From an optimization exercise on the open Yosys and OpenROAD flow, aimed at small area and a short achievable clock period; shortcuts taken in it are not production practice. Only simulation tests tie the RTL to the original design; equivalence was not proved. Not every run is shown, and edits may drop behaviour that the tests do not exercise. With no activity given, the tool overestimates toggling in this design, so its power and IR-drop figures are unreliable.

[design.v]
module DECODER_UNIT #(
parameter ALU_FUN_WIDTH = 2    )      
  (
  input wire [1:0] ALU_FUN,
  output reg Arith_Enable,
  output reg Logic_Enable,
  output reg CMP_Enable,
  output reg Shift_Enable
  );
always@(*)
      begin
        Arith_Enable = 1'b0;
        Logic_Enable = 1'b0;
        CMP_Enable = 1'b0;
        Shift_Enable = 1'b0;
    case(ALU_FUN)
      2'b00: Arith_Enable = 1'b1 ;  
      2'b01: Logic_Enable = 1'b1 ; 
      2'b10: CMP_Enable = 1'b1 ; 
      2'b11: Shift_Enable = 1'b1 ; 
endcase
  end
endmodule
module ARITHMETIC_UNIT #(
parameter A_WIDTH = 16             ,  
parameter B_WIDTH = 16             ,  
parameter ALU_FUN_WIDTH = 2        ,  
parameter ALU_ARITH_OUT_WIDTH = 32 ,  
parameter ALU_ARITH_OUT_D_WIDTH = 32 )  
(  
  input wire [A_WIDTH-1:0] A,
  input wire [B_WIDTH-1:0] B,
  input wire [ALU_FUN_WIDTH-1:0] ALU_FUN,
  input wire CLK,
  input wire RST,
  input wire Arith_Enable,
  output reg [ALU_ARITH_OUT_WIDTH-1:0] Arith_OUT,
  output reg Carry_OUT,
  output reg Arith_Flag
  );
  reg [ALU_ARITH_OUT_D_WIDTH-1:0] Arith_D;
  reg Carry_OUT_D;
always@(posedge CLK or negedge RST)
begin
  if(!RST)
    begin
    Arith_OUT <= 'b0;
    Carry_OUT <= 'b0;
    end
  else
    begin
    Arith_OUT <= Arith_D;
    Carry_OUT <= Carry_OUT_D;
    end
end
always@(*)
  begin
    if (Arith_Enable)
      begin
      Carry_OUT_D = 1'b0;
      Arith_Flag = 1'b0;
      Arith_D = 16'b0;
    case(ALU_FUN)
      2'b00: 
      begin
      {Carry_OUT_D,Arith_D[A_WIDTH-1:0]} = A + B;  
      Arith_Flag = 1'b1;
        end
      2'b01: 
      begin
      Arith_D = A - B;   
      Arith_Flag = 1'b1;
        end
      2'b10:
      begin
       Arith_D = A * B;   
       Arith_Flag = 1'b1;
        end
      2'b11: 
      begin
      Arith_D = (B == {B_WIDTH{1'b0}}) ? 32'h0000FFFF : A / B;   
      Arith_Flag = 1'b1;
        end
    default:
    begin
     Arith_D = 16'b0;
     Carry_OUT_D = 1'b0;
     Arith_Flag = 1'b0;
    end
  endcase
end
else
  begin
    Arith_D = 16'b0;
    Carry_OUT_D = 1'b0;
    Arith_Flag = 1'b0;
    end
  end
endmodule
module LOGIC_UNIT #(
parameter A_WIDTH = 16             ,  
parameter B_WIDTH = 16             ,  
parameter ALU_FUN_WIDTH = 2        ,  
parameter ALU_LOGIC_OUT_WIDTH = 16 ,  
parameter ALU_LOGIC_OUT_D_WIDTH = 16 )  
  (
  input wire [A_WIDTH-1:0] a,
  input wire [B_WIDTH-1:0] b,
  input wire [ALU_FUN_WIDTH-1:0] ALU_FUN,
  input wire CLK,
  input wire RST,
  input wire Logic_Enable,
  output reg [ALU_LOGIC_OUT_WIDTH-1:0] Logic_OUT,
  output reg Logic_Flag
  );
  reg [ALU_LOGIC_OUT_D_WIDTH-1:0] Logic_D;
always@(posedge CLK or negedge RST)
begin
  if(!RST)
    Logic_OUT <= 16'b0;
  else
    Logic_OUT <= Logic_D;
end
always@(*)
  begin
    if (Logic_Enable)
      begin
      Logic_D = 16'b0;
      Logic_Flag = 1'b0;
    case(ALU_FUN)
      2'b00:
      begin
       Logic_D = (a & b);  
       Logic_Flag = 1'b1;
        end
      2'b01:
      begin
       Logic_D = (a | b);   
       Logic_Flag = 1'b1;
        end
      2'b10:
      begin
       Logic_D = ~(a & b);   
       Logic_Flag = 1'b1;
        end
      2'b11:
      begin
       Logic_D = ~(a | b);   
       Logic_Flag = 1'b1;
        end
    default:
    begin
     Logic_D = 16'b0;
     Logic_Flag = 1'b0;
      end
  endcase
end
else
  begin
    Logic_D = 16'b0;
    Logic_Flag = 1'b0;
  end
  end
endmodule
module CMP_UNIT #(
parameter A_WIDTH = 16             ,  
parameter B_WIDTH = 16             ,  
parameter ALU_FUN_WIDTH = 2        ,  
parameter ALU_CMP_OUT_WIDTH = 2 ,  
parameter ALU_CMP_OUT_D_WIDTH = 2 )  
  (
  input wire [A_WIDTH-1:0] A,
  input wire [B_WIDTH-1:0] B,
  input wire [ALU_FUN_WIDTH-1:0] ALU_FUN,
  input wire CLK,
  input wire RST,
  input wire CMP_Enable,
  output reg [ALU_CMP_OUT_WIDTH-1:0] CMP_OUT,
  output reg CMP_Flag
  );
  reg [ALU_CMP_OUT_D_WIDTH-1:0] CMP_D;
always@(posedge CLK or negedge RST)
begin
  if(!RST)
    CMP_OUT <= 16'b0;
  else
    CMP_OUT <= CMP_D;
end
always@(*)
  begin
    if (CMP_Enable)
      begin
    case(ALU_FUN)
      2'b01:
      begin
       CMP_D = (A == B) ? 16'b1 : 16'b0;   
       CMP_Flag = 1'b1;
        end
      2'b10: 
      begin
       CMP_D = (A > B) ? 16'b10 : 16'b0 ;   
       CMP_Flag = 1'b1;
       end
      2'b11:
      begin
       CMP_D = (A < B) ? 16'b11 : 16'b0;   
       CMP_Flag = 1'b1;
        end
    default:
    begin
     CMP_D = 16'b0;
     CMP_Flag = 1'b1;
    end
  endcase
  end
else
  begin
    CMP_D = 16'b0;
    CMP_Flag = 1'b0;
  end
  end
endmodule
module SHIFT_UNIT #(
parameter A_WIDTH = 16             ,  
parameter B_WIDTH = 16             ,  
parameter ALU_FUN_WIDTH = 2        ,  
parameter ALU_SHIFT_OUT_WIDTH = 16 ,  
parameter ALU_SHIFT_OUT_D_WIDTH = 16 )  
  (
  input wire [A_WIDTH-1:0] A,
  input wire [B_WIDTH-1:0] B,
  input wire [ALU_FUN_WIDTH-1:0] ALU_FUN,
  input wire CLK,
  input wire RST,
  input wire Shift_Enable,
  output reg [ALU_SHIFT_OUT_WIDTH-1:0] Shift_OUT,
  output reg Shift_Flag
  );
  reg [ALU_SHIFT_OUT_D_WIDTH-1:0] Shift_D;
always@(posedge CLK or negedge RST)
begin
  if(!RST)
    Shift_OUT <= 16'b0;
  else
    Shift_OUT <= Shift_D;
end
always@(*)
  begin
    if (Shift_Enable)
      begin
    case(ALU_FUN)
      2'b00:
      begin
       Shift_D = A >> 1 ; 
       Shift_Flag = 1'b1;
         end
      2'b01:
      begin
       Shift_D = A << 1;   
       Shift_Flag = 1'b1;
        end
      2'b10:
      begin
       Shift_D = B >> 1;   
       Shift_Flag = 1'b1;
        end
      2'b11:
      begin
       Shift_D = B << 1;   
       Shift_Flag = 1'b1;
        end
    default:
    begin
     Shift_D = 16'b0;
     Shift_Flag = 1'b0;
      end
  endcase
  end
else
  begin
    Shift_D = 16'b0;
    Shift_Flag = 1'b0;
  end
  end
endmodule
module ALU_TOP #(
parameter A_WIDTH = 16             ,  
parameter B_WIDTH = 16             ,  
parameter ALU_FUN_WIDTH = 4        ,  
parameter ALU_ARITH_OUT_WIDTH = 32 ,  
parameter ALU_LOGIC_OUT_WIDTH = 16 ,  
parameter ALU_CMP_OUT_WIDTH   = 2  ,  
parameter ALU_SHIFT_OUT_WIDTH = 16 )  
( 
  input wire [A_WIDTH-1:0] A_TOP,
  input wire [B_WIDTH-1:0] B_TOP,
  input wire [ALU_FUN_WIDTH-1:0] ALU_FUN_TOP,
  input wire CLK_TOP,
  input wire RST_TOP,
  output wire [ALU_ARITH_OUT_WIDTH-1:0] Arith_OUT_TOP,
  output wire Carry_OUT_TOP,
  output wire Arith_Flag_TOP,
  output wire [ALU_LOGIC_OUT_WIDTH-1:0] Logic_OUT_TOP,
  output wire Logic_Flag_TOP, 
  output wire [ALU_CMP_OUT_WIDTH-1:0] CMP_OUT_TOP,
  output wire CMP_Flag_TOP,
  output wire [ALU_SHIFT_OUT_WIDTH-1:0] Shift_OUT_TOP,
  output wire Shift_Flag_TOP
   );
wire                                   Arith_Enable_TOP ;  
wire                                   Logic_Enable_TOP ; 
wire                                   CMP_Enable_TOP   ;  
wire                                   Shift_Enable_TOP ; 
DECODER_UNIT  U_decoder_unit  (
.ALU_FUN(ALU_FUN_TOP[3:2]),
.Arith_Enable(Arith_Enable_TOP),
.Logic_Enable(Logic_Enable_TOP),
.CMP_Enable(CMP_Enable_TOP),
.Shift_Enable(Shift_Enable_TOP)
);  
ARITHMETIC_UNIT U_arithmetic_unit (
.A(A_TOP),
.B(B_TOP),
.ALU_FUN(ALU_FUN_TOP[1:0]),
.CLK(CLK_TOP),
.RST(RST_TOP),
.Arith_Enable(Arith_Enable_TOP),
.Arith_OUT(Arith_OUT_TOP),
.Carry_OUT(Carry_OUT_TOP),
.Arith_Flag(Arith_Flag_TOP)
);
LOGIC_UNIT U_logic_unit (
.a(A_TOP),
.b(B_TOP),
.ALU_FUN(ALU_FUN_TOP[1:0]),
.CLK(CLK_TOP),
.RST(RST_TOP),
.Logic_Enable(Logic_Enable_TOP),
.Logic_OUT(Logic_OUT_TOP),
.Logic_Flag(Logic_Flag_TOP)
);
CMP_UNIT U_cmp_unit (
.A(A_TOP),
.B(B_TOP),
.ALU_FUN(ALU_FUN_TOP[1:0]),
.CLK(CLK_TOP),
.RST(RST_TOP),
.CMP_Enable(CMP_Enable_TOP),
.CMP_OUT(CMP_OUT_TOP),
.CMP_Flag(CMP_Flag_TOP)
);
SHIFT_UNIT U_shifter_unit (
.A(A_TOP),
.B(B_TOP),
.ALU_FUN(ALU_FUN_TOP[1:0]),
.CLK(CLK_TOP),
.RST(RST_TOP),
.Shift_Enable(Shift_Enable_TOP),
.Shift_OUT(Shift_OUT_TOP),
.Shift_Flag(Shift_Flag_TOP)
);
 endmodule
[run.sh]
#!/bin/bash
# synth_recipe.tcl (not shown) runs the flow's synth.tcl, then flattens the netlist and writes it again
# the make line also repeats each setting of config.mk as NAME=value (left out here)
make -C /OpenROAD-flow-scripts/flow DESIGN_CONFIG=/design/flow/config.mk WORK_HOME=/design/flow/orfs CLKGATE_MAP_FILE= SYNTH_SCRIPT=/design/flow/synth_recipe.tcl finish
[config.mk]
export PLATFORM = sky130hd
export DESIGN_NAME = ALU_TOP
export DESIGN_NICKNAME = ALU_TOP
export VERILOG_FILES = /design/flow/design.v
export SDC_FILE = /design/flow/constraint.sdc
export NUM_CORES = 4
export LEC_CHECK = 0
export CAP_MARGIN = 20
export CORE_MARGIN = 2
export CORE_UTILIZATION = 40
export SLEW_MARGIN = 20
[constraint.sdc]
create_clock -name core_clock -period 140.0 [get_ports {CLK_TOP}]
set_input_delay 28.0000 -clock core_clock [delete_from_list [all_inputs] [get_ports {CLK_TOP}]]
set_output_delay 28.0000 -clock core_clock [all_outputs]
set_load 0.01 [all_outputs]
Fig. 1: run 1, port wiring
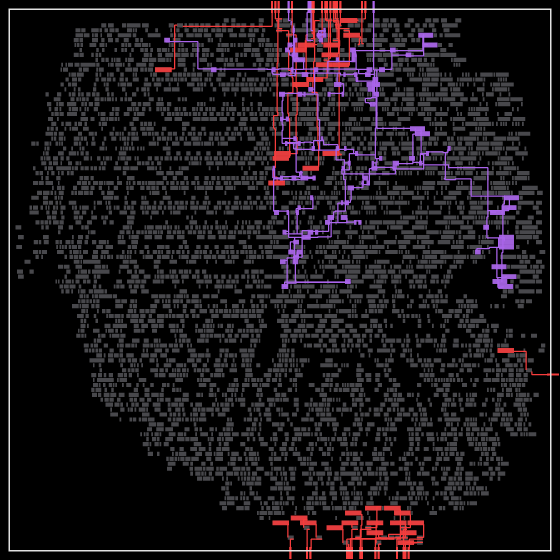
[red] Arith_OUT_TOP | bits: 32 | direction: output | end cells: 32 | wire: 1240 µm
[purple] ALU_FUN_TOP | bits: 4 | direction: input | end cells: 124 | wire: 1830 µm

Fig. 2: run 1, where the registers sit
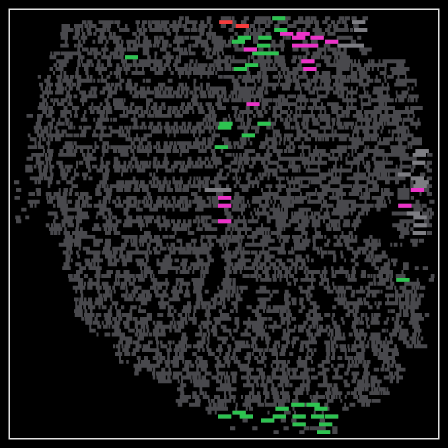
[magenta] U_logic_unit.Logic_OUT | flops: 16
[green] U_arithmetic_unit.Arith_OUT | flops: 32 | where: a vertical strip down the middle
[red] U_cmp_unit.CMP_OUT | flops: 2
not colored: 17
Finished Core Util: 43.8%
fraction of area in registers: 4.48%
register area: 1680 µm²

Fig. 3: run 1, layout detail
Region (139, 199) to (159, 219) µm. Cells in gray, sequential cells in the stronger gray; small squares are vias.
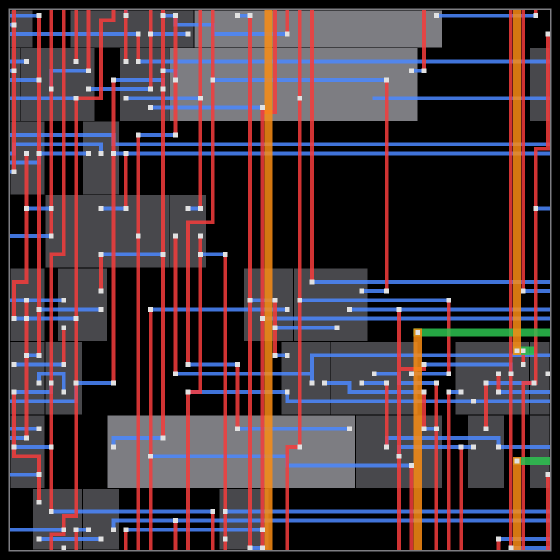
[green] metal 3
[red] metal 2
[orange] metal 4
[blue] metal 1
cells with their middle in the window: 24
most frequent: a21oi_1 (5), nor2_1 (4)
netlist names of flops here include: U_arithmetic_unit.Arith_OUT (3)
sequential cells in the window: 3

Fig. 4: run 1, cell classes on the final placement
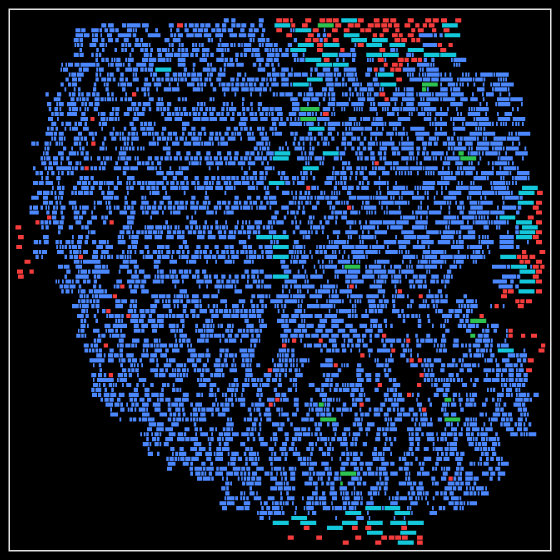
[cyan] flops | cells: 67
[red] other buffers and delay cells | cells: 185
[blue] combinational and other logic | cells: 4349
[green] clock drivers and dummy loads | cells: 16

==> results.py, run 1 <==
metrics = {
    "grt": {
        "antenna_found_initial": 1,
        "gr-usage-all-layers_pct": 25.1,
        "grt_pass1_vias": 33000,
        "overflow": 0,
        "grt_pass1_wl_um": 180000,
        "use_met1_pct": 32.5,
        "grt_util_met2_pct": 43.4,
    },
    "logic_synthesis": {
        "synth_xor_area_share_pct": 5.92,
        "synth-async-reset-ratio_pct": 100,
        "synthTopCellsByArea": "ha_1 20%, fa_1 11%, nand2_1 5.3%, nor2_1 4.9%, dfrtp_1 4.8%",
        "synth_edf_count": 0,
        "synth_top_family_by_area": "adder cells",
        "synthMuxAreaShare_pct": 4.86,
        "avgSynthCellArea_um2": 7.59,
        "ys_top_cells_by_count": "546 x ha_1, 486 x nand2_1, 448 x nor2_1, 328 x inv_1, 275 x a21oi_1",
        "synth_top_area_share_pct": 19.7,
        "yosys_warnings": 5,
        "synthFlopType": "dfrtp_1",
        "post-synth-top-area-cell": "ha_1",
        "synth.distinct_cells": 125,
        "synth-adder-area-share_pct": 31.1,
    },
    "routing": {
        "wl_per_cell_um": 19.6,
        "met2_length_um": 53000,
        "routed_wl_um": 113000,
        "top_layer_used": "met4",
        "vias": 33900,
        "drt_iter0_drc": 2064,
        "viasPerCell": 5.89,
    },
    "final_layout": {
        "nets": 5392,
        "stdcell_count": 5761,
        "multi_input_area_share_pct": 83.1,
        "clkCellAreaFrac_pct": 0.815,
        "layout-drive-gt1-share_pct": 7.26,
        "top_register": "U_arithmetic_unit.Arith_OUT",
        "nClkBuffers": 9,
        "n_antenna_cell": 0,
        "reg_top3": "U_arithmetic_unit.Arith_OUT: 32 flops, U_logic_unit.Logic_OUT: 16 flops, U_shifter_unit.Shift_OUT: 16 flops",
        "largest_reg_flops": 32,
        "layout_common_cells": "546 x ha_1, 486 x nand2_1, 446 x nor2_1",
        "finalInstanceArea_um2": 37400,
        "n_all_inverters": 337,
    },
    "timing": {
        "rsz0062_at_grt": "false",
        "period_minus_slack_ns": 126.93,
        "slew-limit-headroom_pct": 23.9,
        "finalHoldViolations": 0,
        "setup-violations-final": 0,
        "period_share_pct": 90.7,
    },
    "run_status": {
        "status": "no timing/DRC/antenna violations",
    },
    "floorplanning": {
        "ios": 109,
        "rows": 107,
        "die_w_um": 298,
        "tap_cells": 1144,
        "core_um2": 85400,
        "start_util_pct": 40.5,
        "die-height_um": 298,
    },
    "clock_network": {
        "post_cts_resized": 0,
        "cts_root_buffer": "clkbuf_16",
        "cts_buffer_depth": 2,
        "cts-buffers-inserted": 9,
        "htree_levels": 3,
        "cts.reportedPaths.clkPinSlew_ns": 0.08,
    },
    "placement": {
        "io_buffers": 108,
        "dp.cells": 5745,
        "gp_congestion": 0.933,
    },
    "hold_path": {
        "hp-class": "primary input to async pin",
    },
    "worst_setup_path": {
        "startpoint": "B_TOP[10]",
        "slowest_delay_ns": 0.92,
        "crit_path_end": "U_arithmetic_unit.Arith_OUT[0]",
        "cpMostUsedCell": "o21a_1",
        "cp-start-kind": "primary input",
        "worst-setup-path-type": "primary input to flop",
    },
}
## Run 2: files that changed since run 1, shown whole
==> design.v <==
module DECODER_UNIT (
  input  wire [1:0] ALU_FUN,
  output wire       Arith_Enable,
  output wire       Logic_Enable,
  output wire       CMP_Enable,
  output wire       Shift_Enable
);
  assign Arith_Enable = ALU_FUN == 2'b00;
  assign Logic_Enable = ALU_FUN == 2'b01;
  assign CMP_Enable   = ALU_FUN == 2'b10;
  assign Shift_Enable = ALU_FUN == 2'b11;
endmodule
module ARITHMETIC_UNIT #(parameter K = 11) (
  input  wire [15:0]     A,
  input  wire [15:0]     B,
  input  wire [1:0]      ALU_FUN,
  input  wire            Arith_Enable,
  input  wire            Sub,
  input  wire [15:16-K]  QH,
  input  wire [K-1:0]    RH,
  output wire [15:0]     S,
  output wire            C16,
  output wire [31:0]     Arith_OUT,
  output wire            Carry_OUT
);
  ADDSUB U_addsub (.A(A), .B(B), .Sub(Sub), .S(S), .C16(C16));
  wire [31:0] p;
  MUL16 U_mul (.A(A), .B(B), .P(p));
  wire [15:0] q;
  assign q[15:16-K] = QH;
  DIV_TAIL #(.K(K)) U_div_tail (.A(A[15-K:0]), .B(B), .RH(RH), .Q(q[15-K:0]));
  wire [15:0] lo = ALU_FUN[1] ? (ALU_FUN[0] ? q : p[15:0]) : S;
  wire [15:0] hi = ALU_FUN[1] ? (ALU_FUN[0] ? 16'b0 : p[31:16])
                              : {16{ALU_FUN[0] & ~C16}};
  assign Arith_OUT = Arith_Enable ? {hi, lo} : 32'b0;
  assign Carry_OUT = Arith_Enable & (ALU_FUN == 2'b00) & C16;
endmodule
module ADDSUB (
  input  wire [15:0] A,
  input  wire [15:0] B,
  input  wire        Sub,
  output wire [15:0] S,
  output wire        C16
);
  wire [16:0] c;
  wire [15:0] bx = B ^ {16{Sub}};
  assign c[0] = Sub;
  genvar j;
  generate for (j = 0; j < 16; j = j + 1) begin : g
    assign S[j]   = A[j] ^ bx[j] ^ c[j];
    assign c[j+1] = (A[j] & bx[j]) | (c[j] & (A[j] ^ bx[j]));
  end endgenerate
  assign C16 = c[16];
endmodule
module MUL16 (
  input  wire [15:0] A,
  input  wire [15:0] B,
  output wire [31:0] P
);
  wire [16:0] sm [0:15];
  wire [15:0] cy [0:15];
  genvar i, j;
  generate
    for (j = 0; j < 16; j = j + 1) begin : r0
      assign sm[0][j] = A[j] & B[0];
      assign cy[0][j] = 1'b0;
    end
    assign sm[0][16] = 1'b0;
    assign P[0] = sm[0][0];
    for (i = 1; i < 16; i = i + 1) begin : row
      for (j = 0; j < 16; j = j + 1) begin : col
        wire x = A[j] & B[i];
        wire y = sm[i-1][j+1];
        wire z = cy[i-1][j];
        assign sm[i][j] = x ^ y ^ z;
        assign cy[i][j] = (x & y) | (z & (x ^ y));
      end
      assign sm[i][16] = 1'b0;
      assign P[i] = sm[i][0];
    end
  endgenerate
  wire [16:0] c;
  assign c[0] = 1'b0;
  generate for (j = 0; j < 16; j = j + 1) begin : fin
    wire y = sm[15][j+1];
    wire z = cy[15][j];
    assign P[16+j] = y ^ z ^ c[j];
    assign c[j+1]  = (y & z) | (c[j] & (y ^ z));
  end endgenerate
endmodule
module DIV_STEP #(parameter W = 1) (
  input  wire [W-1:0] T,
  input  wire [W-1:0] BL,
  input  wire         BHZ,
  output wire         Q,
  output wire [W-1:0] R
);
  wire [W:0]   c;
  wire [W-1:0] d;
  assign c[0] = 1'b1;
  genvar j;
  generate for (j = 0; j < W; j = j + 1) begin : g
    wire nb = ~BL[j];
    assign d[j]   = T[j] ^ nb ^ c[j];
    assign c[j+1] = (T[j] & nb) | (c[j] & (T[j] ^ nb));
  end endgenerate
  assign Q = BHZ & c[W];
  assign R = Q ? d : T;
endmodule
module DIV_LAST (
  input  wire [15:0] T,
  input  wire [15:0] B,
  output wire        Q
);
  wire [16:0] c;
  assign c[0] = 1'b1;
  genvar j;
  generate for (j = 0; j < 16; j = j + 1) begin : g
    wire nb = ~B[j];
    assign c[j+1] = (T[j] & nb) | (c[j] & (T[j] ^ nb));
  end endgenerate
  assign Q = c[16];
endmodule
module DIV_HEAD #(parameter K = 11) (
  input  wire [15:0]    A,
  input  wire [15:0]    B,
  output wire [15:16-K] Q,
  output wire [K-1:0]   R
);
  wire [16:1] nz;
  assign nz[16] = 1'b0;
  genvar w;
  generate
    for (w = 15; w >= 1; w = w - 1) begin : o
      assign nz[w] = nz[w+1] | B[w];
    end
    for (w = 1; w <= K; w = w + 1) begin : st
      wire [w-1:0] t;
      wire [w-1:0] r;
      if (w == 1) begin : f
        assign t = A[15];
      end else begin : n
        assign t = {st[w-1].r, A[16-w]};
      end
      DIV_STEP #(.W(w)) u (.T(t), .BL(B[w-1:0]), .BHZ(~nz[w]), .Q(Q[16-w]), .R(r));
    end
  endgenerate
  assign R = st[K].r;
endmodule
module DIV_TAIL #(parameter K = 11) (
  input  wire [15-K:0] A,
  input  wire [15:0]   B,
  input  wire [K-1:0]  RH,
  output wire [15-K:0] Q
);
  wire [16:1] nz;
  assign nz[16] = 1'b0;
  genvar w;
  generate
    for (w = 15; w >= 1; w = w - 1) begin : o
      assign nz[w] = nz[w+1] | B[w];
    end
    for (w = K + 1; w <= 15; w = w + 1) begin : st
      wire [w-1:0] t;
      wire [w-1:0] r;
      if (w == K + 1) begin : f
        assign t = {RH, A[16-w]};
      end else begin : n
        assign t = {st[w-1].r, A[16-w]};
      end
      DIV_STEP #(.W(w)) u (.T(t), .BL(B[w-1:0]), .BHZ(~nz[w]), .Q(Q[16-w]), .R(r));
    end
  endgenerate
  DIV_LAST u_last (.T({st[15].r, A[0]}), .B(B), .Q(Q[0]));
endmodule
module LOGIC_UNIT (
  input  wire [15:0] a,
  input  wire [15:0] b,
  input  wire [1:0]  ALU_FUN,
  input  wire        Logic_Enable,
  output wire [15:0] Logic_OUT
);
  wire [15:0] r = (ALU_FUN[0] ? (a | b) : (a & b)) ^ {16{ALU_FUN[1]}};
  assign Logic_OUT = Logic_Enable ? r : 16'b0;
endmodule
module CMP_UNIT (
  input  wire [15:0] S,
  input  wire        C16,
  input  wire [1:0]  ALU_FUN,
  input  wire        CMP_Enable,
  output wire [1:0]  CMP_OUT
);
  wire eq = ~|S;
  wire lt = ~C16;
  wire gt = C16 & ~eq;
  assign CMP_OUT[0] = CMP_Enable & ((ALU_FUN == 2'b01 & eq) | (ALU_FUN == 2'b11 & lt));
  assign CMP_OUT[1] = CMP_Enable & ((ALU_FUN == 2'b10 & gt) | (ALU_FUN == 2'b11 & lt));
endmodule
module SHIFT_UNIT (
  input  wire [15:0] A,
  input  wire [15:0] B,
  input  wire [1:0]  ALU_FUN,
  input  wire        Shift_Enable,
  output wire [15:0] Shift_OUT
);
  wire [15:0] x = ALU_FUN[1] ? B : A;
  wire [15:0] r = ALU_FUN[0] ? {x[14:0], 1'b0} : {1'b0, x[15:1]};
  assign Shift_OUT = Shift_Enable ? r : 16'b0;
endmodule
module ALU_TOP (
  input  wire [15:0] A_TOP,
  input  wire [15:0] B_TOP,
  input  wire [3:0]  ALU_FUN_TOP,
  input  wire        CLK_TOP,
  input  wire        RST_TOP,
  output wire [31:0] Arith_OUT_TOP,
  output wire        Carry_OUT_TOP,
  output wire        Arith_Flag_TOP,
  output wire [15:0] Logic_OUT_TOP,
  output wire        Logic_Flag_TOP,
  output wire [1:0]  CMP_OUT_TOP,
  output wire        CMP_Flag_TOP,
  output wire [15:0] Shift_OUT_TOP,
  output wire        Shift_Flag_TOP
);
  localparam DK = 11;             
  reg [15:0] a_r, b_r;
  reg [3:0]  f_r;
  reg [15:16-DK] dq_r;            
  reg [DK-1:0]   dr_r;            
  wire [15:16-DK] dq_d;
  wire [DK-1:0]   dr_d;
  always @(posedge CLK_TOP or negedge RST_TOP)
    if (!RST_TOP) begin
      a_r <= 16'b0;
      b_r <= 16'b0;
      f_r <= 4'b0;
    end else begin
      a_r <= A_TOP;
      b_r <= B_TOP;
      f_r <= ALU_FUN_TOP;
    end
  always @(posedge CLK_TOP) begin
    dq_r <= dq_d;
    dr_r <= dr_d;
  end
  DECODER_UNIT U_decoder_unit (
    .ALU_FUN(ALU_FUN_TOP[3:2]),
    .Arith_Enable(Arith_Flag_TOP),
    .Logic_Enable(Logic_Flag_TOP),
    .CMP_Enable(CMP_Flag_TOP),
    .Shift_Enable(Shift_Flag_TOP)
  );
  DIV_HEAD #(.K(DK)) U_div_head (
    .A(A_TOP), .B(B_TOP), .Q(dq_d), .R(dr_d)
  );
  wire        sub = f_r[0] | f_r[3];
  wire [15:0] s;
  wire        c16;
  ARITHMETIC_UNIT #(.K(DK)) U_arithmetic_unit (
    .A(a_r), .B(b_r), .ALU_FUN(f_r[1:0]), .Arith_Enable(f_r[3:2] == 2'b00),
    .Sub(sub), .QH(dq_r), .RH(dr_r),
    .S(s), .C16(c16),
    .Arith_OUT(Arith_OUT_TOP), .Carry_OUT(Carry_OUT_TOP)
  );
  LOGIC_UNIT U_logic_unit (
    .a(a_r), .b(b_r), .ALU_FUN(f_r[1:0]), .Logic_Enable(f_r[3:2] == 2'b01),
    .Logic_OUT(Logic_OUT_TOP)
  );
  CMP_UNIT U_cmp_unit (
    .S(s), .C16(c16), .ALU_FUN(f_r[1:0]), .CMP_Enable(f_r[3:2] == 2'b10),
    .CMP_OUT(CMP_OUT_TOP)
  );
  SHIFT_UNIT U_shifter_unit (
    .A(a_r), .B(b_r), .ALU_FUN(f_r[1:0]), .Shift_Enable(f_r[3:2] == 2'b11),
    .Shift_OUT(Shift_OUT_TOP)
  );
endmodule
Fig. 5: run 2, IR drop over the die
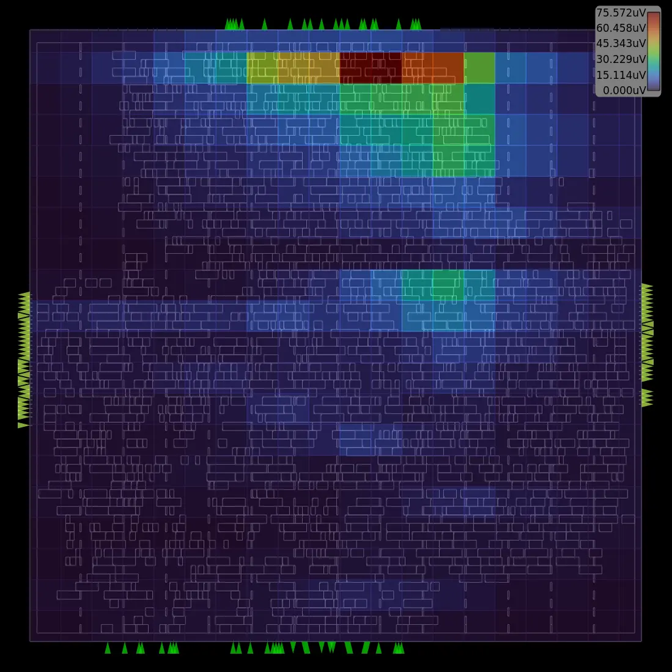

==> results.py, run 2 <==
metrics = {
    "final_layout": {
        "fillers": 3499,
        "n_antenna_cell": 0,
        "multi_input_gates": 1185,
        "multi_input_area_share_pct": 75.8,
        "nets": 1973,
        "final_common_cell": "fa_1",
        "stdcell_count": 2011,
        "n_all_inverters": 144,
        "clkCellAreaFrac_pct": 1.67,
        "areaGrowthSynthToFinish_pct": 12.4,
        "seqCellArea_um2": 1340,
        "finalInstanceArea_um2": 16800,
        "largest_class": "multi-input gates",
        "nClkBuffers": 10,
        "finish.utilization_pct": 45.7,
        "nNonClkBuffers": 140,
        "reg_top3": "a_r: 16 flops, b_r: 16 flops",
        "layout_common_cells": "344 x fa_1, 140 x nor2_1, 139 x inv_1",
        "layout-drive-gt1-share_pct": 8.68,
        "sh_seq_area_pct": 8.01,
    },
    "worst_setup_path": {
        "path_depth": 110,
        "crit_fanout": 15,
        "cp-start-kind": "primary input",
        "arrival_ns": 59.76,
        "cpMostUsedCell": "fa_1",
        "startpoint": "B_TOP[5]",
        "crit_path_end": "dr_r[9]",
        "crit_family": "adder cells",
        "slowest_delay_ns": 0.74,
        "worst-setup-path-type": "primary input to flop",
        "cp-end-kind": "flop",
        "critical_path_required_ns": 140.25,
    },
    "timing": {
        "setup-violations-final": 0,
        "period_minus_slack_ns": 59.51,
        "fin_ws_ns": 80.49,
        "finalHoldViolations": 0,
        "fin_hold_ws_ns": 27.81,
        "rsz0062_at_grt": "false",
        "slew-limit-headroom_pct": 34.0,
        "period_share_pct": 42.5,
    },
    "floorplanning": {
        "ios": 109,
        "start_util_pct": 40.7,
        "rows": 70,
        "die_area_um2": 38900,
        "core_um2": 36700,
        "die-height_um": 197,
        "die_w_um": 197,
        "tap_cells": 468,
    },
    "clock_network": {
        "cts_buffer_depth": 2,
        "htree_levels": 3,
        "post_cts_resized": 0,
        "cts_root_buffer": "clkbuf_16",
        "cts-buffers-inserted": 9,
        "cts.reportedPaths.clkPinSlew_ns": 0.06,
        "cts_tree": "done",
    },
    "routing": {
        "met2_length_um": 21000,
        "routed_wl_um": 43900,
        "wl_met1_um": 18900,
        "viasPerCell": 5.54,
        "dr_wl_met3_um": 2960,
        "top_layer_used": "met4",
        "drt_iter0_drc": 751,
        "vias": 11100,
        "wl_per_cell_um": 21.9,
        "drtAntennaViolNets": 0,
    },
    "logic_synthesis": {
        "synth_xor_area_share_pct": 1.82,
        "synthTopCellsByArea": "fa_1 46%, dfrtp_1 6.0%, and2_1 5.4%, ha_1 4.4%, nor2_1 3.5%",
        "ys_top_cells_by_count": "344 x fa_1, 140 x nor2_1, 139 x inv_1, 130 x and2_1, 120 x nand2_1",
        "yosysMostFrequentCell": "fa_1",
        "avgSynthCellArea_um2": 10.2,
        "synth_edf_count": 0,
        "synthFlopType": "dfrtp_1",
        "synth-adder-area-share_pct": 51.2,
        "synth_compound_area_share_pct": 7.26,
        "post-synth-top-area-cell": "fa_1",
        "syn_inst": 1465,
        "synth_top_family_by_area": "adder cells",
        "yosys_warnings": 2,
        "synth_area_um2": 14900,
        "synth-async-reset-ratio_pct": 62.1,
        "synth.distinct_cells": 82,
        "synthMuxAreaShare_pct": 7.68,
        "synth_top_area_share_pct": 46.1,
    },
    "placement": {
        "dpl-instance-area_um2": 16500,
        "gp_congestion": 0.964,
        "dp.cells": 1995,
        "io_buffers": 108,
        "dp_hpwl_um": 35100,
    },
    "grt": {
        "antenna_found_initial": 0,
        "gr-usage-all-layers_pct": 24.2,
        "grt_util_met2_pct": 39.8,
        "use_met1_pct": 33.0,
        "overflow": 0,
        "grt_pass1_vias": 12300,
        "grt_max_degree": 60,
        "grt_busiest_layer": "met2",
        "grt_pass1_wl_um": 71000,
    },
    "run_status": {
        "status": "no timing/DRC/antenna violations",
    },
    "hold_path": {
        "hp-class": "primary input to async pin",
    },
}
Fig. 6: run 2, cell classes on the final placement
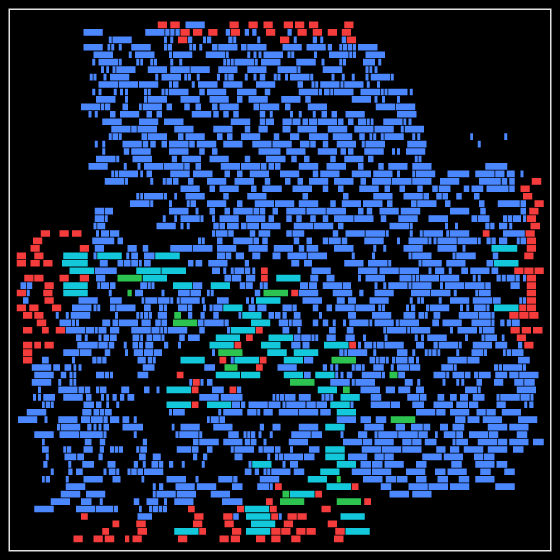
[blue] combinational and other logic | cells: 1329
[green] clock drivers and dummy loads | cells: 16
[red] other buffers and delay cells | cells: 140
[cyan] flops | cells: 58

## Run 3: large edit since run 2, in outline
design.v: 278 -> 1312 lines; modules unchanged: 11
  MUL16: edited, 36 -> 1070 lines
--- a/config.mk
+++ b/config.mk
@@ -6,6 +6,7 @@
 export NUM_CORES = 4
 export LEC_CHECK = 0
+export ABC_AREA = 1
 export CAP_MARGIN = 20
 export CORE_MARGIN = 2
-export CORE_UTILIZATION = 40
+export CORE_UTILIZATION = 65
 export SLEW_MARGIN = 20
Fig. 7: run 3, layout detail
Region (64, 94) to (84, 114) µm. Cells in gray, sequential cells in the stronger gray; small squares are vias.
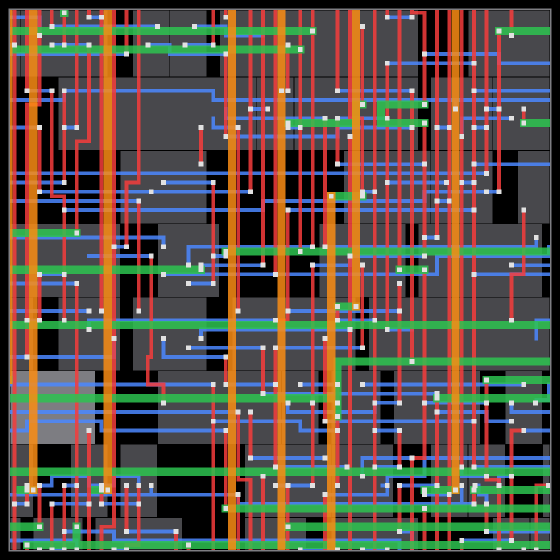
[blue] metal 1
[red] metal 2
[orange] metal 4
[green] metal 3
most frequent: xor2_1 (7), o22ai_1 (5), nor2_1 (5)
sequential cells in the window: 0
cells with their middle in the window: 32

==> results.py, run 3 <==
metrics = {
    "floorplanning": {
        "tap_cells": 270,
        "core_um2": 20400,
        "die-height_um": 149,
        "start_util_pct": 66.7,
    },
    "timing": {
        "fin_hold_ws_ns": 27.82,
        "finalHoldViolations": 0,
        "rsz0062_at_grt": "false",
    },
    "final_layout": {
        "stdcell_count": 1898,
        "reg_top3": "a_r: 16 flops, b_r: 16 flops",
        "fillers": 1602,
        "nNonClkBuffers": 129,
        "multi_input_gates": 1223,
        "n_all_inverters": 202,
        "finalInstanceArea_um2": 15200,
        "clkCellAreaFrac_pct": 1.94,
        "n_antenna_cell": 0,
        "multi_input_area_share_pct": 73.9,
        "nClkBuffers": 9,
    },
    "logic_synthesis": {
        "yosys_warnings": 1,
        "synth_xor_area_share_pct": 10.0,
        "synthFlopType": "dfrtp_1",
        "avgSynthCellArea_um2": 8.70,
        "syn_inst": 1566,
        "ys_top_cells_by_count": "249 x fa_1, 247 x nand2_1, 175 x inv_1, 153 x xor2_1, 141 x o22ai_1",
        "synth_compound_area_share_pct": 13.0,
        "synth-adder-area-share_pct": 42.6,
        "synth_top_area_share_pct": 36.6,
    },
    "worst_setup_path": {
        "slowest_delay_ns": 0.55,
        "cp-end-kind": "primary output",
        "cp-start-kind": "primary input",
        "startpoint": "ALU_FUN_TOP[2]",
        "crit_fanout": 5,
        "arrival_ns": 29.28,
        "path_depth": 4,
        "cpMostUsedCell": "clkdlybuf4s50_1",
    },
    "routing": {
        "wl_met1_um": 16100,
        "drtAntennaViolNets": 0,
        "viasPerCell": 6.28,
        "top_layer_used": "met4",
        "met2_length_um": 18600,
        "drt_iter0_drc": 1281,
        "dr_wl_met3_um": 4760,
    },
    "placement": {
        "dp_hpwl_um": 31600,
        "dp.cells": 1882,
        "dpl-instance-area_um2": 14900,
        "io_buffers": 108,
    },
    "grt": {
        "use_met1_pct": 53.8,
        "overflow": 0,
        "antenna_found_initial": 0,
        "grt_pass1_vias": 12200,
        "grt_busiest_layer": "met2",
        "grt_util_met2_pct": 59.7,
    },
    "run_status": {
        "status": "no timing/DRC/antenna violations",
    },
    "clock_network": {
        "cts_root_buffer": "clkbuf_16",
        "post_cts_resized": 0,
        "htree_levels": 3,
        "cts-buffers-inserted": 9,
        "cts_buffer_depth": 2,
    },
}
Fig. 8: run 3, where the registers sit
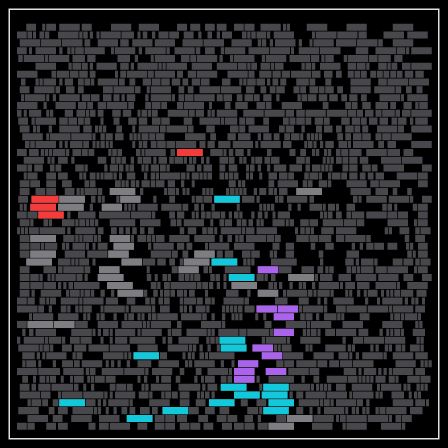
[cyan] b_r | flops: 16 | where: bottom middle
[purple] dr_r | flops: 11 | where: bottom middle
[red] f_r | flops: 4 | where: left middle
not colored: 27
register area: 1340 µm²
Finished Core Util: 74.3%
fraction of area in registers: 8.84%

--- run 4 (diff from run 3) ---
--- a/config.mk
+++ b/config.mk
@@ -8,5 +8,5 @@
 export ABC_AREA = 1
 export CAP_MARGIN = 20
 export CORE_MARGIN = 2
-export CORE_UTILIZATION = 65
+export CORE_UTILIZATION = 40
 export SLEW_MARGIN = 20
Fig. 9: run 4, cell classes on the final placement
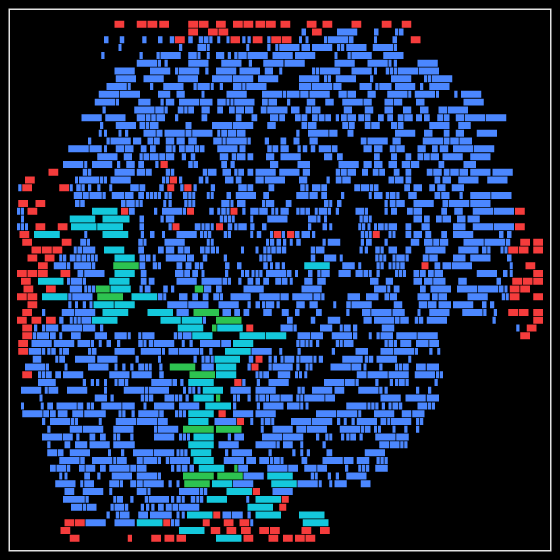
[cyan] flops | cells: 58
[blue] combinational and other logic | cells: 1425
[red] other buffers and delay cells | cells: 133
[green] clock drivers and dummy loads | cells: 16
Rows: 67
fraction of area in registers: 8.68%
Finished Core Util: 46.1%
post-route design area: 15500 µm²

==> results.py, run 4 <==
metrics = {
    "grt": {
        "grt_util_met2_pct": 36.7,
        "grt_busiest_layer": "met2",
        "antenna_found_initial": 0,
        "overflow": 0,
    },
    "worst_setup_path": {
        "cp-end-kind": "primary output",
        "path_depth": 4,
        "cp-start-kind": "primary input",
        "cpMostUsedCell": "clkdlybuf4s50_1",
        "startpoint": "ALU_FUN_TOP[3]",
        "arrival_ns": 29.26,
    },
    "clock_network": {
        "htree_levels": 3,
        "cts-buffers-inserted": 9,
        "cts_root_buffer": "clkbuf_16",
    },
    "placement": {
        "dp.cells": 2064,
        "io_buffers": 108,
    },
    "final_layout": {
        "stdcell_count": 2080,
        "fillers": 3279,
        "n_antenna_cell": 0,
        "multi_input_area_share_pct": 72.5,
        "nNonClkBuffers": 133,
        "reg_top3": "a_r: 16 flops, b_r: 16 flops",
        "nClkBuffers": 11,
        "clkCellAreaFrac_pct": 2.08,
        "n_all_inverters": 202,
        "multi_input_gates": 1223,
    },
    "routing": {
        "met2_length_um": 18400,
        "drtAntennaViolNets": 0,
        "top_layer_used": "met4",
        "dr_wl_met3_um": 3890,
        "viasPerCell": 5.48,
        "wl_met1_um": 17300,
    },
    "logic_synthesis": {
        "synth_compound_area_share_pct": 13.0,
        "ys_top_cells_by_count": "249 x fa_1, 247 x nand2_1, 175 x inv_1, 153 x xor2_1, 141 x o22ai_1",
        "synth_xor_area_share_pct": 10.0,
        "avgSynthCellArea_um2": 8.70,
        "synthFlopType": "dfrtp_1",
        "synth_top_area_share_pct": 36.6,
        "synth-adder-area-share_pct": 42.6,
    },
    "timing": {
        "fin_hold_ws_ns": 27.80,
        "rsz0062_at_grt": "false",
        "finalHoldViolations": 0,
    },
    "floorplanning": {
        "tap_cells": 448,
        "start_util_pct": 40.6,
        "core_um2": 33500,
    },
    "run_status": {
        "status": "no timing/DRC/antenna violations",
    },
}
Fig. 10: run 4, port wiring
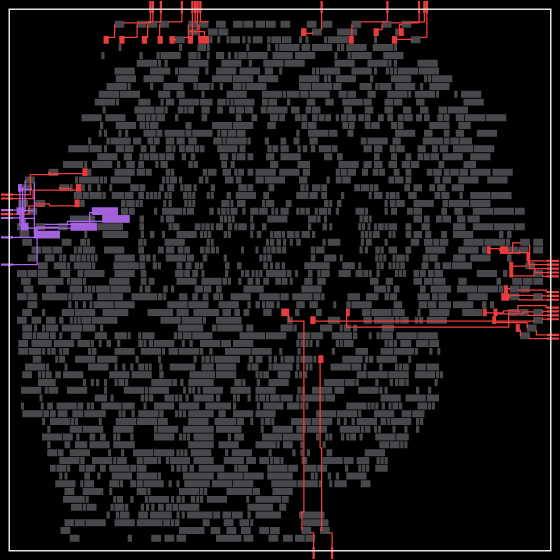
[red] Arith_OUT_TOP | bits: 32 | direction: output | end cells: 32 | wire: 792 µm
[purple] ALU_FUN_TOP | bits: 4 | direction: input | end cells: 10 | wire: 181 µm

--- run 5 (diff from run 4) ---
--- a/design.v
+++ b/design.v
@@ -53,37 +53,35 @@
   assign C16 = c[16];
 endmodule
 module DIV_STEP #(parameter W = 1) (
-  input  wire [W-1:0] T,
+  input  wire [W-1:0] U,
   input  wire [W-1:0] BL,
   input  wire         BHZ,
   output wire         Q,
-  output wire [W-1:0] R
+  output wire [W-1:0] UN
 );
   wire [W:0]   c;
-  wire [W-1:0] d;
-  assign c[0] = 1'b1;
+  wire [W-1:0] s;
+  assign c[0] = 1'b0;
   genvar j;
   generate for (j = 0; j < W; j = j + 1) begin : g
-    wire nb = ~BL[j];
-    assign d[j]   = T[j] ^ nb ^ c[j];
-    assign c[j+1] = (T[j] & nb) | (c[j] & (T[j] ^ nb));
+    assign s[j]   = U[j] ^ BL[j] ^ c[j];
+    assign c[j+1] = (U[j] & BL[j]) | (c[j] & (U[j] ^ BL[j]));
   end endgenerate
-  assign Q = BHZ & c[W];
-  assign R = Q ? d : T;
+  assign Q  = BHZ & ~c[W];
+  assign UN = Q ? s : U;
 endmodule
 module DIV_LAST (
-  input  wire [15:0] T,
+  input  wire [15:0] U,
   input  wire [15:0] B,
   output wire        Q
 );
   wire [16:0] c;
-  assign c[0] = 1'b1;
+  assign c[0] = 1'b0;
   genvar j;
   generate for (j = 0; j < 16; j = j + 1) begin : g
-    wire nb = ~B[j];
-    assign c[j+1] = (T[j] & nb) | (c[j] & (T[j] ^ nb));
+    assign c[j+1] = (U[j] & B[j]) | (c[j] & (U[j] ^ B[j]));
   end endgenerate
-  assign Q = c[16];
+  assign Q = ~c[16];
 endmodule
 module DIV_HEAD #(parameter K = 11) (
   input  wire [15:0]    A,
@@ -102,11 +100,11 @@
       wire [w-1:0] t;
       wire [w-1:0] r;
       if (w == 1) begin : f
-        assign t = A[15];
+        assign t = ~A[15];
       end else begin : n
-        assign t = {st[w-1].r, A[16-w]};
+        assign t = {st[w-1].r, ~A[16-w]};
       end
-      DIV_STEP #(.W(w)) u (.T(t), .BL(B[w-1:0]), .BHZ(~nz[w]), .Q(Q[16-w]), .R(r));
+      DIV_STEP #(.W(w)) u (.U(t), .BL(B[w-1:0]), .BHZ(~nz[w]), .Q(Q[16-w]), .UN(r));
     end
   endgenerate
   assign R = st[K].r;
@@ -128,14 +126,14 @@
       wire [w-1:0] t;
       wire [w-1:0] r;
       if (w == K + 1) begin : f
-        assign t = {RH, A[16-w]};
+        assign t = {RH, ~A[16-w]};
       end else begin : n
-        assign t = {st[w-1].r, A[16-w]};
+        assign t = {st[w-1].r, ~A[16-w]};
       end
-      DIV_STEP #(.W(w)) u (.T(t), .BL(B[w-1:0]), .BHZ(~nz[w]), .Q(Q[16-w]), .R(r));
+      DIV_STEP #(.W(w)) u (.U(t), .BL(B[w-1:0]), .BHZ(~nz[w]), .Q(Q[16-w]), .UN(r));
     end
   endgenerate
-  DIV_LAST u_last (.T({st[15].r, A[0]}), .B(B), .Q(Q[0]));
+  DIV_LAST u_last (.U({st[15].r, ~A[0]}), .B(B), .Q(Q[0]));
 endmodule
 module MUL16 (
   input  wire [15:0] A,
@@ -1214,8 +1212,10 @@
   input  wire        Logic_Enable,
   output wire [15:0] Logic_OUT
 );
-  wire [15:0] r = (ALU_FUN[0] ? (a | b) : (a & b)) ^ {16{ALU_FUN[1]}};
-  assign Logic_OUT = Logic_Enable ? r : 16'b0;
+  wire        k1 = Logic_Enable & ~ALU_FUN[1];
+  wire        k0 = Logic_Enable & ALU_FUN[1];
+  wire [15:0] m  = (a & b) | (a & {16{ALU_FUN[0]}}) | (b & {16{ALU_FUN[0]}});
+  assign Logic_OUT = (m & {16{k1}}) | (~m & {16{k0}});
 endmodule
 module CMP_UNIT (
   input  wire [15:0] S,
@@ -1265,16 +1265,13 @@
   wire [15:16-DK] dq_d;
   wire [DK-1:0]   dr_d;
   always @(posedge CLK_TOP or negedge RST_TOP)
-    if (!RST_TOP) begin
-      a_r <= 16'b0;
-      b_r <= 16'b0;
-      f_r <= 4'b0;
-    end else begin
-      a_r <= A_TOP;
-      b_r <= B_TOP;
+    if (!RST_TOP)
+      f_r <= 4'b1000;
+    else
       f_r <= ALU_FUN_TOP;
-    end
   always @(posedge CLK_TOP) begin
+    a_r  <= A_TOP;
+    b_r  <= B_TOP;
     dq_r <= dq_d;
     dr_r <= dr_d;
   end
--- a/config.mk
+++ b/config.mk
@@ -8,5 +8,5 @@
 export ABC_AREA = 1
 export CAP_MARGIN = 20
 export CORE_MARGIN = 2
-export CORE_UTILIZATION = 40
+export CORE_UTILIZATION = 60
 export SLEW_MARGIN = 20
Fig. 11: run 5, layout detail
Region (67, 97) to (87, 117) µm. Cells in gray, sequential cells in the stronger gray; small squares are vias.
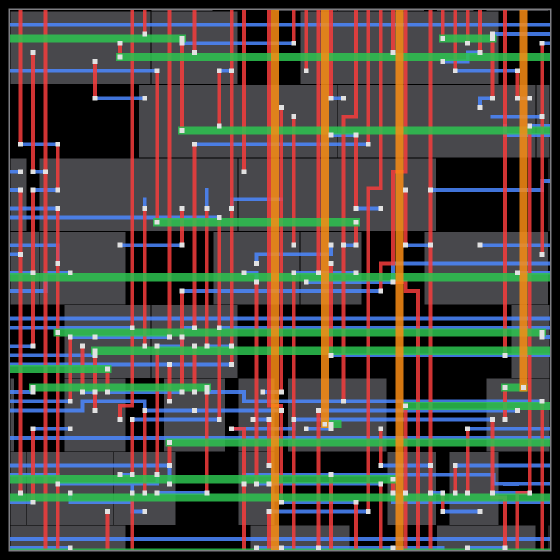
[green] metal 3
[red] metal 2
[orange] metal 4
[blue] metal 1
cells with their middle in the window: 23
sequential cells in the window: 0
most frequent: xor2_1 (6), fa_1 (6), o22ai_1 (4)

==> results.py, run 5 <==
metrics = {
    "run_status": {
        "status": "no timing/DRC/antenna violations",
    },
    "placement": {
        "io_buffers": 108,
        "dp.cells": 1907,
    },
    "floorplanning": {
        "rows": 54,
        "core_um2": 21800,
        "tap_cells": 280,
        "start_util_pct": 61.0,
    },
    "clock_network": {
        "cts-buffers-inserted": 9,
        "htree_levels": 3,
    },
    "timing": {
        "finalHoldViolations": 0,
        "fin_hold_ws_ns": 27.85,
        "rsz0062_at_grt": "false",
    },
    "routing": {
        "met2_length_um": 17400,
        "dr_wl_met3_um": 4680,
        "drtAntennaViolNets": 0,
        "top_layer_used": "met5",
        "viasPerCell": 6.03,
        "wl_met1_um": 16200,
        "wl_per_cell_um": 20.7,
    },
    "grt": {
        "antenna_found_initial": 3,
        "grt_busiest_layer": "met2",
        "overflow": 0,
    },
    "final_layout": {
        "sh_seq_area_pct": 7.90,
        "nClkBuffers": 12,
        "fillers": 1858,
        "n_antenna_cell": 2,
        "reg_top3": "a_r: 16 flops, b_r: 16 flops",
        "n_all_inverters": 204,
        "nNonClkBuffers": 137,
        "clkCellAreaFrac_pct": 2.21,
    },
    "logic_synthesis": {
        "synth-adder-area-share_pct": 43.4,
        "synth_top_area_share_pct": 37.4,
        "synth_compound_area_share_pct": 13.5,
        "syn_inst": 1578,
        "ys_ff_latch": 58,
        "avgSynthCellArea_um2": 8.44,
    },
    "worst_setup_path": {
        "slowest_delay_ns": 0.55,
        "startpoint": "ALU_FUN_TOP[2]",
        "cpMostUsedCell": "clkdlybuf4s50_1",
        "arrival_ns": 29.23,
        "path_depth": 4,
        "cp-start-kind": "primary input",
        "cp-end-kind": "primary output",
    },
}
Fig. 12: run 5, placement view
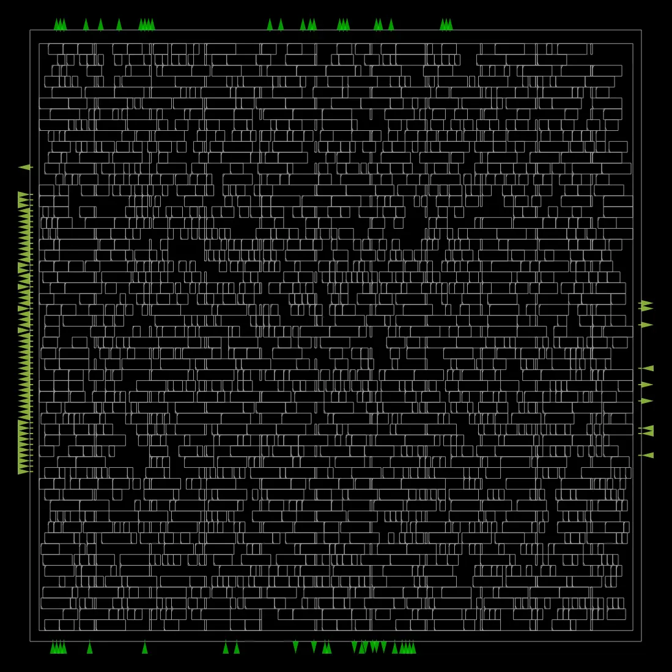
fin cells: 1925
Finished Core Util: 68.6%

--- run 6 (diff from run 5) ---
==> flow/run.sh (new file) <==
#!/bin/bash
# The standard layout (standard.sh), with two changes: the port
# buffers are sky130_fd_sc_hd__buf_1 cells, and Yosys's synth skips its
# generic "abc -fast" pass before full-adder extraction (ABC still maps the
# design to cells afterwards).  Each tool's output is in this folder's logs.
set -euo pipefail
export BUFFER_PORTS_ARGS="-buffer_cell sky130_fd_sc_hd__buf_1"
export SYNTH_ARGS="-noabc"
bash standard.sh > standard.log 2>&1
==> standard.sh (new file) <==
#!/bin/bash
# synth_recipe.tcl (not shown) runs the flow's synth.tcl, then flattens the netlist and writes it again
# the make line also repeats each setting of config.mk as NAME=value (left out here)
make -C /OpenROAD-flow-scripts/flow DESIGN_CONFIG=/design/flow/config.mk WORK_HOME=/design/flow/orfs CLKGATE_MAP_FILE= SYNTH_SCRIPT=/design/flow/synth_recipe.tcl "${@:-finish}"
removed: run.sh
Fig. 13: run 6, IR drop over the die
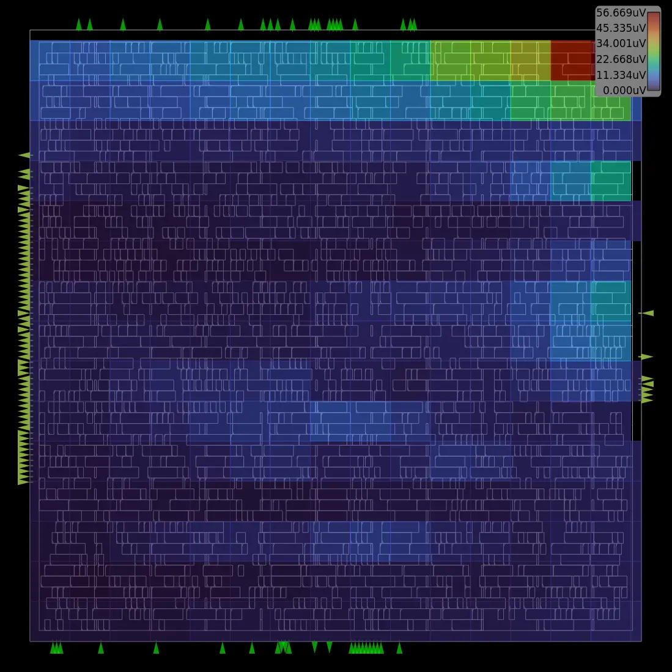

==> results.py, run 6 <==
metrics = {
    "logic_synthesis": {
        "post-synth-top-area-cell": "fa_1",
        "yosysMostFrequentCell": "nand2_1",
        "ys_top_cells_by_count": "333 x nand2_1, 255 x fa_1, 147 x inv_1, 147 x xor2_1, 128 x o22ai_1",
        "synth_top_family_by_area": "adder cells",
        "synth_top_area_share_pct": 38.5,
        "avgSynthCellArea_um2": 8.43,
        "ys_ff_latch": 58,
        "synthFlopType": "dfxtp_1",
        "synth-adder-area-share_pct": 44.5,
        "syn_inst": 1572,
        "synth_compound_area_share_pct": 12.7,
        "synthMuxAreaShare_pct": 1.21,
        "synthTopCellsByArea": "fa_1 39%, xor2_1 9.7%, nand2_1 9.4%, dfxtp_1 8.2%, o22ai_1 6.0%",
        "synth-simple-area-share_pct": 15.5,
    },
    "grt": {
        "antenna_found_initial": 0,
        "use_met1_pct": 49.1,
        "grt_busiest_layer": "met2",
        "gr-usage-all-layers_pct": 33.3,
        "grt_pass1_vias": 11300,
        "use_met3_pct": 5.75,
        "overflow": 0,
    },
    "placement": {
        "io_buffers": 108,
        "dp.cells": 1908,
        "dp_hpwl_um": 29500,
    },
    "final_layout": {
        "largest_class": "multi-input gates",
        "seq_cells": 58,
        "sh_seq_area_pct": 8.29,
        "finalInstanceArea_um2": 14300,
        "nets": 1995,
        "clkCellAreaFrac_pct": 2.29,
        "seqCellArea_um2": 1180,
        "nNonClkBuffers": 140,
        "nClkBuffers": 9,
        "n_antenna_cell": 0,
        "n_all_inverters": 172,
        "reg_top3": "a_r: 16 flops, b_r: 16 flops",
        "fillers": 1941,
        "multi_input_area_share_pct": 77.8,
        "stdcell_count": 1924,
        "finish.utilization_pct": 65.5,
    },
    "hold_path": {
        "hp-class": "primary input to async pin",
    },
    "worst_setup_path": {
        "cp-end-kind": "flop",
        "cpMostUsedCell": "fa_1",
        "cp-start-kind": "primary input",
        "arrival_ns": 58.37,
        "crit_family": "adder cells",
        "path_depth": 94,
        "slowest_delay_ns": 0.49,
        "startpoint": "B_TOP[13]",
        "slowest_stage": "nor2_1",
    },
    "timing": {
        "tightest_slew_ns": 1.05,
        "timing.setup.tns_ns": 0,
        "slew-limit-headroom_pct": 30.1,
        "fin_hold_ws_ns": 27.48,
        "period_minus_slack_ns": 58.17,
        "rsz0062_at_grt": "false",
        "period_share_pct": 41.6,
        "finalHoldViolations": 0,
    },
    "clock_network": {
        "cts-buffers-inserted": 9,
        "htree_levels": 3,
        "postCtsHoldBufs": 0,
        "cts.reportedPaths.clkPinSlew_ns": 0.06,
        "cts_buffer_depth": 2,
        "cts_tree": "done",
    },
    "routing": {
        "viasPerCell": 5.86,
        "top_layer_used": "met4",
        "wl_met1_um": 16400,
        "dr_wl_met3_um": 3520,
        "met2_length_um": 17100,
        "wl_per_cell_um": 19.7,
        "routed_wl_um": 37800,
        "drt_iter0_drc": 967,
        "drtAntennaViolNets": 0,
    },
    "run_status": {
        "status": "no timing/DRC/antenna violations",
    },
    "floorplanning": {
        "tap_cells": 280,
        "die-height_um": 153,
        "core_um2": 21800,
        "rows": 54,
        "die_w_um": 153,
        "start_util_pct": 60.9,
    },
}
Fig. 14: run 6, layout detail
Region (66, 97) to (86, 117) µm. Cells in gray, sequential cells in the stronger gray; small squares are vias.
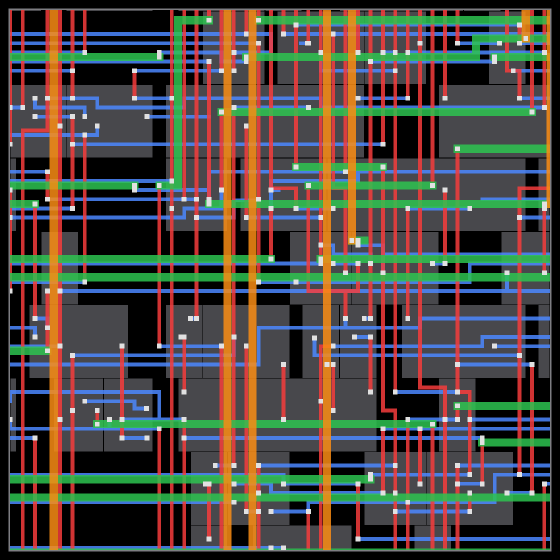
[orange] metal 4
[green] metal 3
[blue] metal 1
[red] metal 2
sequential cells in the window: 0
cells with their middle in the window: 29
most frequent: o22ai_1 (7), xor2_1 (6), inv_1 (5)

--- run 7 (diff from run 6) ---
--- a/design.v
+++ b/design.v
@@ -83,19 +83,38 @@
   end endgenerate
   assign Q = ~c[16];
 endmodule
+module HIGH_OR (
+  input  wire [15:0] B,
+  output wire [15:1] NZ
+);
+  wire [15:0] p;        
+  wire [3:0]  above;    
+  genvar k;
+  generate for (k = 0; k < 4; k = k + 1) begin : g
+    assign p[4*k+3] = B[4*k+3];
+    assign p[4*k+2] = B[4*k+3] | B[4*k+2];
+    assign p[4*k+1] = p[4*k+2] | B[4*k+1];
+    assign p[4*k]   = p[4*k+2] | (B[4*k+1] | B[4*k]);
+  end endgenerate
+  assign above[3] = 1'b0;
+  assign above[2] = p[12];
+  assign above[1] = p[12] | p[8];
+  assign above[0] = p[12] | (p[8] | p[4]);
+  genvar w;
+  generate for (w = 1; w < 16; w = w + 1) begin : o
+    assign NZ[w] = above[w/4] | p[w];
+  end endgenerate
+endmodule
 module DIV_HEAD #(parameter K = 11) (
   input  wire [15:0]    A,
   input  wire [15:0]    B,
   output wire [15:16-K] Q,
   output wire [K-1:0]   R
 );
-  wire [16:1] nz;
-  assign nz[16] = 1'b0;
+  wire [15:1] nz;
+  HIGH_OR U_nz (.B(B), .NZ(nz));
   genvar w;
   generate
-    for (w = 15; w >= 1; w = w - 1) begin : o
-      assign nz[w] = nz[w+1] | B[w];
-    end
     for (w = 1; w <= K; w = w + 1) begin : st
       wire [w-1:0] t;
       wire [w-1:0] r;
@@ -115,13 +134,10 @@
   input  wire [K-1:0]  RH,
   output wire [15-K:0] Q
 );
-  wire [16:1] nz;
-  assign nz[16] = 1'b0;
+  wire [15:1] nz;
+  HIGH_OR U_nz (.B(B), .NZ(nz));
   genvar w;
   generate
-    for (w = 15; w >= 1; w = w - 1) begin : o
-      assign nz[w] = nz[w+1] | B[w];
-    end
     for (w = K + 1; w <= 15; w = w + 1) begin : st
       wire [w-1:0] t;
       wire [w-1:0] r;
--- a/config.mk
+++ b/config.mk
@@ -9,4 +9,4 @@
 export CAP_MARGIN = 20
 export CORE_MARGIN = 2
 export CORE_UTILIZATION = 60
-export SLEW_MARGIN = 20
+export SLEW_MARGIN = 60
Fig. 15: run 7, port wiring
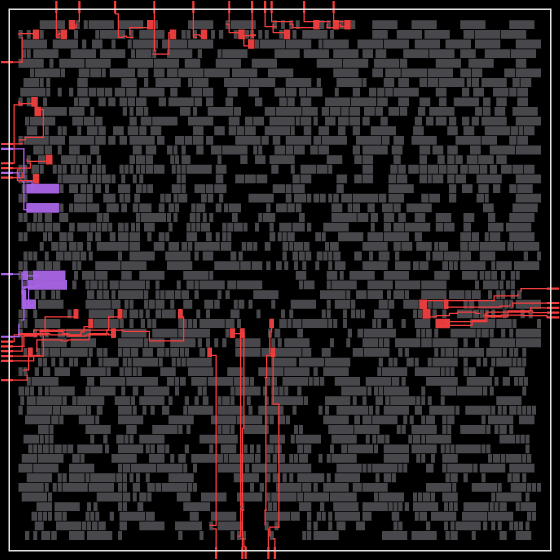
[red] Arith_OUT_TOP | bits: 32 | direction: output | end cells: 32 | wire: 925 µm
[purple] ALU_FUN_TOP | bits: 4 | direction: input | end cells: 10 | wire: 78.0 µm
IO buf count: 108
Top Ports: 109

==> results.py, run 7 <==
metrics = {
    "grt": {
        "grt_busiest_layer": "met2",
        "use_met3_pct": 7.11,
        "gr-usage-all-layers_pct": 33.7,
        "grt_util_met2_pct": 52.6,
        "use_met1_pct": 48.8,
        "antenna_found_initial": 1,
        "grt_pass1_vias": 11600,
        "overflow": 0,
    },
    "timing": {
        "fin_hold_ws_ns": 27.47,
        "finalHoldViolations": 0,
        "setup-violations-final": 0,
        "period_share_pct": 41.2,
        "period_minus_slack_ns": 57.63,
        "slew-limit-headroom_pct": 59.8,
        "rsz0062_at_grt": "false",
        "fin_ws_ns": 82.37,
        "tightest_slew_ns": 0.596,
        "timing.setup.tns_ns": 0,
    },
    "placement": {
        "dp.cells": 1899,
        "dp_hpwl_um": 29600,
    },
    "logic_synthesis": {
        "ys_ff_latch": 58,
        "syn_inst": 1560,
        "synth_top_area_share_pct": 38.6,
        "synthMuxAreaShare_pct": 1.21,
        "post-synth-top-area-cell": "fa_1",
        "synth_compound_area_share_pct": 13.2,
        "synthFlopType": "dfxtp_1",
        "avgSynthCellArea_um2": 8.47,
        "ys_top_cells_by_count": "339 x nand2_1, 255 x fa_1, 147 x xor2_1, 135 x inv_1, 130 x o22ai_1",
        "synth-adder-area-share_pct": 44.6,
        "synth-simple-area-share_pct": 15.0,
        "synthTopCellsByArea": "fa_1 39%, xor2_1 9.7%, nand2_1 9.6%, dfxtp_1 8.2%, o22ai_1 6.2%",
        "synth.distinct_cells": 43,
        "yosysMostFrequentCell": "nand2_1",
        "synth-async-reset-ratio_pct": 6.90,
        "synth_top_family_by_area": "adder cells",
    },
    "final_layout": {
        "n_all_inverters": 166,
        "multi_input_area_share_pct": 77.9,
        "n_antenna_cell": 0,
        "reg_top3": "a_r: 16 flops, b_r: 16 flops",
        "multi_input_gates": 1252,
        "clkCellAreaFrac_pct": 2.12,
        "largest_class": "multi-input gates",
        "nNonClkBuffers": 143,
        "nClkBuffers": 9,
        "finish.utilization_pct": 65.7,
        "fillers": 1903,
        "seqCellArea_um2": 1190,
        "finalInstanceArea_um2": 14200,
        "sh_seq_area_pct": 8.34,
        "stdcell_count": 1915,
        "nets": 1986,
        "seq_cells": 58,
    },
    "routing": {
        "wl_met1_um": 16000,
        "drtAntennaViolNets": 0,
        "wl_per_cell_um": 19.6,
        "drt_iter0_drc": 1001,
        "dr.pass1.iters": 6,
        "met2_length_um": 17000,
        "top_layer_used": "met5",
        "routed_wl_um": 37500,
        "viasPerCell": 5.88,
        "dr_wl_met3_um": 3550,
        "drc_errors": 0,
    },
    "worst_setup_path": {
        "startpoint": "B_TOP[15]",
        "crit_fanout": 14,
        "arrival_ns": 57.83,
        "cp-end-kind": "flop",
        "slowest_stage": "fa_1",
        "cp-start-kind": "primary input",
        "slowest_delay_ns": 0.46,
        "cpMostUsedCell": "fa_1",
        "path_depth": 92,
        "crit_family": "adder cells",
    },
    "clock_network": {
        "cts.reportedPaths.clkPinSlew_ns": 0.06,
        "cts_tree": "done",
        "htree_levels": 3,
        "cts-buffers-inserted": 9,
        "cts_buffer_depth": 2,
        "postCtsHoldBufs": 0,
    },
    "floorplanning": {
        "rows": 54,
        "core_um2": 21700,
        "die_w_um": 152,
        "die-height_um": 152,
        "start_util_pct": 60.9,
        "tap_cells": 280,
    },
    "hold_path": {
        "hp-class": "primary input to async pin",
    },
    "run_status": {
        "status": "no timing/DRC/antenna violations",
    },
}
Fig. 16: run 7, layout detail
Region (66, 97) to (86, 117) µm. Cells in gray, sequential cells in the stronger gray; small squares are vias.
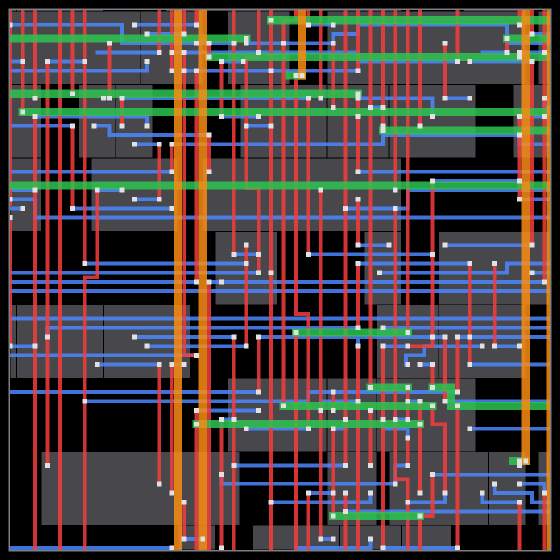
[orange] metal 4
[green] metal 3
[blue] metal 1
[red] metal 2
cells with their middle in the window: 27
most frequent: o22ai_1 (7), xor2_1 (6), fa_1 (4)
sequential cells in the window: 0

--- run 8 (diff from run 7) ---
--- a/config.mk
+++ b/config.mk
@@ -9,4 +9,4 @@
 export CAP_MARGIN = 20
 export CORE_MARGIN = 2
 export CORE_UTILIZATION = 60
-export SLEW_MARGIN = 60
+export SLEW_MARGIN = 20
Fig. 17: run 8, port wiring
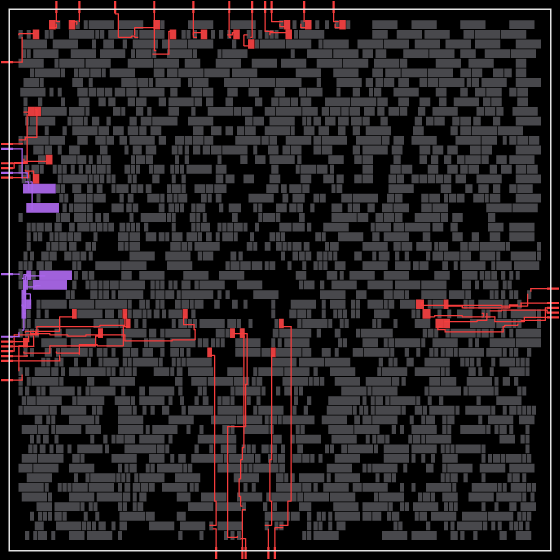
[purple] ALU_FUN_TOP | bits: 4 | direction: input | end cells: 10 | wire: 75.7 µm
[red] Arith_OUT_TOP | bits: 32 | direction: output | end cells: 32 | wire: 931 µm

==> results.py, run 8 <==
metrics = {
    "run_status": {
        "status": "no timing/DRC/antenna violations",
    },
    "timing": {
        "period_minus_slack_ns": 57.69,
        "fin_ws_ns": 82.31,
        "period_share_pct": 41.2,
        "rsz0062_at_grt": "false",
        "setup-violations-final": 0,
    },
    "routing": {
        "dr_wl_met3_um": 3530,
        "top_layer_used": "met5",
        "viasPerCell": 5.82,
        "drtAntennaViolNets": 0,
        "wl_per_cell_um": 19.6,
        "met2_length_um": 17200,
        "routed_wl_um": 37600,
        "drt_iter0_drc": 953,
    },
    "grt": {
        "grt_pass1_vias": 11500,
        "use_met3_pct": 8.16,
        "gr-usage-all-layers_pct": 33.7,
        "grt_busiest_layer": "met2",
        "antenna_found_initial": 1,
        "use_met1_pct": 47.7,
        "grt_util_met2_pct": 53.4,
    },
    "logic_synthesis": {
        "yosysMostFrequentCell": "nand2_1",
        "synth_compound_area_share_pct": 13.2,
        "synthTopCellsByArea": "fa_1 39%, xor2_1 9.7%, nand2_1 9.6%, dfxtp_1 8.2%, o22ai_1 6.2%",
        "synth.distinct_cells": 43,
        "post-synth-top-area-cell": "fa_1",
        "syn_inst": 1560,
        "synth-simple-area-share_pct": 15.0,
        "synth-async-reset-ratio_pct": 6.90,
        "synthMuxAreaShare_pct": 1.21,
        "avgSynthCellArea_um2": 8.47,
    },
    "placement": {
        "dp_hpwl_um": 29500,
        "io_buffers": 108,
    },
    "final_layout": {
        "multi_input_gates": 1252,
        "nets": 1986,
        "stdcell_count": 1915,
        "finalInstanceArea_um2": 14200,
        "nNonClkBuffers": 143,
        "n_antenna_cell": 0,
        "nClkBuffers": 9,
        "seq_cells": 58,
        "clkCellAreaFrac_pct": 2.12,
        "finish.utilization_pct": 65.5,
        "n_all_inverters": 166,
    },
    "floorplanning": {
        "start_util_pct": 60.9,
        "die-height_um": 152,
        "ios": 109,
        "die_w_um": 152,
        "tap_cells": 280,
    },
    "worst_setup_path": {
        "cp-start-kind": "primary input",
        "slowest_delay_ns": 0.45,
    },
    "clock_network": {
        "cts_tree": "done",
        "htree_levels": 3,
    },
    "hold_path": {
        "hp-class": "primary input to async pin",
    },
}
Fig. 18: run 8, cell classes on the final placement
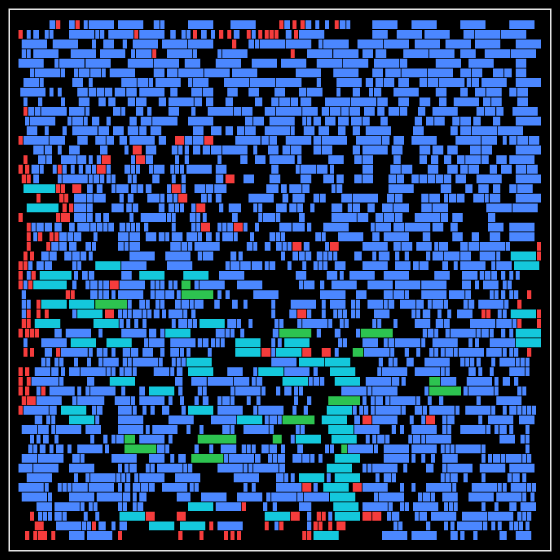
[green] clock drivers and dummy loads | cells: 16
[blue] combinational and other logic | cells: 1418
[cyan] flops | cells: 58
[red] other buffers and delay cells | cells: 143

--- run 9 (diff from run 8) ---
==> flow/run.sh (replaced) <==
#!/bin/bash
# The standard layout (standard.sh) with these changes:
# - the port buffers are sky130_fd_sc_hd__buf_1 cells;
# - Yosys's synth skips its generic "abc -fast" pass before full-adder
#   extraction (ABC still maps the design to cells afterwards);
set -euo pipefail
export BUFFER_PORTS_ARGS="-buffer_cell sky130_fd_sc_hd__buf_1"
export SYNTH_ARGS="-noabc"
export SETUP_SLACK_MARGIN=82.8
bash standard.sh > standard.log 2>&1
Fig. 19: run 9, placement view
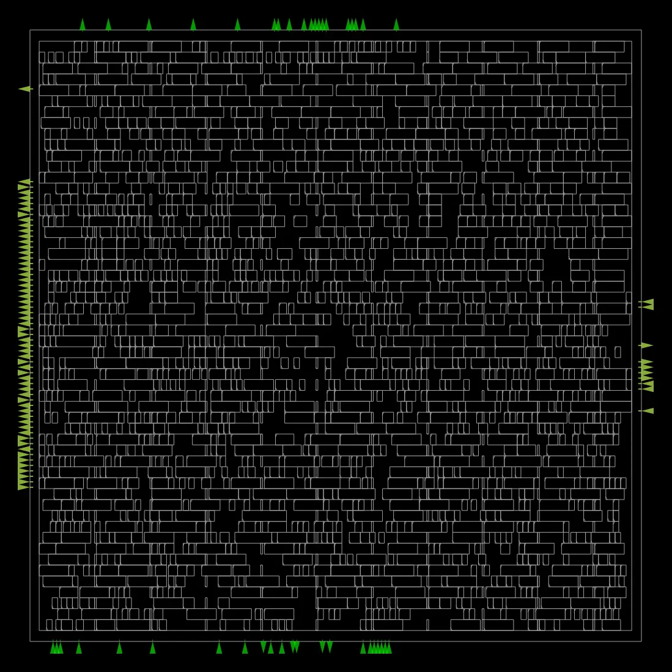
Fillers: 1912
Rows: 54
fraction of area in registers: 8.22%
tapcell count: 280

==> results.py, run 9 <==
metrics = {
    "run_status": {
        "status": "no timing/DRC/antenna violations",
    },
    "logic_synthesis": {
        "synth-simple-area-share_pct": 15.0,
        "synthMuxAreaShare_pct": 1.21,
        "syn_inst": 1560,
        "synth_compound_area_share_pct": 13.2,
        "synth_area_um2": 13200,
        "synth-adder-area-share_pct": 44.6,
        "yosysMostFrequentCell": "nand2_1",
        "yosysSeqAreaShare_pct": 8.95,
        "synthTopCellsByArea": "fa_1 39%, xor2_1 9.7%, nand2_1 9.6%, dfxtp_1 8.2%, o22ai_1 6.2%",
        "synth-async-reset-ratio_pct": 6.90,
        "synth_xor_area_share_pct": 9.81,
        "synth.distinct_cells": 43,
        "post-synth-top-area-cell": "fa_1",
        "avgSynthCellArea_um2": 8.47,
        "synth_top_family_by_area": "adder cells",
        "synth_edf_count": 0,
        "yosys_warnings": 1,
    },
    "routing": {
        "drt_iter0_drc": 900,
        "viasPerCell": 5.85,
        "dr_wl_met3_um": 3270,
        "met2_length_um": 17500,
        "routed_wl_um": 37900,
        "top_layer_used": "met5",
        "wl_per_cell_um": 19.6,
        "drtAntennaViolNets": 0,
        "dr.pass1.iters": 6,
    },
    "grt": {
        "grt_util_met2_pct": 53.4,
        "use_met3_pct": 8.19,
        "grt_busiest_layer": "met2",
        "gr-usage-all-layers_pct": 33.8,
        "grt_pass1_vias": 11600,
        "use_met1_pct": 47.7,
        "grt_max_degree": 42,
        "antenna_found_initial": 1,
    },
    "timing": {
        "tightest_slew_ns": 0.898,
        "period_share_pct": 40.3,
        "fin_ws_ns": 83.54,
        "setup-violations-final": 0,
        "period_minus_slack_ns": 56.46,
        "rsz0062_at_grt": "false",
    },
    "final_layout": {
        "stdcell_count": 1930,
        "nonClkBufAreaFrac_pct": 5.33,
        "nClkBuffers": 9,
        "finalInstanceArea_um2": 14400,
        "nets": 2001,
        "multi_input_gates": 1252,
        "clkCellAreaFrac_pct": 2.09,
        "seq_cells": 58,
        "multi_input_area_um2": 11100,
        "areaGrowthSynthToFinish_pct": 8.95,
        "final_common_cell": "nand2_1",
        "largest_class": "multi-input gates",
        "reg_top3": "a_r: 16 flops, b_r: 16 flops",
        "n_antenna_cell": 0,
        "nNonClkBuffers": 156,
        "n_all_inverters": 168,
        "layout-drive-gt1-share_pct": 8.00,
    },
    "floorplanning": {
        "start_util_pct": 60.9,
        "die_area_um2": 23200,
        "die-height_um": 152,
        "ios": 109,
        "die_w_um": 152,
    },
    "worst_setup_path": {
        "arrival_ns": 28.46,
        "crit_path_end": "CMP_Flag_TOP",
        "slowest_delay_ns": 0.16,
        "worst-setup-path-type": "primary input to primary output",
        "crit_path_cell_trace": "buf_1 > inv_1 > nor2_1 > buf_1",
        "crit_family": "buffers and inverters",
        "cp-start-kind": "primary input",
        "critical_path_required_ns": 112.00,
    },
    "placement": {
        "io_buffers": 108,
        "dp_hpwl_um": 29500,
        "dp.cells": 1899,
        "dp_slack_ns": 81.79,
    },
    "hold_path": {
        "hp-class": "primary input to async pin",
    },
    "clock_network": {
        "cts_tree": "done",
        "post_cts_resized": 8,
        "htree_levels": 3,
        "cts.reportedPaths.clkPinSlew_ns": 0.06,
    },
}
Fig. 20: run 9, where the registers sit
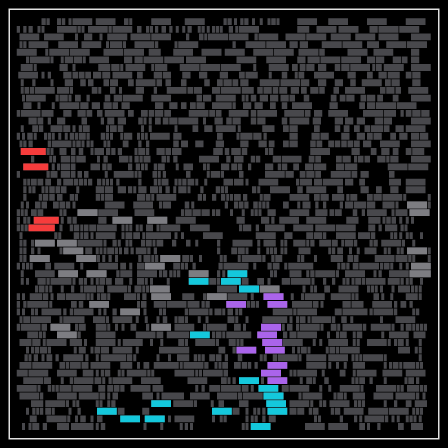
[purple] dr_r | flops: 11 | where: bottom middle
[cyan] b_r | flops: 16
[red] f_r | flops: 4 | where: left middle
not colored: 27
register area: 1180 µm²
Finished Core Util: 66.4%

--- run 10 (diff from run 9) ---
--- a/flow/run.sh
+++ b/flow/run.sh
@@ -6,5 +6,5 @@
 set -euo pipefail
 export BUFFER_PORTS_ARGS="-buffer_cell sky130_fd_sc_hd__buf_1"
 export SYNTH_ARGS="-noabc"
-export SETUP_SLACK_MARGIN=82.8
+export SETUP_SLACK_MARGIN=83.5
 bash standard.sh > standard.log 2>&1
Fig. 21: run 10, cell classes on the final placement
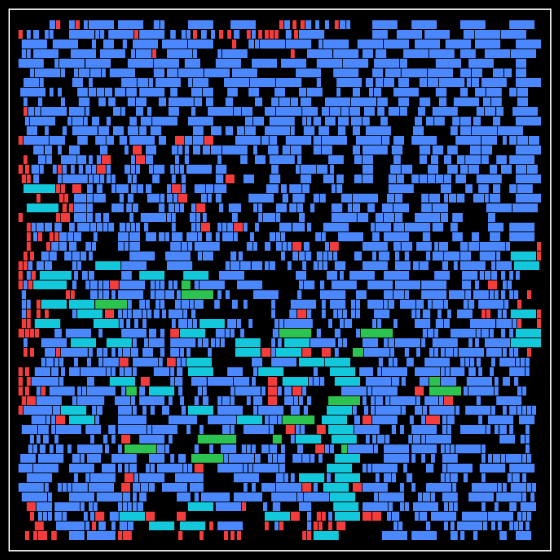
[cyan] flops | cells: 58
[blue] combinational and other logic | cells: 1420
[red] other buffers and delay cells | cells: 165
[green] clock drivers and dummy loads | cells: 16

==> results.py, run 10 <==
metrics = {
    "final_layout": {
        "nonClkBufAreaFrac_pct": 5.78,
        "sh_seq_area_pct": 8.17,
        "multi_input_gates": 1252,
        "finalInstanceArea_um2": 14500,
        "nNonClkBuffers": 165,
        "stdcell_count": 1939,
        "largest_class": "multi-input gates",
        "n_antenna_cell": 0,
        "finish.utilization_pct": 66.9,
        "clkCellAreaFrac_pct": 2.08,
        "seqCellArea_um2": 1190,
        "final_common_cell": "nand2_1",
        "reg_top3": "a_r: 16 flops, b_r: 16 flops",
        "fillers": 1895,
        "nClkBuffers": 9,
        "nets": 2010,
        "n_all_inverters": 168,
        "areaGrowthSynthToFinish_pct": 9.85,
    },
    "placement": {
        "dp_slack_ns": 81.79,
        "dp_hpwl_um": 29500,
        "io_buffers": 108,
    },
    "timing": {
        "period_minus_slack_ns": 56.46,
        "period_share_pct": 40.3,
        "rsz0062_at_grt": "true",
        "fin_ws_ns": 83.54,
        "tightest_slew_ns": 0.909,
        "setup-violations-final": 0,
    },
    "floorplanning": {
        "die_w_um": 152,
        "tap_cells": 280,
        "die-height_um": 152,
        "ios": 109,
        "die_area_um2": 23200,
    },
    "worst_setup_path": {
        "crit_path_end": "CMP_Flag_TOP",
        "cp-start-kind": "primary input",
        "crit_family": "buffers and inverters",
        "slowest_delay_ns": 0.16,
        "arrival_ns": 28.46,
        "critical_path_required_ns": 112.00,
    },
    "logic_synthesis": {
        "avgSynthCellArea_um2": 8.47,
        "yosys_warnings": 1,
        "syn_inst": 1560,
        "synth-simple-area-share_pct": 15.0,
        "synth_xor_area_share_pct": 9.81,
        "synth_top_family_by_area": "adder cells",
        "synth_compound_area_share_pct": 13.2,
        "yosysMostFrequentCell": "nand2_1",
        "synthTopCellsByArea": "fa_1 39%, xor2_1 9.7%, nand2_1 9.6%, dfxtp_1 8.2%, o22ai_1 6.2%",
        "synth_area_um2": 13200,
        "post-synth-top-area-cell": "fa_1",
        "synth-adder-area-share_pct": 44.6,
        "synthMuxAreaShare_pct": 1.21,
        "synth-async-reset-ratio_pct": 6.90,
        "synth.distinct_cells": 43,
    },
    "routing": {
        "routed_wl_um": 38300,
        "wl_per_cell_um": 19.8,
        "drtAntennaViolNets": 0,
        "dr_wl_met3_um": 3690,
        "dr.pass1.iters": 5,
        "viasPerCell": 5.87,
        "top_layer_used": "met5",
    },
    "clock_network": {
        "cts_tree": "done",
        "htree_levels": 3,
        "cts-buffers-inserted": 9,
        "post_cts_resized": 18,
        "cts.reportedPaths.clkPinSlew_ns": 0.06,
    },
    "grt": {
        "gr-usage-all-layers_pct": 33.9,
        "antenna_found_initial": 1,
        "use_met1_pct": 47.8,
        "grt_pass1_vias": 11600,
        "grt_max_degree": 42,
        "use_met3_pct": 8.19,
        "grt_util_met2_pct": 53.8,
        "grt_busiest_layer": "met2",
    },
    "run_status": {
        "status": "no timing/DRC/antenna violations",
    },
    "hold_path": {
        "hp-class": "primary input to async pin",
    },
}
Fig. 22: run 10, where the registers sit
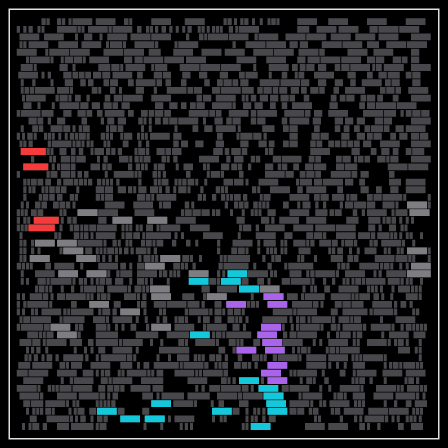
[purple] dr_r | flops: 11 | where: bottom middle
[red] f_r | flops: 4 | where: left middle
[cyan] b_r | flops: 16
not colored: 27

--- run 11 (diff from run 10) ---
--- a/flow/run.sh
+++ b/flow/run.sh
@@ -6,5 +6,5 @@
 set -euo pipefail
 export BUFFER_PORTS_ARGS="-buffer_cell sky130_fd_sc_hd__buf_1"
 export SYNTH_ARGS="-noabc"
-export SETUP_SLACK_MARGIN=83.5
+export SETUP_SLACK_MARGIN=82.8
 bash standard.sh > standard.log 2>&1
--- a/config.mk
+++ b/config.mk
@@ -9,4 +9,5 @@
 export CAP_MARGIN = 20
 export CORE_MARGIN = 2
 export CORE_UTILIZATION = 60
+export CTS_BUF_LIST = sky130_fd_sc_hd__clkbuf_4 sky130_fd_sc_hd__clkbuf_8
 export SLEW_MARGIN = 20
Fig. 23: run 11, placement view
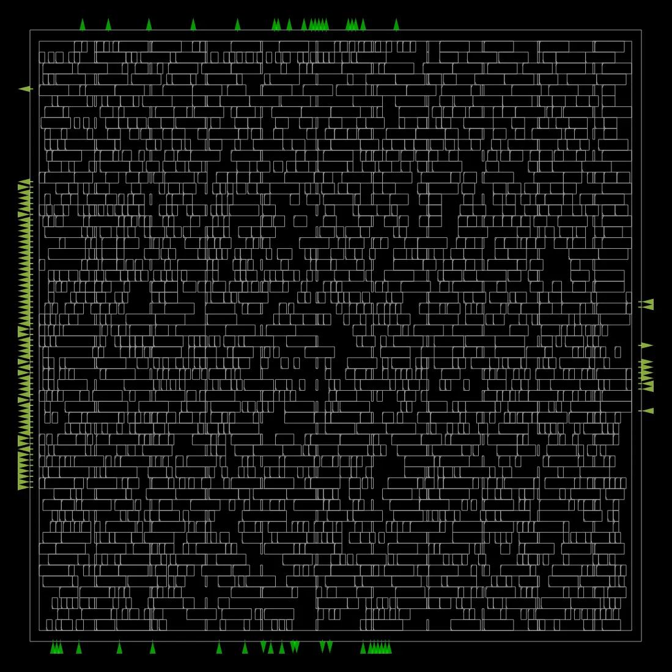
fraction of area in registers: 8.29%
Finished Core Util: 65.9%
CORE AREA: 21700 µm²
FF+latch count: 58
Fillers: 1923

==> results.py, run 11 <==
metrics = {
    "final_layout": {
        "areaGrowthSynthToFinish_pct": 8.13,
        "nets": 2000,
        "finalInstanceArea_um2": 14300,
        "final_common_cell": "nand2_1",
        "seqCellArea_um2": 1180,
        "clkCellAreaFrac_pct": 1.40,
        "nNonClkBuffers": 155,
        "nClkBuffers": 9,
        "stdcell_count": 1929,
        "n_all_inverters": 168,
        "reg_top3": "a_r: 16 flops, b_r: 16 flops",
    },
    "worst_setup_path": {
        "slowest_delay_ns": 0.16,
        "arrival_ns": 28.46,
        "crit_family": "buffers and inverters",
        "crit_path_end": "CMP_Flag_TOP",
        "critical_path_required_ns": 112.00,
    },
    "grt": {
        "use_met3_pct": 8.05,
        "antenna_found_initial": 1,
        "grt_busiest_layer": "met2",
        "grt_util_met2_pct": 53.4,
        "gr-usage-all-layers_pct": 33.7,
        "grt_max_degree": 42,
    },
    "routing": {
        "drtAntennaViolNets": 0,
        "dr.pass1.iters": 6,
        "wl_per_cell_um": 19.6,
        "dr_wl_met3_um": 3490,
    },
    "floorplanning": {
        "die_area_um2": 23200,
        "tap_cells": 280,
        "die_w_um": 152,
    },
    "logic_synthesis": {
        "yosysMostFrequentCell": "nand2_1",
        "synth_top_family_by_area": "adder cells",
        "synth_xor_area_share_pct": 9.81,
        "synth-async-reset-ratio_pct": 6.90,
        "synth_compound_area_share_pct": 13.2,
        "post-synth-top-area-cell": "fa_1",
        "avgSynthCellArea_um2": 8.47,
        "synth-adder-area-share_pct": 44.6,
        "synth_area_um2": 13200,
        "syn_inst": 1560,
        "synth.distinct_cells": 43,
    },
    "clock_network": {
        "cts.reportedPaths.clkPinSlew_ns": 0.08,
        "cts_tree": "done",
        "cts-buffers-inserted": 9,
        "post_cts_resized": 8,
        "htree_levels": 3,
    },
    "placement": {
        "io_buffers": 108,
        "dp_slack_ns": 81.79,
    },
    "timing": {
        "setup-violations-final": 0,
        "fin_ws_ns": 83.54,
        "period_share_pct": 40.3,
    },
    "run_status": {
        "status": "no timing/DRC/antenna violations",
    },
}
Fig. 24: run 11, IR drop over the die
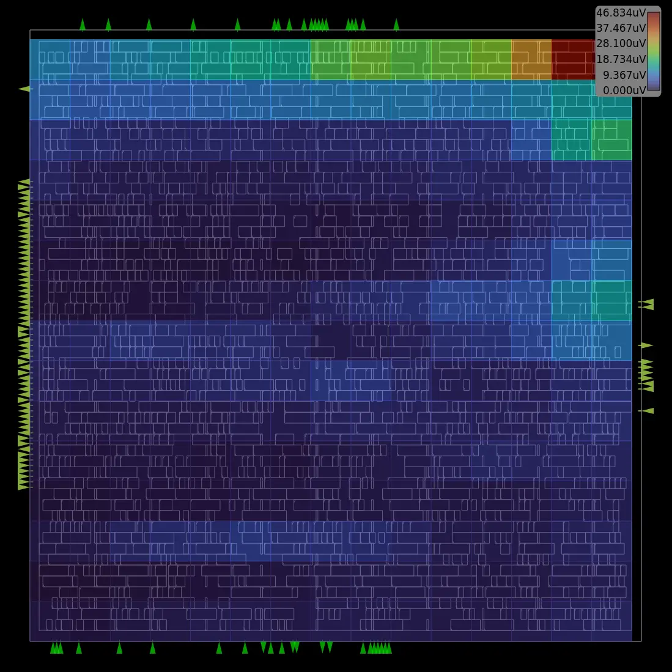

--- run 12 (diff from run 11) ---
--- a/config.mk
+++ b/config.mk
@@ -9,5 +9,5 @@
 export CAP_MARGIN = 20
 export CORE_MARGIN = 2
 export CORE_UTILIZATION = 60
-export CTS_BUF_LIST = sky130_fd_sc_hd__clkbuf_4 sky130_fd_sc_hd__clkbuf_8
+export CTS_BUF_LIST = sky130_fd_sc_hd__clkbuf_8
 export SLEW_MARGIN = 20
Fig. 25: run 12, cell classes on the final placement
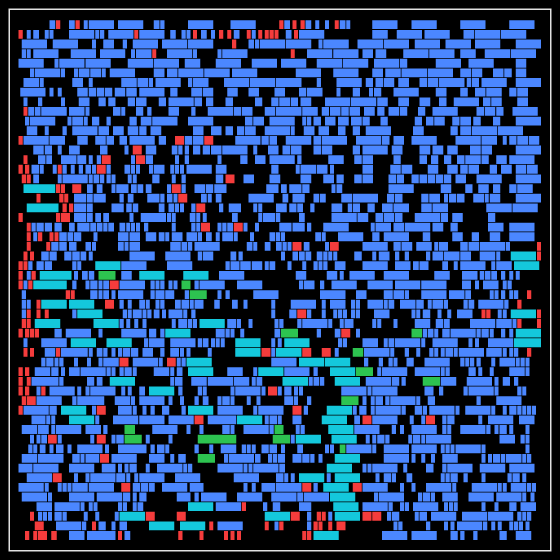
[blue] combinational and other logic | cells: 1420
[cyan] flops | cells: 58
[green] clock drivers and dummy loads | cells: 16
[red] other buffers and delay cells | cells: 155

==> results.py, run 12 <==
metrics = {
    "timing": {
        "setup-violations-final": 0,
        "timing.setup.tns_ns": 0,
        "tightest_slew_ns": 0.899,
        "fin_ws_ns": 83.54,
        "period_share_pct": 40.3,
    },
    "final_layout": {
        "reg_top3": "a_r: 16 flops, b_r: 16 flops",
        "largest_class": "multi-input gates",
        "finalInstanceArea_um2": 14300,
        "final_common_cell": "nand2_1",
        "sh_seq_area_pct": 8.29,
        "areaGrowthSynthToFinish_pct": 8.13,
        "finish.utilization_pct": 65.9,
        "seqCellArea_um2": 1180,
        "nets": 2000,
        "clkCellAreaFrac_pct": 1.40,
        "nNonClkBuffers": 155,
        "n_antenna_cell": 0,
        "n_all_inverters": 168,
        "nonClkBufAreaFrac_pct": 5.32,
        "stdcell_count": 1929,
        "seq_cells": 58,
    },
    "logic_synthesis": {
        "avgSynthCellArea_um2": 8.47,
        "synth_area_um2": 13200,
        "synth_xor_area_share_pct": 9.81,
        "synth_top_family_by_area": "adder cells",
        "ys_top_cells_by_count": "339 x nand2_1, 255 x fa_1, 147 x xor2_1, 135 x inv_1, 130 x o22ai_1",
        "syn_inst": 1560,
        "synthTopCellsByArea": "fa_1 39%, xor2_1 9.7%, nand2_1 9.6%, dfxtp_1 8.2%, o22ai_1 6.2%",
        "synth_compound_area_share_pct": 13.2,
        "post-synth-top-area-cell": "fa_1",
        "synth-adder-area-share_pct": 44.6,
        "synth.distinct_cells": 43,
        "yosysMostFrequentCell": "nand2_1",
        "synth-async-reset-ratio_pct": 6.90,
    },
    "worst_setup_path": {
        "worst-setup-path-type": "primary input to primary output",
        "critical_path_required_ns": 112.00,
        "arrival_ns": 28.46,
        "slowest_stage": "buf_1",
        "crit_path_end": "CMP_Flag_TOP",
        "crit_family": "buffers and inverters",
        "slowest_delay_ns": 0.16,
    },
    "routing": {
        "routed_wl_um": 37800,
        "vias": 11200,
        "wl_per_cell_um": 19.6,
        "dr.pass1.iters": 6,
        "dr_wl_met3_um": 3490,
        "top_layer_used": "met5",
        "drtAntennaViolNets": 0,
        "met2_length_um": 17400,
    },
    "floorplanning": {
        "core_um2": 21700,
        "tap_cells": 280,
        "die_w_um": 152,
        "die_area_um2": 23200,
    },
    "placement": {
        "dp_slack_ns": 81.79,
        "io_buffers": 108,
    },
    "grt": {
        "use_met3_pct": 8.05,
        "gr-usage-all-layers_pct": 33.7,
        "antenna_found_initial": 1,
        "grt_busiest_layer": "met2",
        "grt_max_degree": 42,
        "grt_util_met2_pct": 53.4,
    },
    "run_status": {
        "status": "no timing/DRC/antenna violations",
    },
    "clock_network": {
        "cts.reportedPaths.clkPinSlew_ns": 0.08,
        "post_cts_resized": 8,
        "cts_root_buffer": "clkbuf_8",
        "htree_levels": 3,
        "cts-buffers-inserted": 9,
        "cts_tree": "done",
        "clock-sinks": 58,
    },
}
Fig. 26: run 12, layout detail
Region (66, 97) to (86, 117) µm. Cells in gray, sequential cells in the stronger gray; small squares are vias.
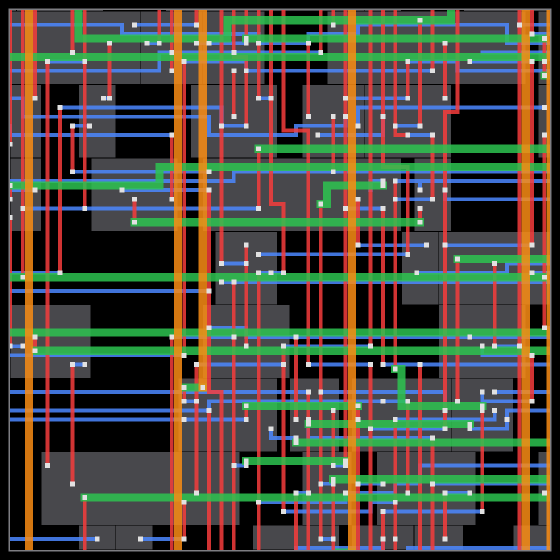
[green] metal 3
[red] metal 2
[orange] metal 4
[blue] metal 1
sequential cells in the window: 0
cells with their middle in the window: 25
most frequent: o22ai_1 (6), xor2_1 (6), fa_1 (4)

--- run 13 (diff from run 12) ---
--- a/config.mk
+++ b/config.mk
@@ -6,8 +6,8 @@
 export NUM_CORES = 4
 export LEC_CHECK = 0
 export ABC_AREA = 1
-export CAP_MARGIN = 20
+export CAP_MARGIN = 5
 export CORE_MARGIN = 2
 export CORE_UTILIZATION = 60
 export CTS_BUF_LIST = sky130_fd_sc_hd__clkbuf_8
-export SLEW_MARGIN = 20
+export SLEW_MARGIN = 5
Fig. 27: run 13, port wiring
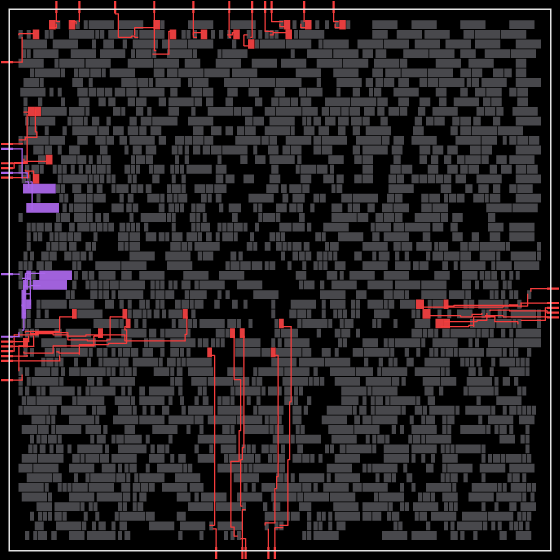
[purple] ALU_FUN_TOP | bits: 4 | direction: input | end cells: 10 | wire: 76.7 µm
[red] Arith_OUT_TOP | bits: 32 | direction: output | end cells: 32 | wire: 915 µm

==> results.py, run 13 <==
metrics = {
    "worst_setup_path": {
        "crit_path_cell_trace": "buf_1 > inv_1 > nor2_1 > buf_1",
        "crit_buf_inv": 3,
        "slowest_delay_ns": 0.16,
        "crit_family": "buffers and inverters",
        "slowest_stage": "buf_1",
        "critical_path_required_ns": 112.00,
        "startpoint": "ALU_FUN_TOP[3]",
        "crit_path_end": "CMP_Flag_TOP",
        "arrival_ns": 28.46,
        "cp-end-kind": "primary output",
        "worst-setup-path-type": "primary input to primary output",
    },
    "logic_synthesis": {
        "syn_inst": 1560,
        "synth-simple-area-share_pct": 15.0,
        "synth_top_area_share_pct": 38.6,
        "synth.distinct_cells": 43,
        "post-synth-top-area-cell": "fa_1",
        "synthTopCellsByArea": "fa_1 39%, xor2_1 9.7%, nand2_1 9.6%, dfxtp_1 8.2%, o22ai_1 6.2%",
        "ys_top_cells_by_count": "339 x nand2_1, 255 x fa_1, 147 x xor2_1, 135 x inv_1, 130 x o22ai_1",
        "synth_compound_area_share_pct": 13.2,
        "synth_top_family_by_area": "adder cells",
        "yosysMostFrequentCell": "nand2_1",
        "synth-async-reset-ratio_pct": 6.90,
        "synth_xor_area_share_pct": 9.81,
        "synth_area_um2": 13200,
        "avgSynthCellArea_um2": 8.47,
        "synth-adder-area-share_pct": 44.6,
        "synthMuxAreaShare_pct": 1.21,
    },
    "placement": {
        "dp_hpwl_um": 29500,
        "dpl-instance-area_um2": 13900,
        "dp_slack_ns": 81.79,
        "io_buffers": 108,
    },
    "grt": {
        "grt_pass1_wl_um": 62100,
        "use_met3_pct": 8.05,
        "grt_max_degree": 42,
        "use_met1_pct": 47.4,
        "overflow": 0,
        "antenna_found_initial": 1,
        "gr-usage-all-layers_pct": 33.7,
        "grt_busiest_layer": "met2",
        "grt_util_met2_pct": 53.4,
    },
    "timing": {
        "period_minus_slack_ns": 56.46,
        "tightest_slew_ns": 0.899,
        "fmax_ghz": 0.0177,
        "fin_ws_ns": 83.54,
        "fin_hold_ws_ns": 27.45,
        "setup-violations-final": 0,
        "timing.setup.tns_ns": 0,
        "rsz0062_at_grt": "false",
        "finalHoldViolations": 0,
        "period_share_pct": 40.3,
        "slew-limit-headroom_pct": 40.0,
    },
    "routing": {
        "viasPerCell": 5.82,
        "drtAntennaViolNets": 0,
        "dr.pass1.iters": 6,
        "vias": 11200,
        "top_layer_used": "met5",
        "wl_per_cell_um": 19.6,
        "dr_wl_met3_um": 3490,
        "routed_wl_um": 37800,
        "met2_length_um": 17400,
    },
    "final_layout": {
        "finalInstanceArea_um2": 14300,
        "finish.utilization_pct": 65.9,
        "reg_top3": "a_r: 16 flops, b_r: 16 flops",
        "nonClkBufAreaFrac_pct": 5.32,
        "seq_cells": 58,
        "largest_class": "multi-input gates",
        "areaGrowthSynthToFinish_pct": 8.13,
        "n_antenna_cell": 0,
        "seqCellArea_um2": 1180,
        "stdcell_count": 1929,
        "clkCellAreaFrac_pct": 1.40,
        "nets": 2000,
        "n_all_inverters": 168,
        "nNonClkBuffers": 155,
        "sh_seq_area_pct": 8.29,
        "layout_common_cells": "337 x nand2_1, 252 x fa_1, 147 x xor2_1",
        "nClkBuffers": 9,
        "final_common_cell": "nand2_1",
    },
    "floorplanning": {
        "die_area_um2": 23200,
        "die-height_um": 152,
        "tap_cells": 280,
        "start_util_pct": 60.9,
        "core_um2": 21700,
        "die_w_um": 152,
    },
    "clock_network": {
        "htree_levels": 3,
        "cts.reportedPaths.clkPinSlew_ns": 0.08,
        "cts_tree": "done",
        "cts_root_buffer": "clkbuf_8",
        "post_cts_resized": 8,
        "clock-sinks": 58,
        "post_cts_buffers": 0,
        "cts-buffers-inserted": 9,
    },
    "job": {
        "drv_cap": 0,
    },
    "hold_path": {
        "hp-class": "primary input to async pin",
    },
    "run_status": {
        "status": "no timing/DRC/antenna violations",
    },
}
Fig. 28: run 13, where the registers sit
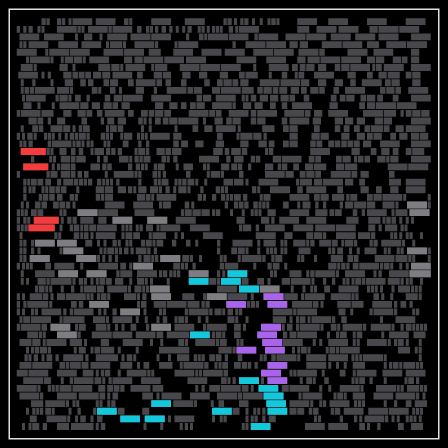
[purple] dr_r | flops: 11 | where: bottom middle
[red] f_r | flops: 4 | where: left middle
[cyan] b_r | flops: 16

--- run 14 (diff from run 13) ---
--- a/flow/run.sh
+++ b/flow/run.sh
@@ -3,7 +3,13 @@
 # - the port buffers are sky130_fd_sc_hd__buf_1 cells;
 # - Yosys's synth skips its generic "abc -fast" pass before full-adder
 #   extraction (ABC still maps the design to cells afterwards);
+# - ABC's area script (ABC_AREA = 1) is replaced by an area-recovering
+#   mapping without ABC's buffering and sizing: strash; dch; map -a; topo
+#   (a copy of ORFS's scripts folder, with only abc_area.script changed);
 set -euo pipefail
+cp -r "$FLOW_HOME/scripts" orfs_scripts
+printf 'strash\ndch\nmap -a\ntopo\n' > orfs_scripts/abc_area.script
+export SCRIPTS_DIR="$PWD/orfs_scripts"
 export BUFFER_PORTS_ARGS="-buffer_cell sky130_fd_sc_hd__buf_1"
 export SYNTH_ARGS="-noabc"
 export SETUP_SLACK_MARGIN=82.8
--- a/config.mk
+++ b/config.mk
@@ -6,8 +6,8 @@
 export NUM_CORES = 4
 export LEC_CHECK = 0
 export ABC_AREA = 1
-export CAP_MARGIN = 5
+export CAP_MARGIN = 20
 export CORE_MARGIN = 2
 export CORE_UTILIZATION = 60
 export CTS_BUF_LIST = sky130_fd_sc_hd__clkbuf_8
-export SLEW_MARGIN = 5
+export SLEW_MARGIN = 20
Fig. 29: run 14, cell classes on the final placement
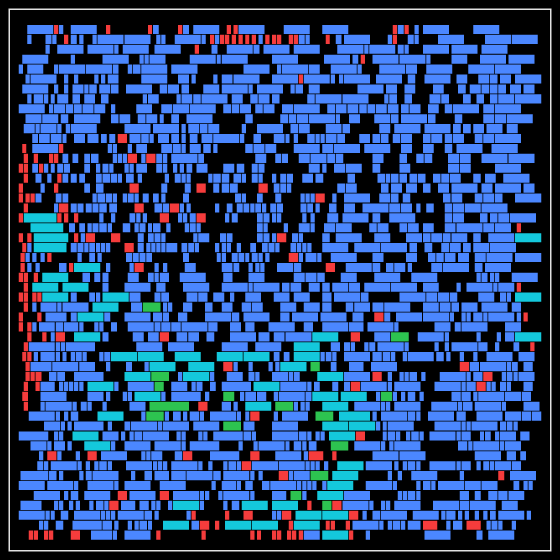
[red] other buffers and delay cells | cells: 159
[green] clock drivers and dummy loads | cells: 16
[blue] combinational and other logic | cells: 1328
[cyan] flops | cells: 58
CORE AREA: 20300 µm²
post-route design area: 14000 µm²
Finished Core Util: 69.1%
Rows: 52

==> results.py, run 14 <==
metrics = {
    "floorplanning": {
        "die_area_um2": 21900,
        "tap_cells": 270,
        "die_w_um": 148,
        "die-height_um": 148,
    },
    "routing": {
        "viasPerCell": 6.13,
        "dr.pass1.iters": 5,
        "wl_per_cell_um": 20.4,
        "met2_length_um": 17000,
        "drtAntennaViolNets": 0,
        "dr_wl_met3_um": 3320,
        "top_layer_used": "met4",
    },
    "clock_network": {
        "post_cts_resized": 13,
        "cts_tree": "done",
        "cts_root_buffer": "clkbuf_8",
        "clock-sinks": 58,
        "post_cts_buffers": 12,
        "htree_levels": 3,
        "cts-buffers-inserted": 9,
    },
    "worst_setup_path": {
        "critical_path_required_ns": 112.00,
        "worst-setup-path-type": "primary input to primary output",
        "slowest_stage": "buf_1",
        "cp-end-kind": "primary output",
        "slowest_delay_ns": 0.15,
        "crit_path_end": "Shift_Flag_TOP",
        "arrival_ns": 28.53,
    },
    "logic_synthesis": {
        "synth_compound_area_share_pct": 17.0,
        "synthTopCellsByArea": "fa_1 41%, xor2_1 9.6%, dfxtp_1 8.7%, nand2_1 7.0%, o22ai_1 6.5%",
        "synthMuxAreaShare_pct": 0.0903,
        "yosysMostFrequentCell": "fa_1",
        "synth-simple-area-share_pct": 11.7,
        "post-synth-top-area-cell": "fa_1",
        "synth_xor_area_share_pct": 10.6,
        "synth-adder-area-share_pct": 47.3,
        "ys_top_cells_by_count": "255 x fa_1, 232 x nand2_1, 136 x xor2_1, 130 x o22ai_1, 127 x clkinv_1",
        "avgSynthCellArea_um2": 8.99,
        "synth.distinct_cells": 26,
        "synth_area_um2": 12500,
        "synth_top_family_by_area": "adder cells",
        "synth_top_area_share_pct": 40.9,
    },
    "final_layout": {
        "layout_common_cells": "245 x fa_1, 231 x nand2_1, 136 x xor2_1",
        "nClkBuffers": 9,
        "n_antenna_cell": 0,
        "stdcell_count": 1831,
        "seq_cells": 58,
        "final_common_cell": "fa_1",
        "areaGrowthSynthToFinish_pct": 12.5,
        "nets": 1912,
        "sh_seq_area_pct": 8.46,
        "seqCellArea_um2": 1190,
        "n_all_inverters": 127,
        "reg_top3": "a_r: 16 flops, b_r: 16 flops",
        "nonClkBufAreaFrac_pct": 5.70,
        "largest_class": "multi-input gates",
        "clkCellAreaFrac_pct": 1.45,
    },
    "run_status": {
        "status": "no timing/DRC/antenna violations",
    },
    "timing": {
        "period_minus_slack_ns": 56.53,
        "slew-limit-headroom_pct": 30.5,
        "fin_hold_ws_ns": 27.46,
        "finalHoldViolations": 0,
        "tightest_slew_ns": 1.04,
        "rsz0062_at_grt": "false",
        "fin_ws_ns": 83.47,
        "setup-violations-final": 0,
        "period_share_pct": 40.4,
    },
    "grt": {
        "grt_max_degree": 36,
        "grt_pass1_wl_um": 60600,
        "overflow": 0,
        "grt_busiest_layer": "met2",
        "use_met3_pct": 6.26,
        "gr-usage-all-layers_pct": 35.5,
    },
    "placement": {
        "dp_hpwl_um": 28500,
        "io_buffers": 108,
        "dp_slack_ns": 80.84,
    },
    "hold_path": {
        "hp-class": "primary input to async pin",
    },
    "job": {
        "drv_cap": 0,
    },
}
Fig. 30: run 14, IR drop over the die
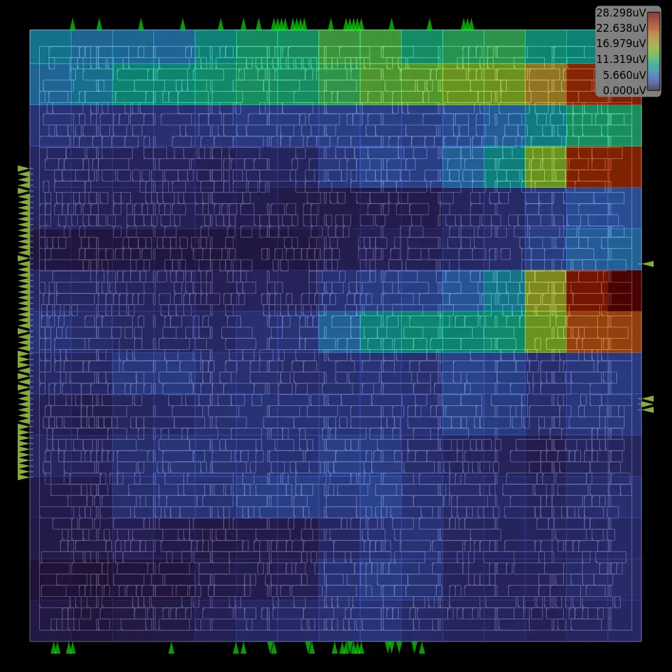

--- run 15 (diff from run 14) ---
==> flow/run.sh (replaced) <==
#!/bin/bash
# The standard layout (standard.sh) with these changes:
# - the port buffers are sky130_fd_sc_hd__buf_1 cells;
# - Yosys's synth skips its generic "abc -fast" pass before full-adder
#   extraction (ABC still maps the design to cells afterwards);
# - ABC's area script (ABC_AREA = 1) is replaced by an area-recovering
#   mapping without ABC's buffering and sizing: strash; dch; map -a; strash; dch; map -a; topo
#   (a copy of ORFS's scripts folder, with only abc_area.script changed);
set -euo pipefail
cp -r "$FLOW_HOME/scripts" orfs_scripts
printf 'strash\ndch\nmap -a\nstrash\ndch\nmap -a\ntopo\n' > orfs_scripts/abc_area.script
export SCRIPTS_DIR="$PWD/orfs_scripts"
export BUFFER_PORTS_ARGS="-buffer_cell sky130_fd_sc_hd__buf_1"
export SYNTH_ARGS="-noabc"
export SETUP_SLACK_MARGIN=82.8
bash standard.sh > standard.log 2>&1
Fig. 31: run 15, where the registers sit
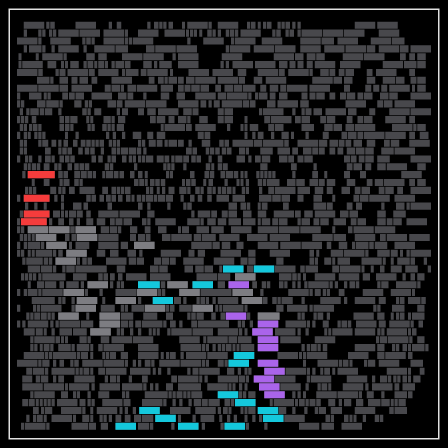
[purple] dr_r | flops: 11 | where: bottom middle
[cyan] b_r | flops: 16
[red] f_r | flops: 4 | where: left middle
register area: 1180 µm²
Finished Core Util: 68.9%

==> results.py, run 15 <==
metrics = {
    "worst_setup_path": {
        "slowest_delay_ns": 0.17,
        "cp-end-kind": "primary output",
        "critical_path_required_ns": 112.00,
        "worst-setup-path-type": "primary input to primary output",
        "cpMostUsedCell": "buf_1",
        "slowest_stage": "buf_1",
        "crit_path_end": "Shift_Flag_TOP",
        "arrival_ns": 28.54,
    },
    "grt": {
        "use_met3_pct": 7.52,
        "grt_max_degree": 36,
        "overflow": 0,
        "grt_busiest_layer": "met2",
        "gr-usage-all-layers_pct": 33.4,
        "grt_pass1_wl_um": 57400,
    },
    "clock_network": {
        "post_cts_resized": 19,
        "cts_tree": "done",
        "htree_levels": 3,
        "cts_root_buffer": "clkbuf_8",
        "post_cts_buffers": 6,
        "clock-sinks": 58,
        "postCtsHoldBufs": 0,
        "cts-buffers-inserted": 9,
    },
    "logic_synthesis": {
        "ys_ff_latch": 58,
        "synth_top_area_share_pct": 41.0,
        "synth-simple-area-share_pct": 12.1,
        "post-synth-top-area-cell": "fa_1",
        "synthMuxAreaShare_pct": 0.181,
        "avgSynthCellArea_um2": 8.96,
        "synthTopCellsByArea": "fa_1 41%, xor2_1 9.1%, dfxtp_1 8.7%, nand2_1 8.0%, o22ai_1 6.5%",
        "synth.distinct_cells": 28,
        "yosysMostFrequentCell": "nand2_1",
        "synth_area_um2": 12500,
        "synth_top_family_by_area": "adder cells",
        "ys_top_cells_by_count": "264 x nand2_1, 255 x fa_1, 130 x o22ai_1, 129 x xor2_1, 124 x clkinv_1",
        "synth_xor_area_share_pct": 10.2,
        "synth_compound_area_share_pct": 16.9,
        "synth-adder-area-share_pct": 47.3,
    },
    "floorplanning": {
        "rows": 52,
        "die_w_um": 148,
        "core_um2": 20300,
        "ios": 109,
        "die_area_um2": 21900,
        "die-height_um": 148,
    },
    "timing": {
        "slew-limit-headroom_pct": 29.5,
        "maxSlewViolCount": 0,
        "tightest_slew_ns": 1.06,
        "rsz0062_at_grt": "false",
        "fin_ws_ns": 83.46,
        "period_minus_slack_ns": 56.54,
        "period_share_pct": 40.4,
        "fin_hold_ws_ns": 27.45,
        "finalHoldViolations": 0,
        "setup-violations-final": 0,
    },
    "final_layout": {
        "finalInstanceArea_um2": 14000,
        "layout_common_cells": "262 x nand2_1, 249 x fa_1, 130 x o22ai_1",
        "largest_class": "multi-input gates",
        "n_all_inverters": 125,
        "nClkBuffers": 9,
        "reg_top3": "a_r: 16 flops, b_r: 16 flops",
        "areaGrowthSynthToFinish_pct": 12.2,
        "final_common_cell": "nand2_1",
        "n_antenna_cell": 0,
        "nets": 1914,
        "clkCellAreaFrac_pct": 1.78,
        "nonClkBufAreaFrac_pct": 5.45,
        "seq_cells": 58,
    },
    "placement": {
        "dp_slack_ns": 80.35,
        "dp_hpwl_um": 27400,
        "io_buffers": 108,
    },
    "routing": {
        "met2_length_um": 16200,
        "dr_wl_met3_um": 3240,
        "top_layer_used": "met4",
        "routed_wl_um": 35500,
        "wl_per_cell_um": 19.4,
        "drt_iter0_drc": 827,
        "dr.pass1.iters": 5,
        "viasPerCell": 5.99,
        "drtAntennaViolNets": 0,
    },
    "run_status": {
        "status": "no timing/DRC/antenna violations",
    },
    "hold_path": {
        "hp-class": "primary input to async pin",
    },
    "job": {
        "drv_cap": 0,
    },
}
Fig. 32: run 15, placement view
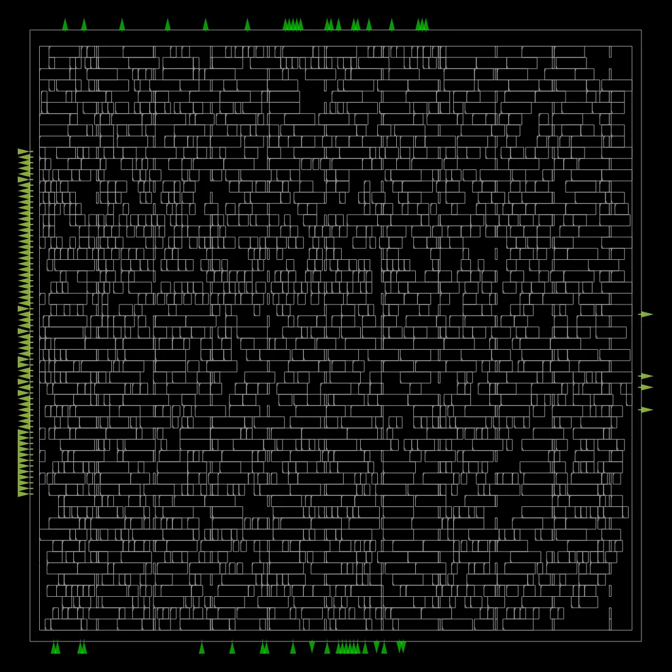
fraction of area in registers: 8.48%
fin cells: 1833
Fillers: 1717
tapcell count: 270

--- run 16 (diff from run 15) ---
--- a/flow/run.sh
+++ b/flow/run.sh
@@ -6,6 +6,8 @@
 # - ABC's area script (ABC_AREA = 1) is replaced by an area-recovering
 #   mapping without ABC's buffering and sizing: strash; dch; map -a; strash; dch; map -a; topo
 #   (a copy of ORFS's scripts folder, with only abc_area.script changed);
+# - CTS builds a clock tree of clkbuf_8 cells, up to 20 registers per leaf buffer, without dummy loads
+#   (CTS_ARGS: -sink_clustering_enable -repair_clock_nets -buf_list sky130_fd_sc_hd__clkbuf_8 -sink_clustering_size 20 -sink_clustering_max_diameter 100 -dont_use_dummy_load);
 set -euo pipefail
 cp -r "$FLOW_HOME/scripts" orfs_scripts
 printf 'strash\ndch\nmap -a\nstrash\ndch\nmap -a\ntopo\n' > orfs_scripts/abc_area.script
@@ -13,4 +15,5 @@
 export BUFFER_PORTS_ARGS="-buffer_cell sky130_fd_sc_hd__buf_1"
 export SYNTH_ARGS="-noabc"
 export SETUP_SLACK_MARGIN=82.8
+export CTS_ARGS="-sink_clustering_enable -repair_clock_nets -buf_list sky130_fd_sc_hd__clkbuf_8 -sink_clustering_size 20 -sink_clustering_max_diameter 100 -dont_use_dummy_load"
 bash standard.sh > standard.log 2>&1
Fig. 33: run 16, placement view
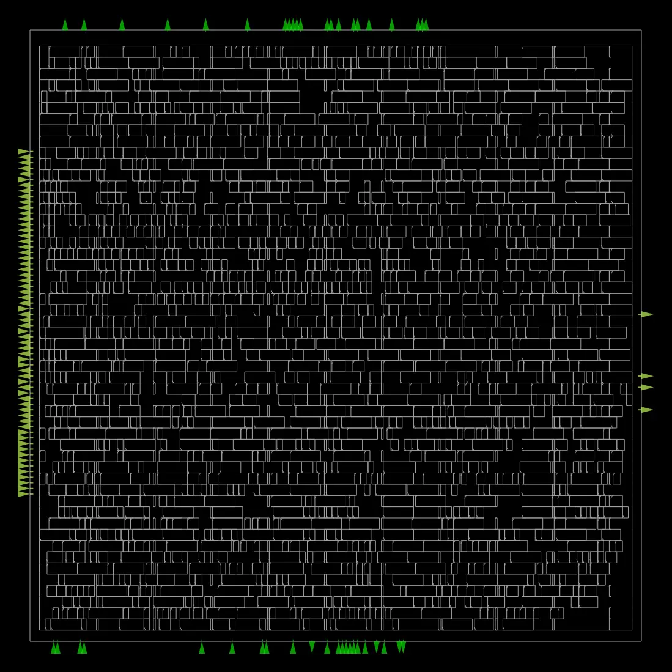
Fillers: 1734
fraction of area in registers: 8.55%
Finished Core Util: 68.3%
fin cells: 1826

==> results.py, run 16 <==
metrics = {
    "hold_path": {
        "hp-class": "primary input to async pin",
    },
    "grt": {
        "grt_pass1_wl_um": 57300,
        "grt_busiest_layer": "met2",
        "grt_max_degree": 36,
        "gr-usage-all-layers_pct": 33.3,
        "overflow": 0,
        "use_met3_pct": 6.90,
    },
    "routing": {
        "routed_wl_um": 35400,
        "wl_per_cell_um": 19.4,
        "top_layer_used": "met4",
        "dr_wl_met3_um": 3310,
        "dr.pass1.iters": 5,
        "viasPerCell": 6.03,
        "met2_length_um": 16200,
        "drtAntennaViolNets": 0,
        "drt_iter0_drc": 781,
    },
    "worst_setup_path": {
        "startpoint": "ALU_FUN_TOP[2]",
        "crit_path_end": "Shift_Flag_TOP",
        "cpMostUsedCell": "buf_1",
        "crit_buf_inv": 3,
        "critical_path_required_ns": 112.00,
        "slowest_stage": "buf_1",
        "cp-end-kind": "primary output",
        "slowest_delay_ns": 0.17,
        "arrival_ns": 28.55,
        "worst-setup-path-type": "primary input to primary output",
    },
    "logic_synthesis": {
        "synth-simple-area-share_pct": 12.1,
        "synth_compound_area_share_pct": 16.9,
        "synth_xor_area_share_pct": 10.2,
        "synth.distinct_cells": 28,
        "ys_top_cells_by_count": "264 x nand2_1, 255 x fa_1, 130 x o22ai_1, 129 x xor2_1, 124 x clkinv_1",
        "synth_top_area_share_pct": 41.0,
        "post-synth-top-area-cell": "fa_1",
        "synthMuxAreaShare_pct": 0.181,
        "synth_area_um2": 12500,
        "avgSynthCellArea_um2": 8.96,
        "synth-adder-area-share_pct": 47.3,
        "ys_ff_latch": 58,
        "yosysMostFrequentCell": "nand2_1",
        "synth_top_family_by_area": "adder cells",
        "synthTopCellsByArea": "fa_1 41%, xor2_1 9.1%, dfxtp_1 8.7%, nand2_1 8.0%, o22ai_1 6.5%",
    },
    "final_layout": {
        "final_common_cell": "nand2_1",
        "seqCellArea_um2": 1180,
        "finalInstanceArea_um2": 13900,
        "nClkBuffers": 9,
        "nonClkBufAreaFrac_pct": 5.52,
        "reg_top3": "a_r: 16 flops, b_r: 16 flops",
        "clkCellAreaFrac_pct": 0.894,
        "n_antenna_cell": 0,
        "areaGrowthSynthToFinish_pct": 11.3,
        "n_all_inverters": 125,
        "layout_common_cells": "262 x nand2_1, 248 x fa_1, 130 x o22ai_1",
        "nets": 1914,
    },
    "timing": {
        "maxSlewViolCount": 0,
        "fin_ws_ns": 83.45,
        "period_minus_slack_ns": 56.55,
        "rsz0062_at_grt": "false",
        "tightest_slew_ns": 1.06,
        "finalHoldViolations": 0,
        "period_share_pct": 40.4,
        "slew-limit-headroom_pct": 29.4,
    },
    "clock_network": {
        "htree_levels": 3,
        "post_cts_buffers": 6,
        "cts_root_buffer": "clkbuf_8",
        "cts-buffers-inserted": 9,
        "postCtsHoldBufs": 0,
        "post_cts_resized": 19,
        "cts_tree": "done",
        "clock-sinks": 58,
    },
    "placement": {
        "dp_slack_ns": 80.35,
        "dp_hpwl_um": 27400,
        "io_buffers": 108,
    },
    "run_status": {
        "status": "no timing/DRC/antenna violations",
    },
    "floorplanning": {
        "rows": 52,
        "die-height_um": 148,
        "core_um2": 20300,
        "die_area_um2": 21900,
        "die_w_um": 148,
    },
}
Fig. 34: run 16, layout detail
Region (64, 94) to (84, 114) µm. Cells in gray, sequential cells in the stronger gray; small squares are vias.
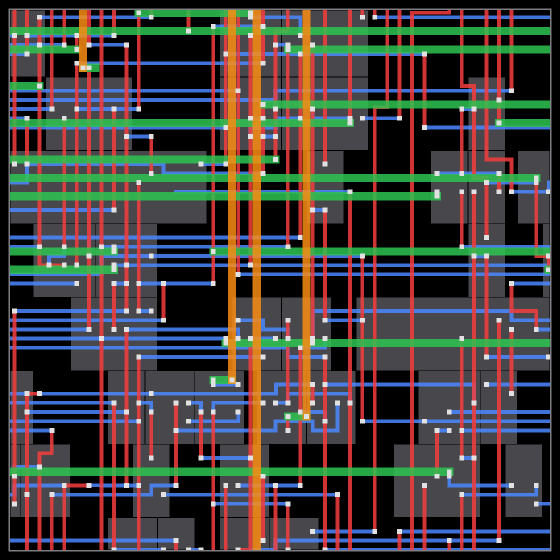
[orange] metal 4
[red] metal 2
[green] metal 3
[blue] metal 1
sequential cells in the window: 0
cells with their middle in the window: 30
most frequent: o22ai_1 (6), clkinv_1 (5), xor2_1 (5)

[afterwards: timing with drivers on the ports]
No port has a modelled driver above. Below, the same layouts with a new extraction and two added sets of constraints. Step 1, drivers: a clkbuf_16 drives CLK_TOP and a buf_2 each remaining input, both assumed. Step 2 moves the port delays by t, midway between the first and last clock arrival at a register: inputs arrive t later, outputs are due t later. That takes back most of the time a late clock gives input paths. Three values: ideal, step 1, step 2; two values: the first two.
run | t, ns | setup WS [ns] | hold WS [ns]
run 1 | 0.466 | 13.074 / 13.107 / 12.641 | 27.469 / 27.438 / 27.904
run 2 | 0.388 | 80.488 / 80.512 / 80.124 | 27.812 / 27.792 / 28.179
run 3 | 0.377 | 82.724 / 82.703 / 82.703 | 27.820 / 27.819 / 28.196
run 4 | 0.354 | 82.741 / 82.709 / 82.709 | 27.797 / 27.782 / 28.137
run 5 | 0.372 | 82.770 / 82.745 / 82.745 | 27.852 / 27.838 / 28.210
run 6 | 0.365 | 81.828 / 81.844 / 81.478 | 27.480 / 27.463 / 27.829
run 7 | 0.375 | 82.373 / 82.388 / 82.013 | 27.474 / 27.461 / 27.836
run 8 | 0.377 | 82.314 / 82.330 / 81.954 | 27.480 / 27.465 / 27.841
run 9 | 0.380 | 83.544 / 83.523 / 83.523 | 27.477 / 27.462 / 27.842
run 10 | 0.377 | 83.544 / 83.523 / 83.523 | 27.479 / 27.463 / 27.840
run 11 | 0.392 | 83.541 / 83.520 / 83.520 | 27.450 / 27.439 / 27.831
run 12 | 0.392 | 83.541 / 83.520 / 83.520 | 27.450 / 27.439 / 27.831
run 13 | 0.392 | 83.541 / 83.520 / 83.520 | 27.450 / 27.439 / 27.831
run 14 | 0.372 | 83.473 / 83.446 / 83.446 | 27.465 / 27.458 / 27.830
run 15 | 0.370 | 83.458 / 83.438 / 83.438 | 27.453 / 27.448 / 27.818
run 16 | 0.357 | 83.449 / 83.429 / 83.429 | 27.475 / 27.469 / 27.826
After both steps every run listed still meets setup and hold. For run 1, which loses most, drivers alone change the setup slack by +0.033 ns; drivers and shift together by -0.433 ns.
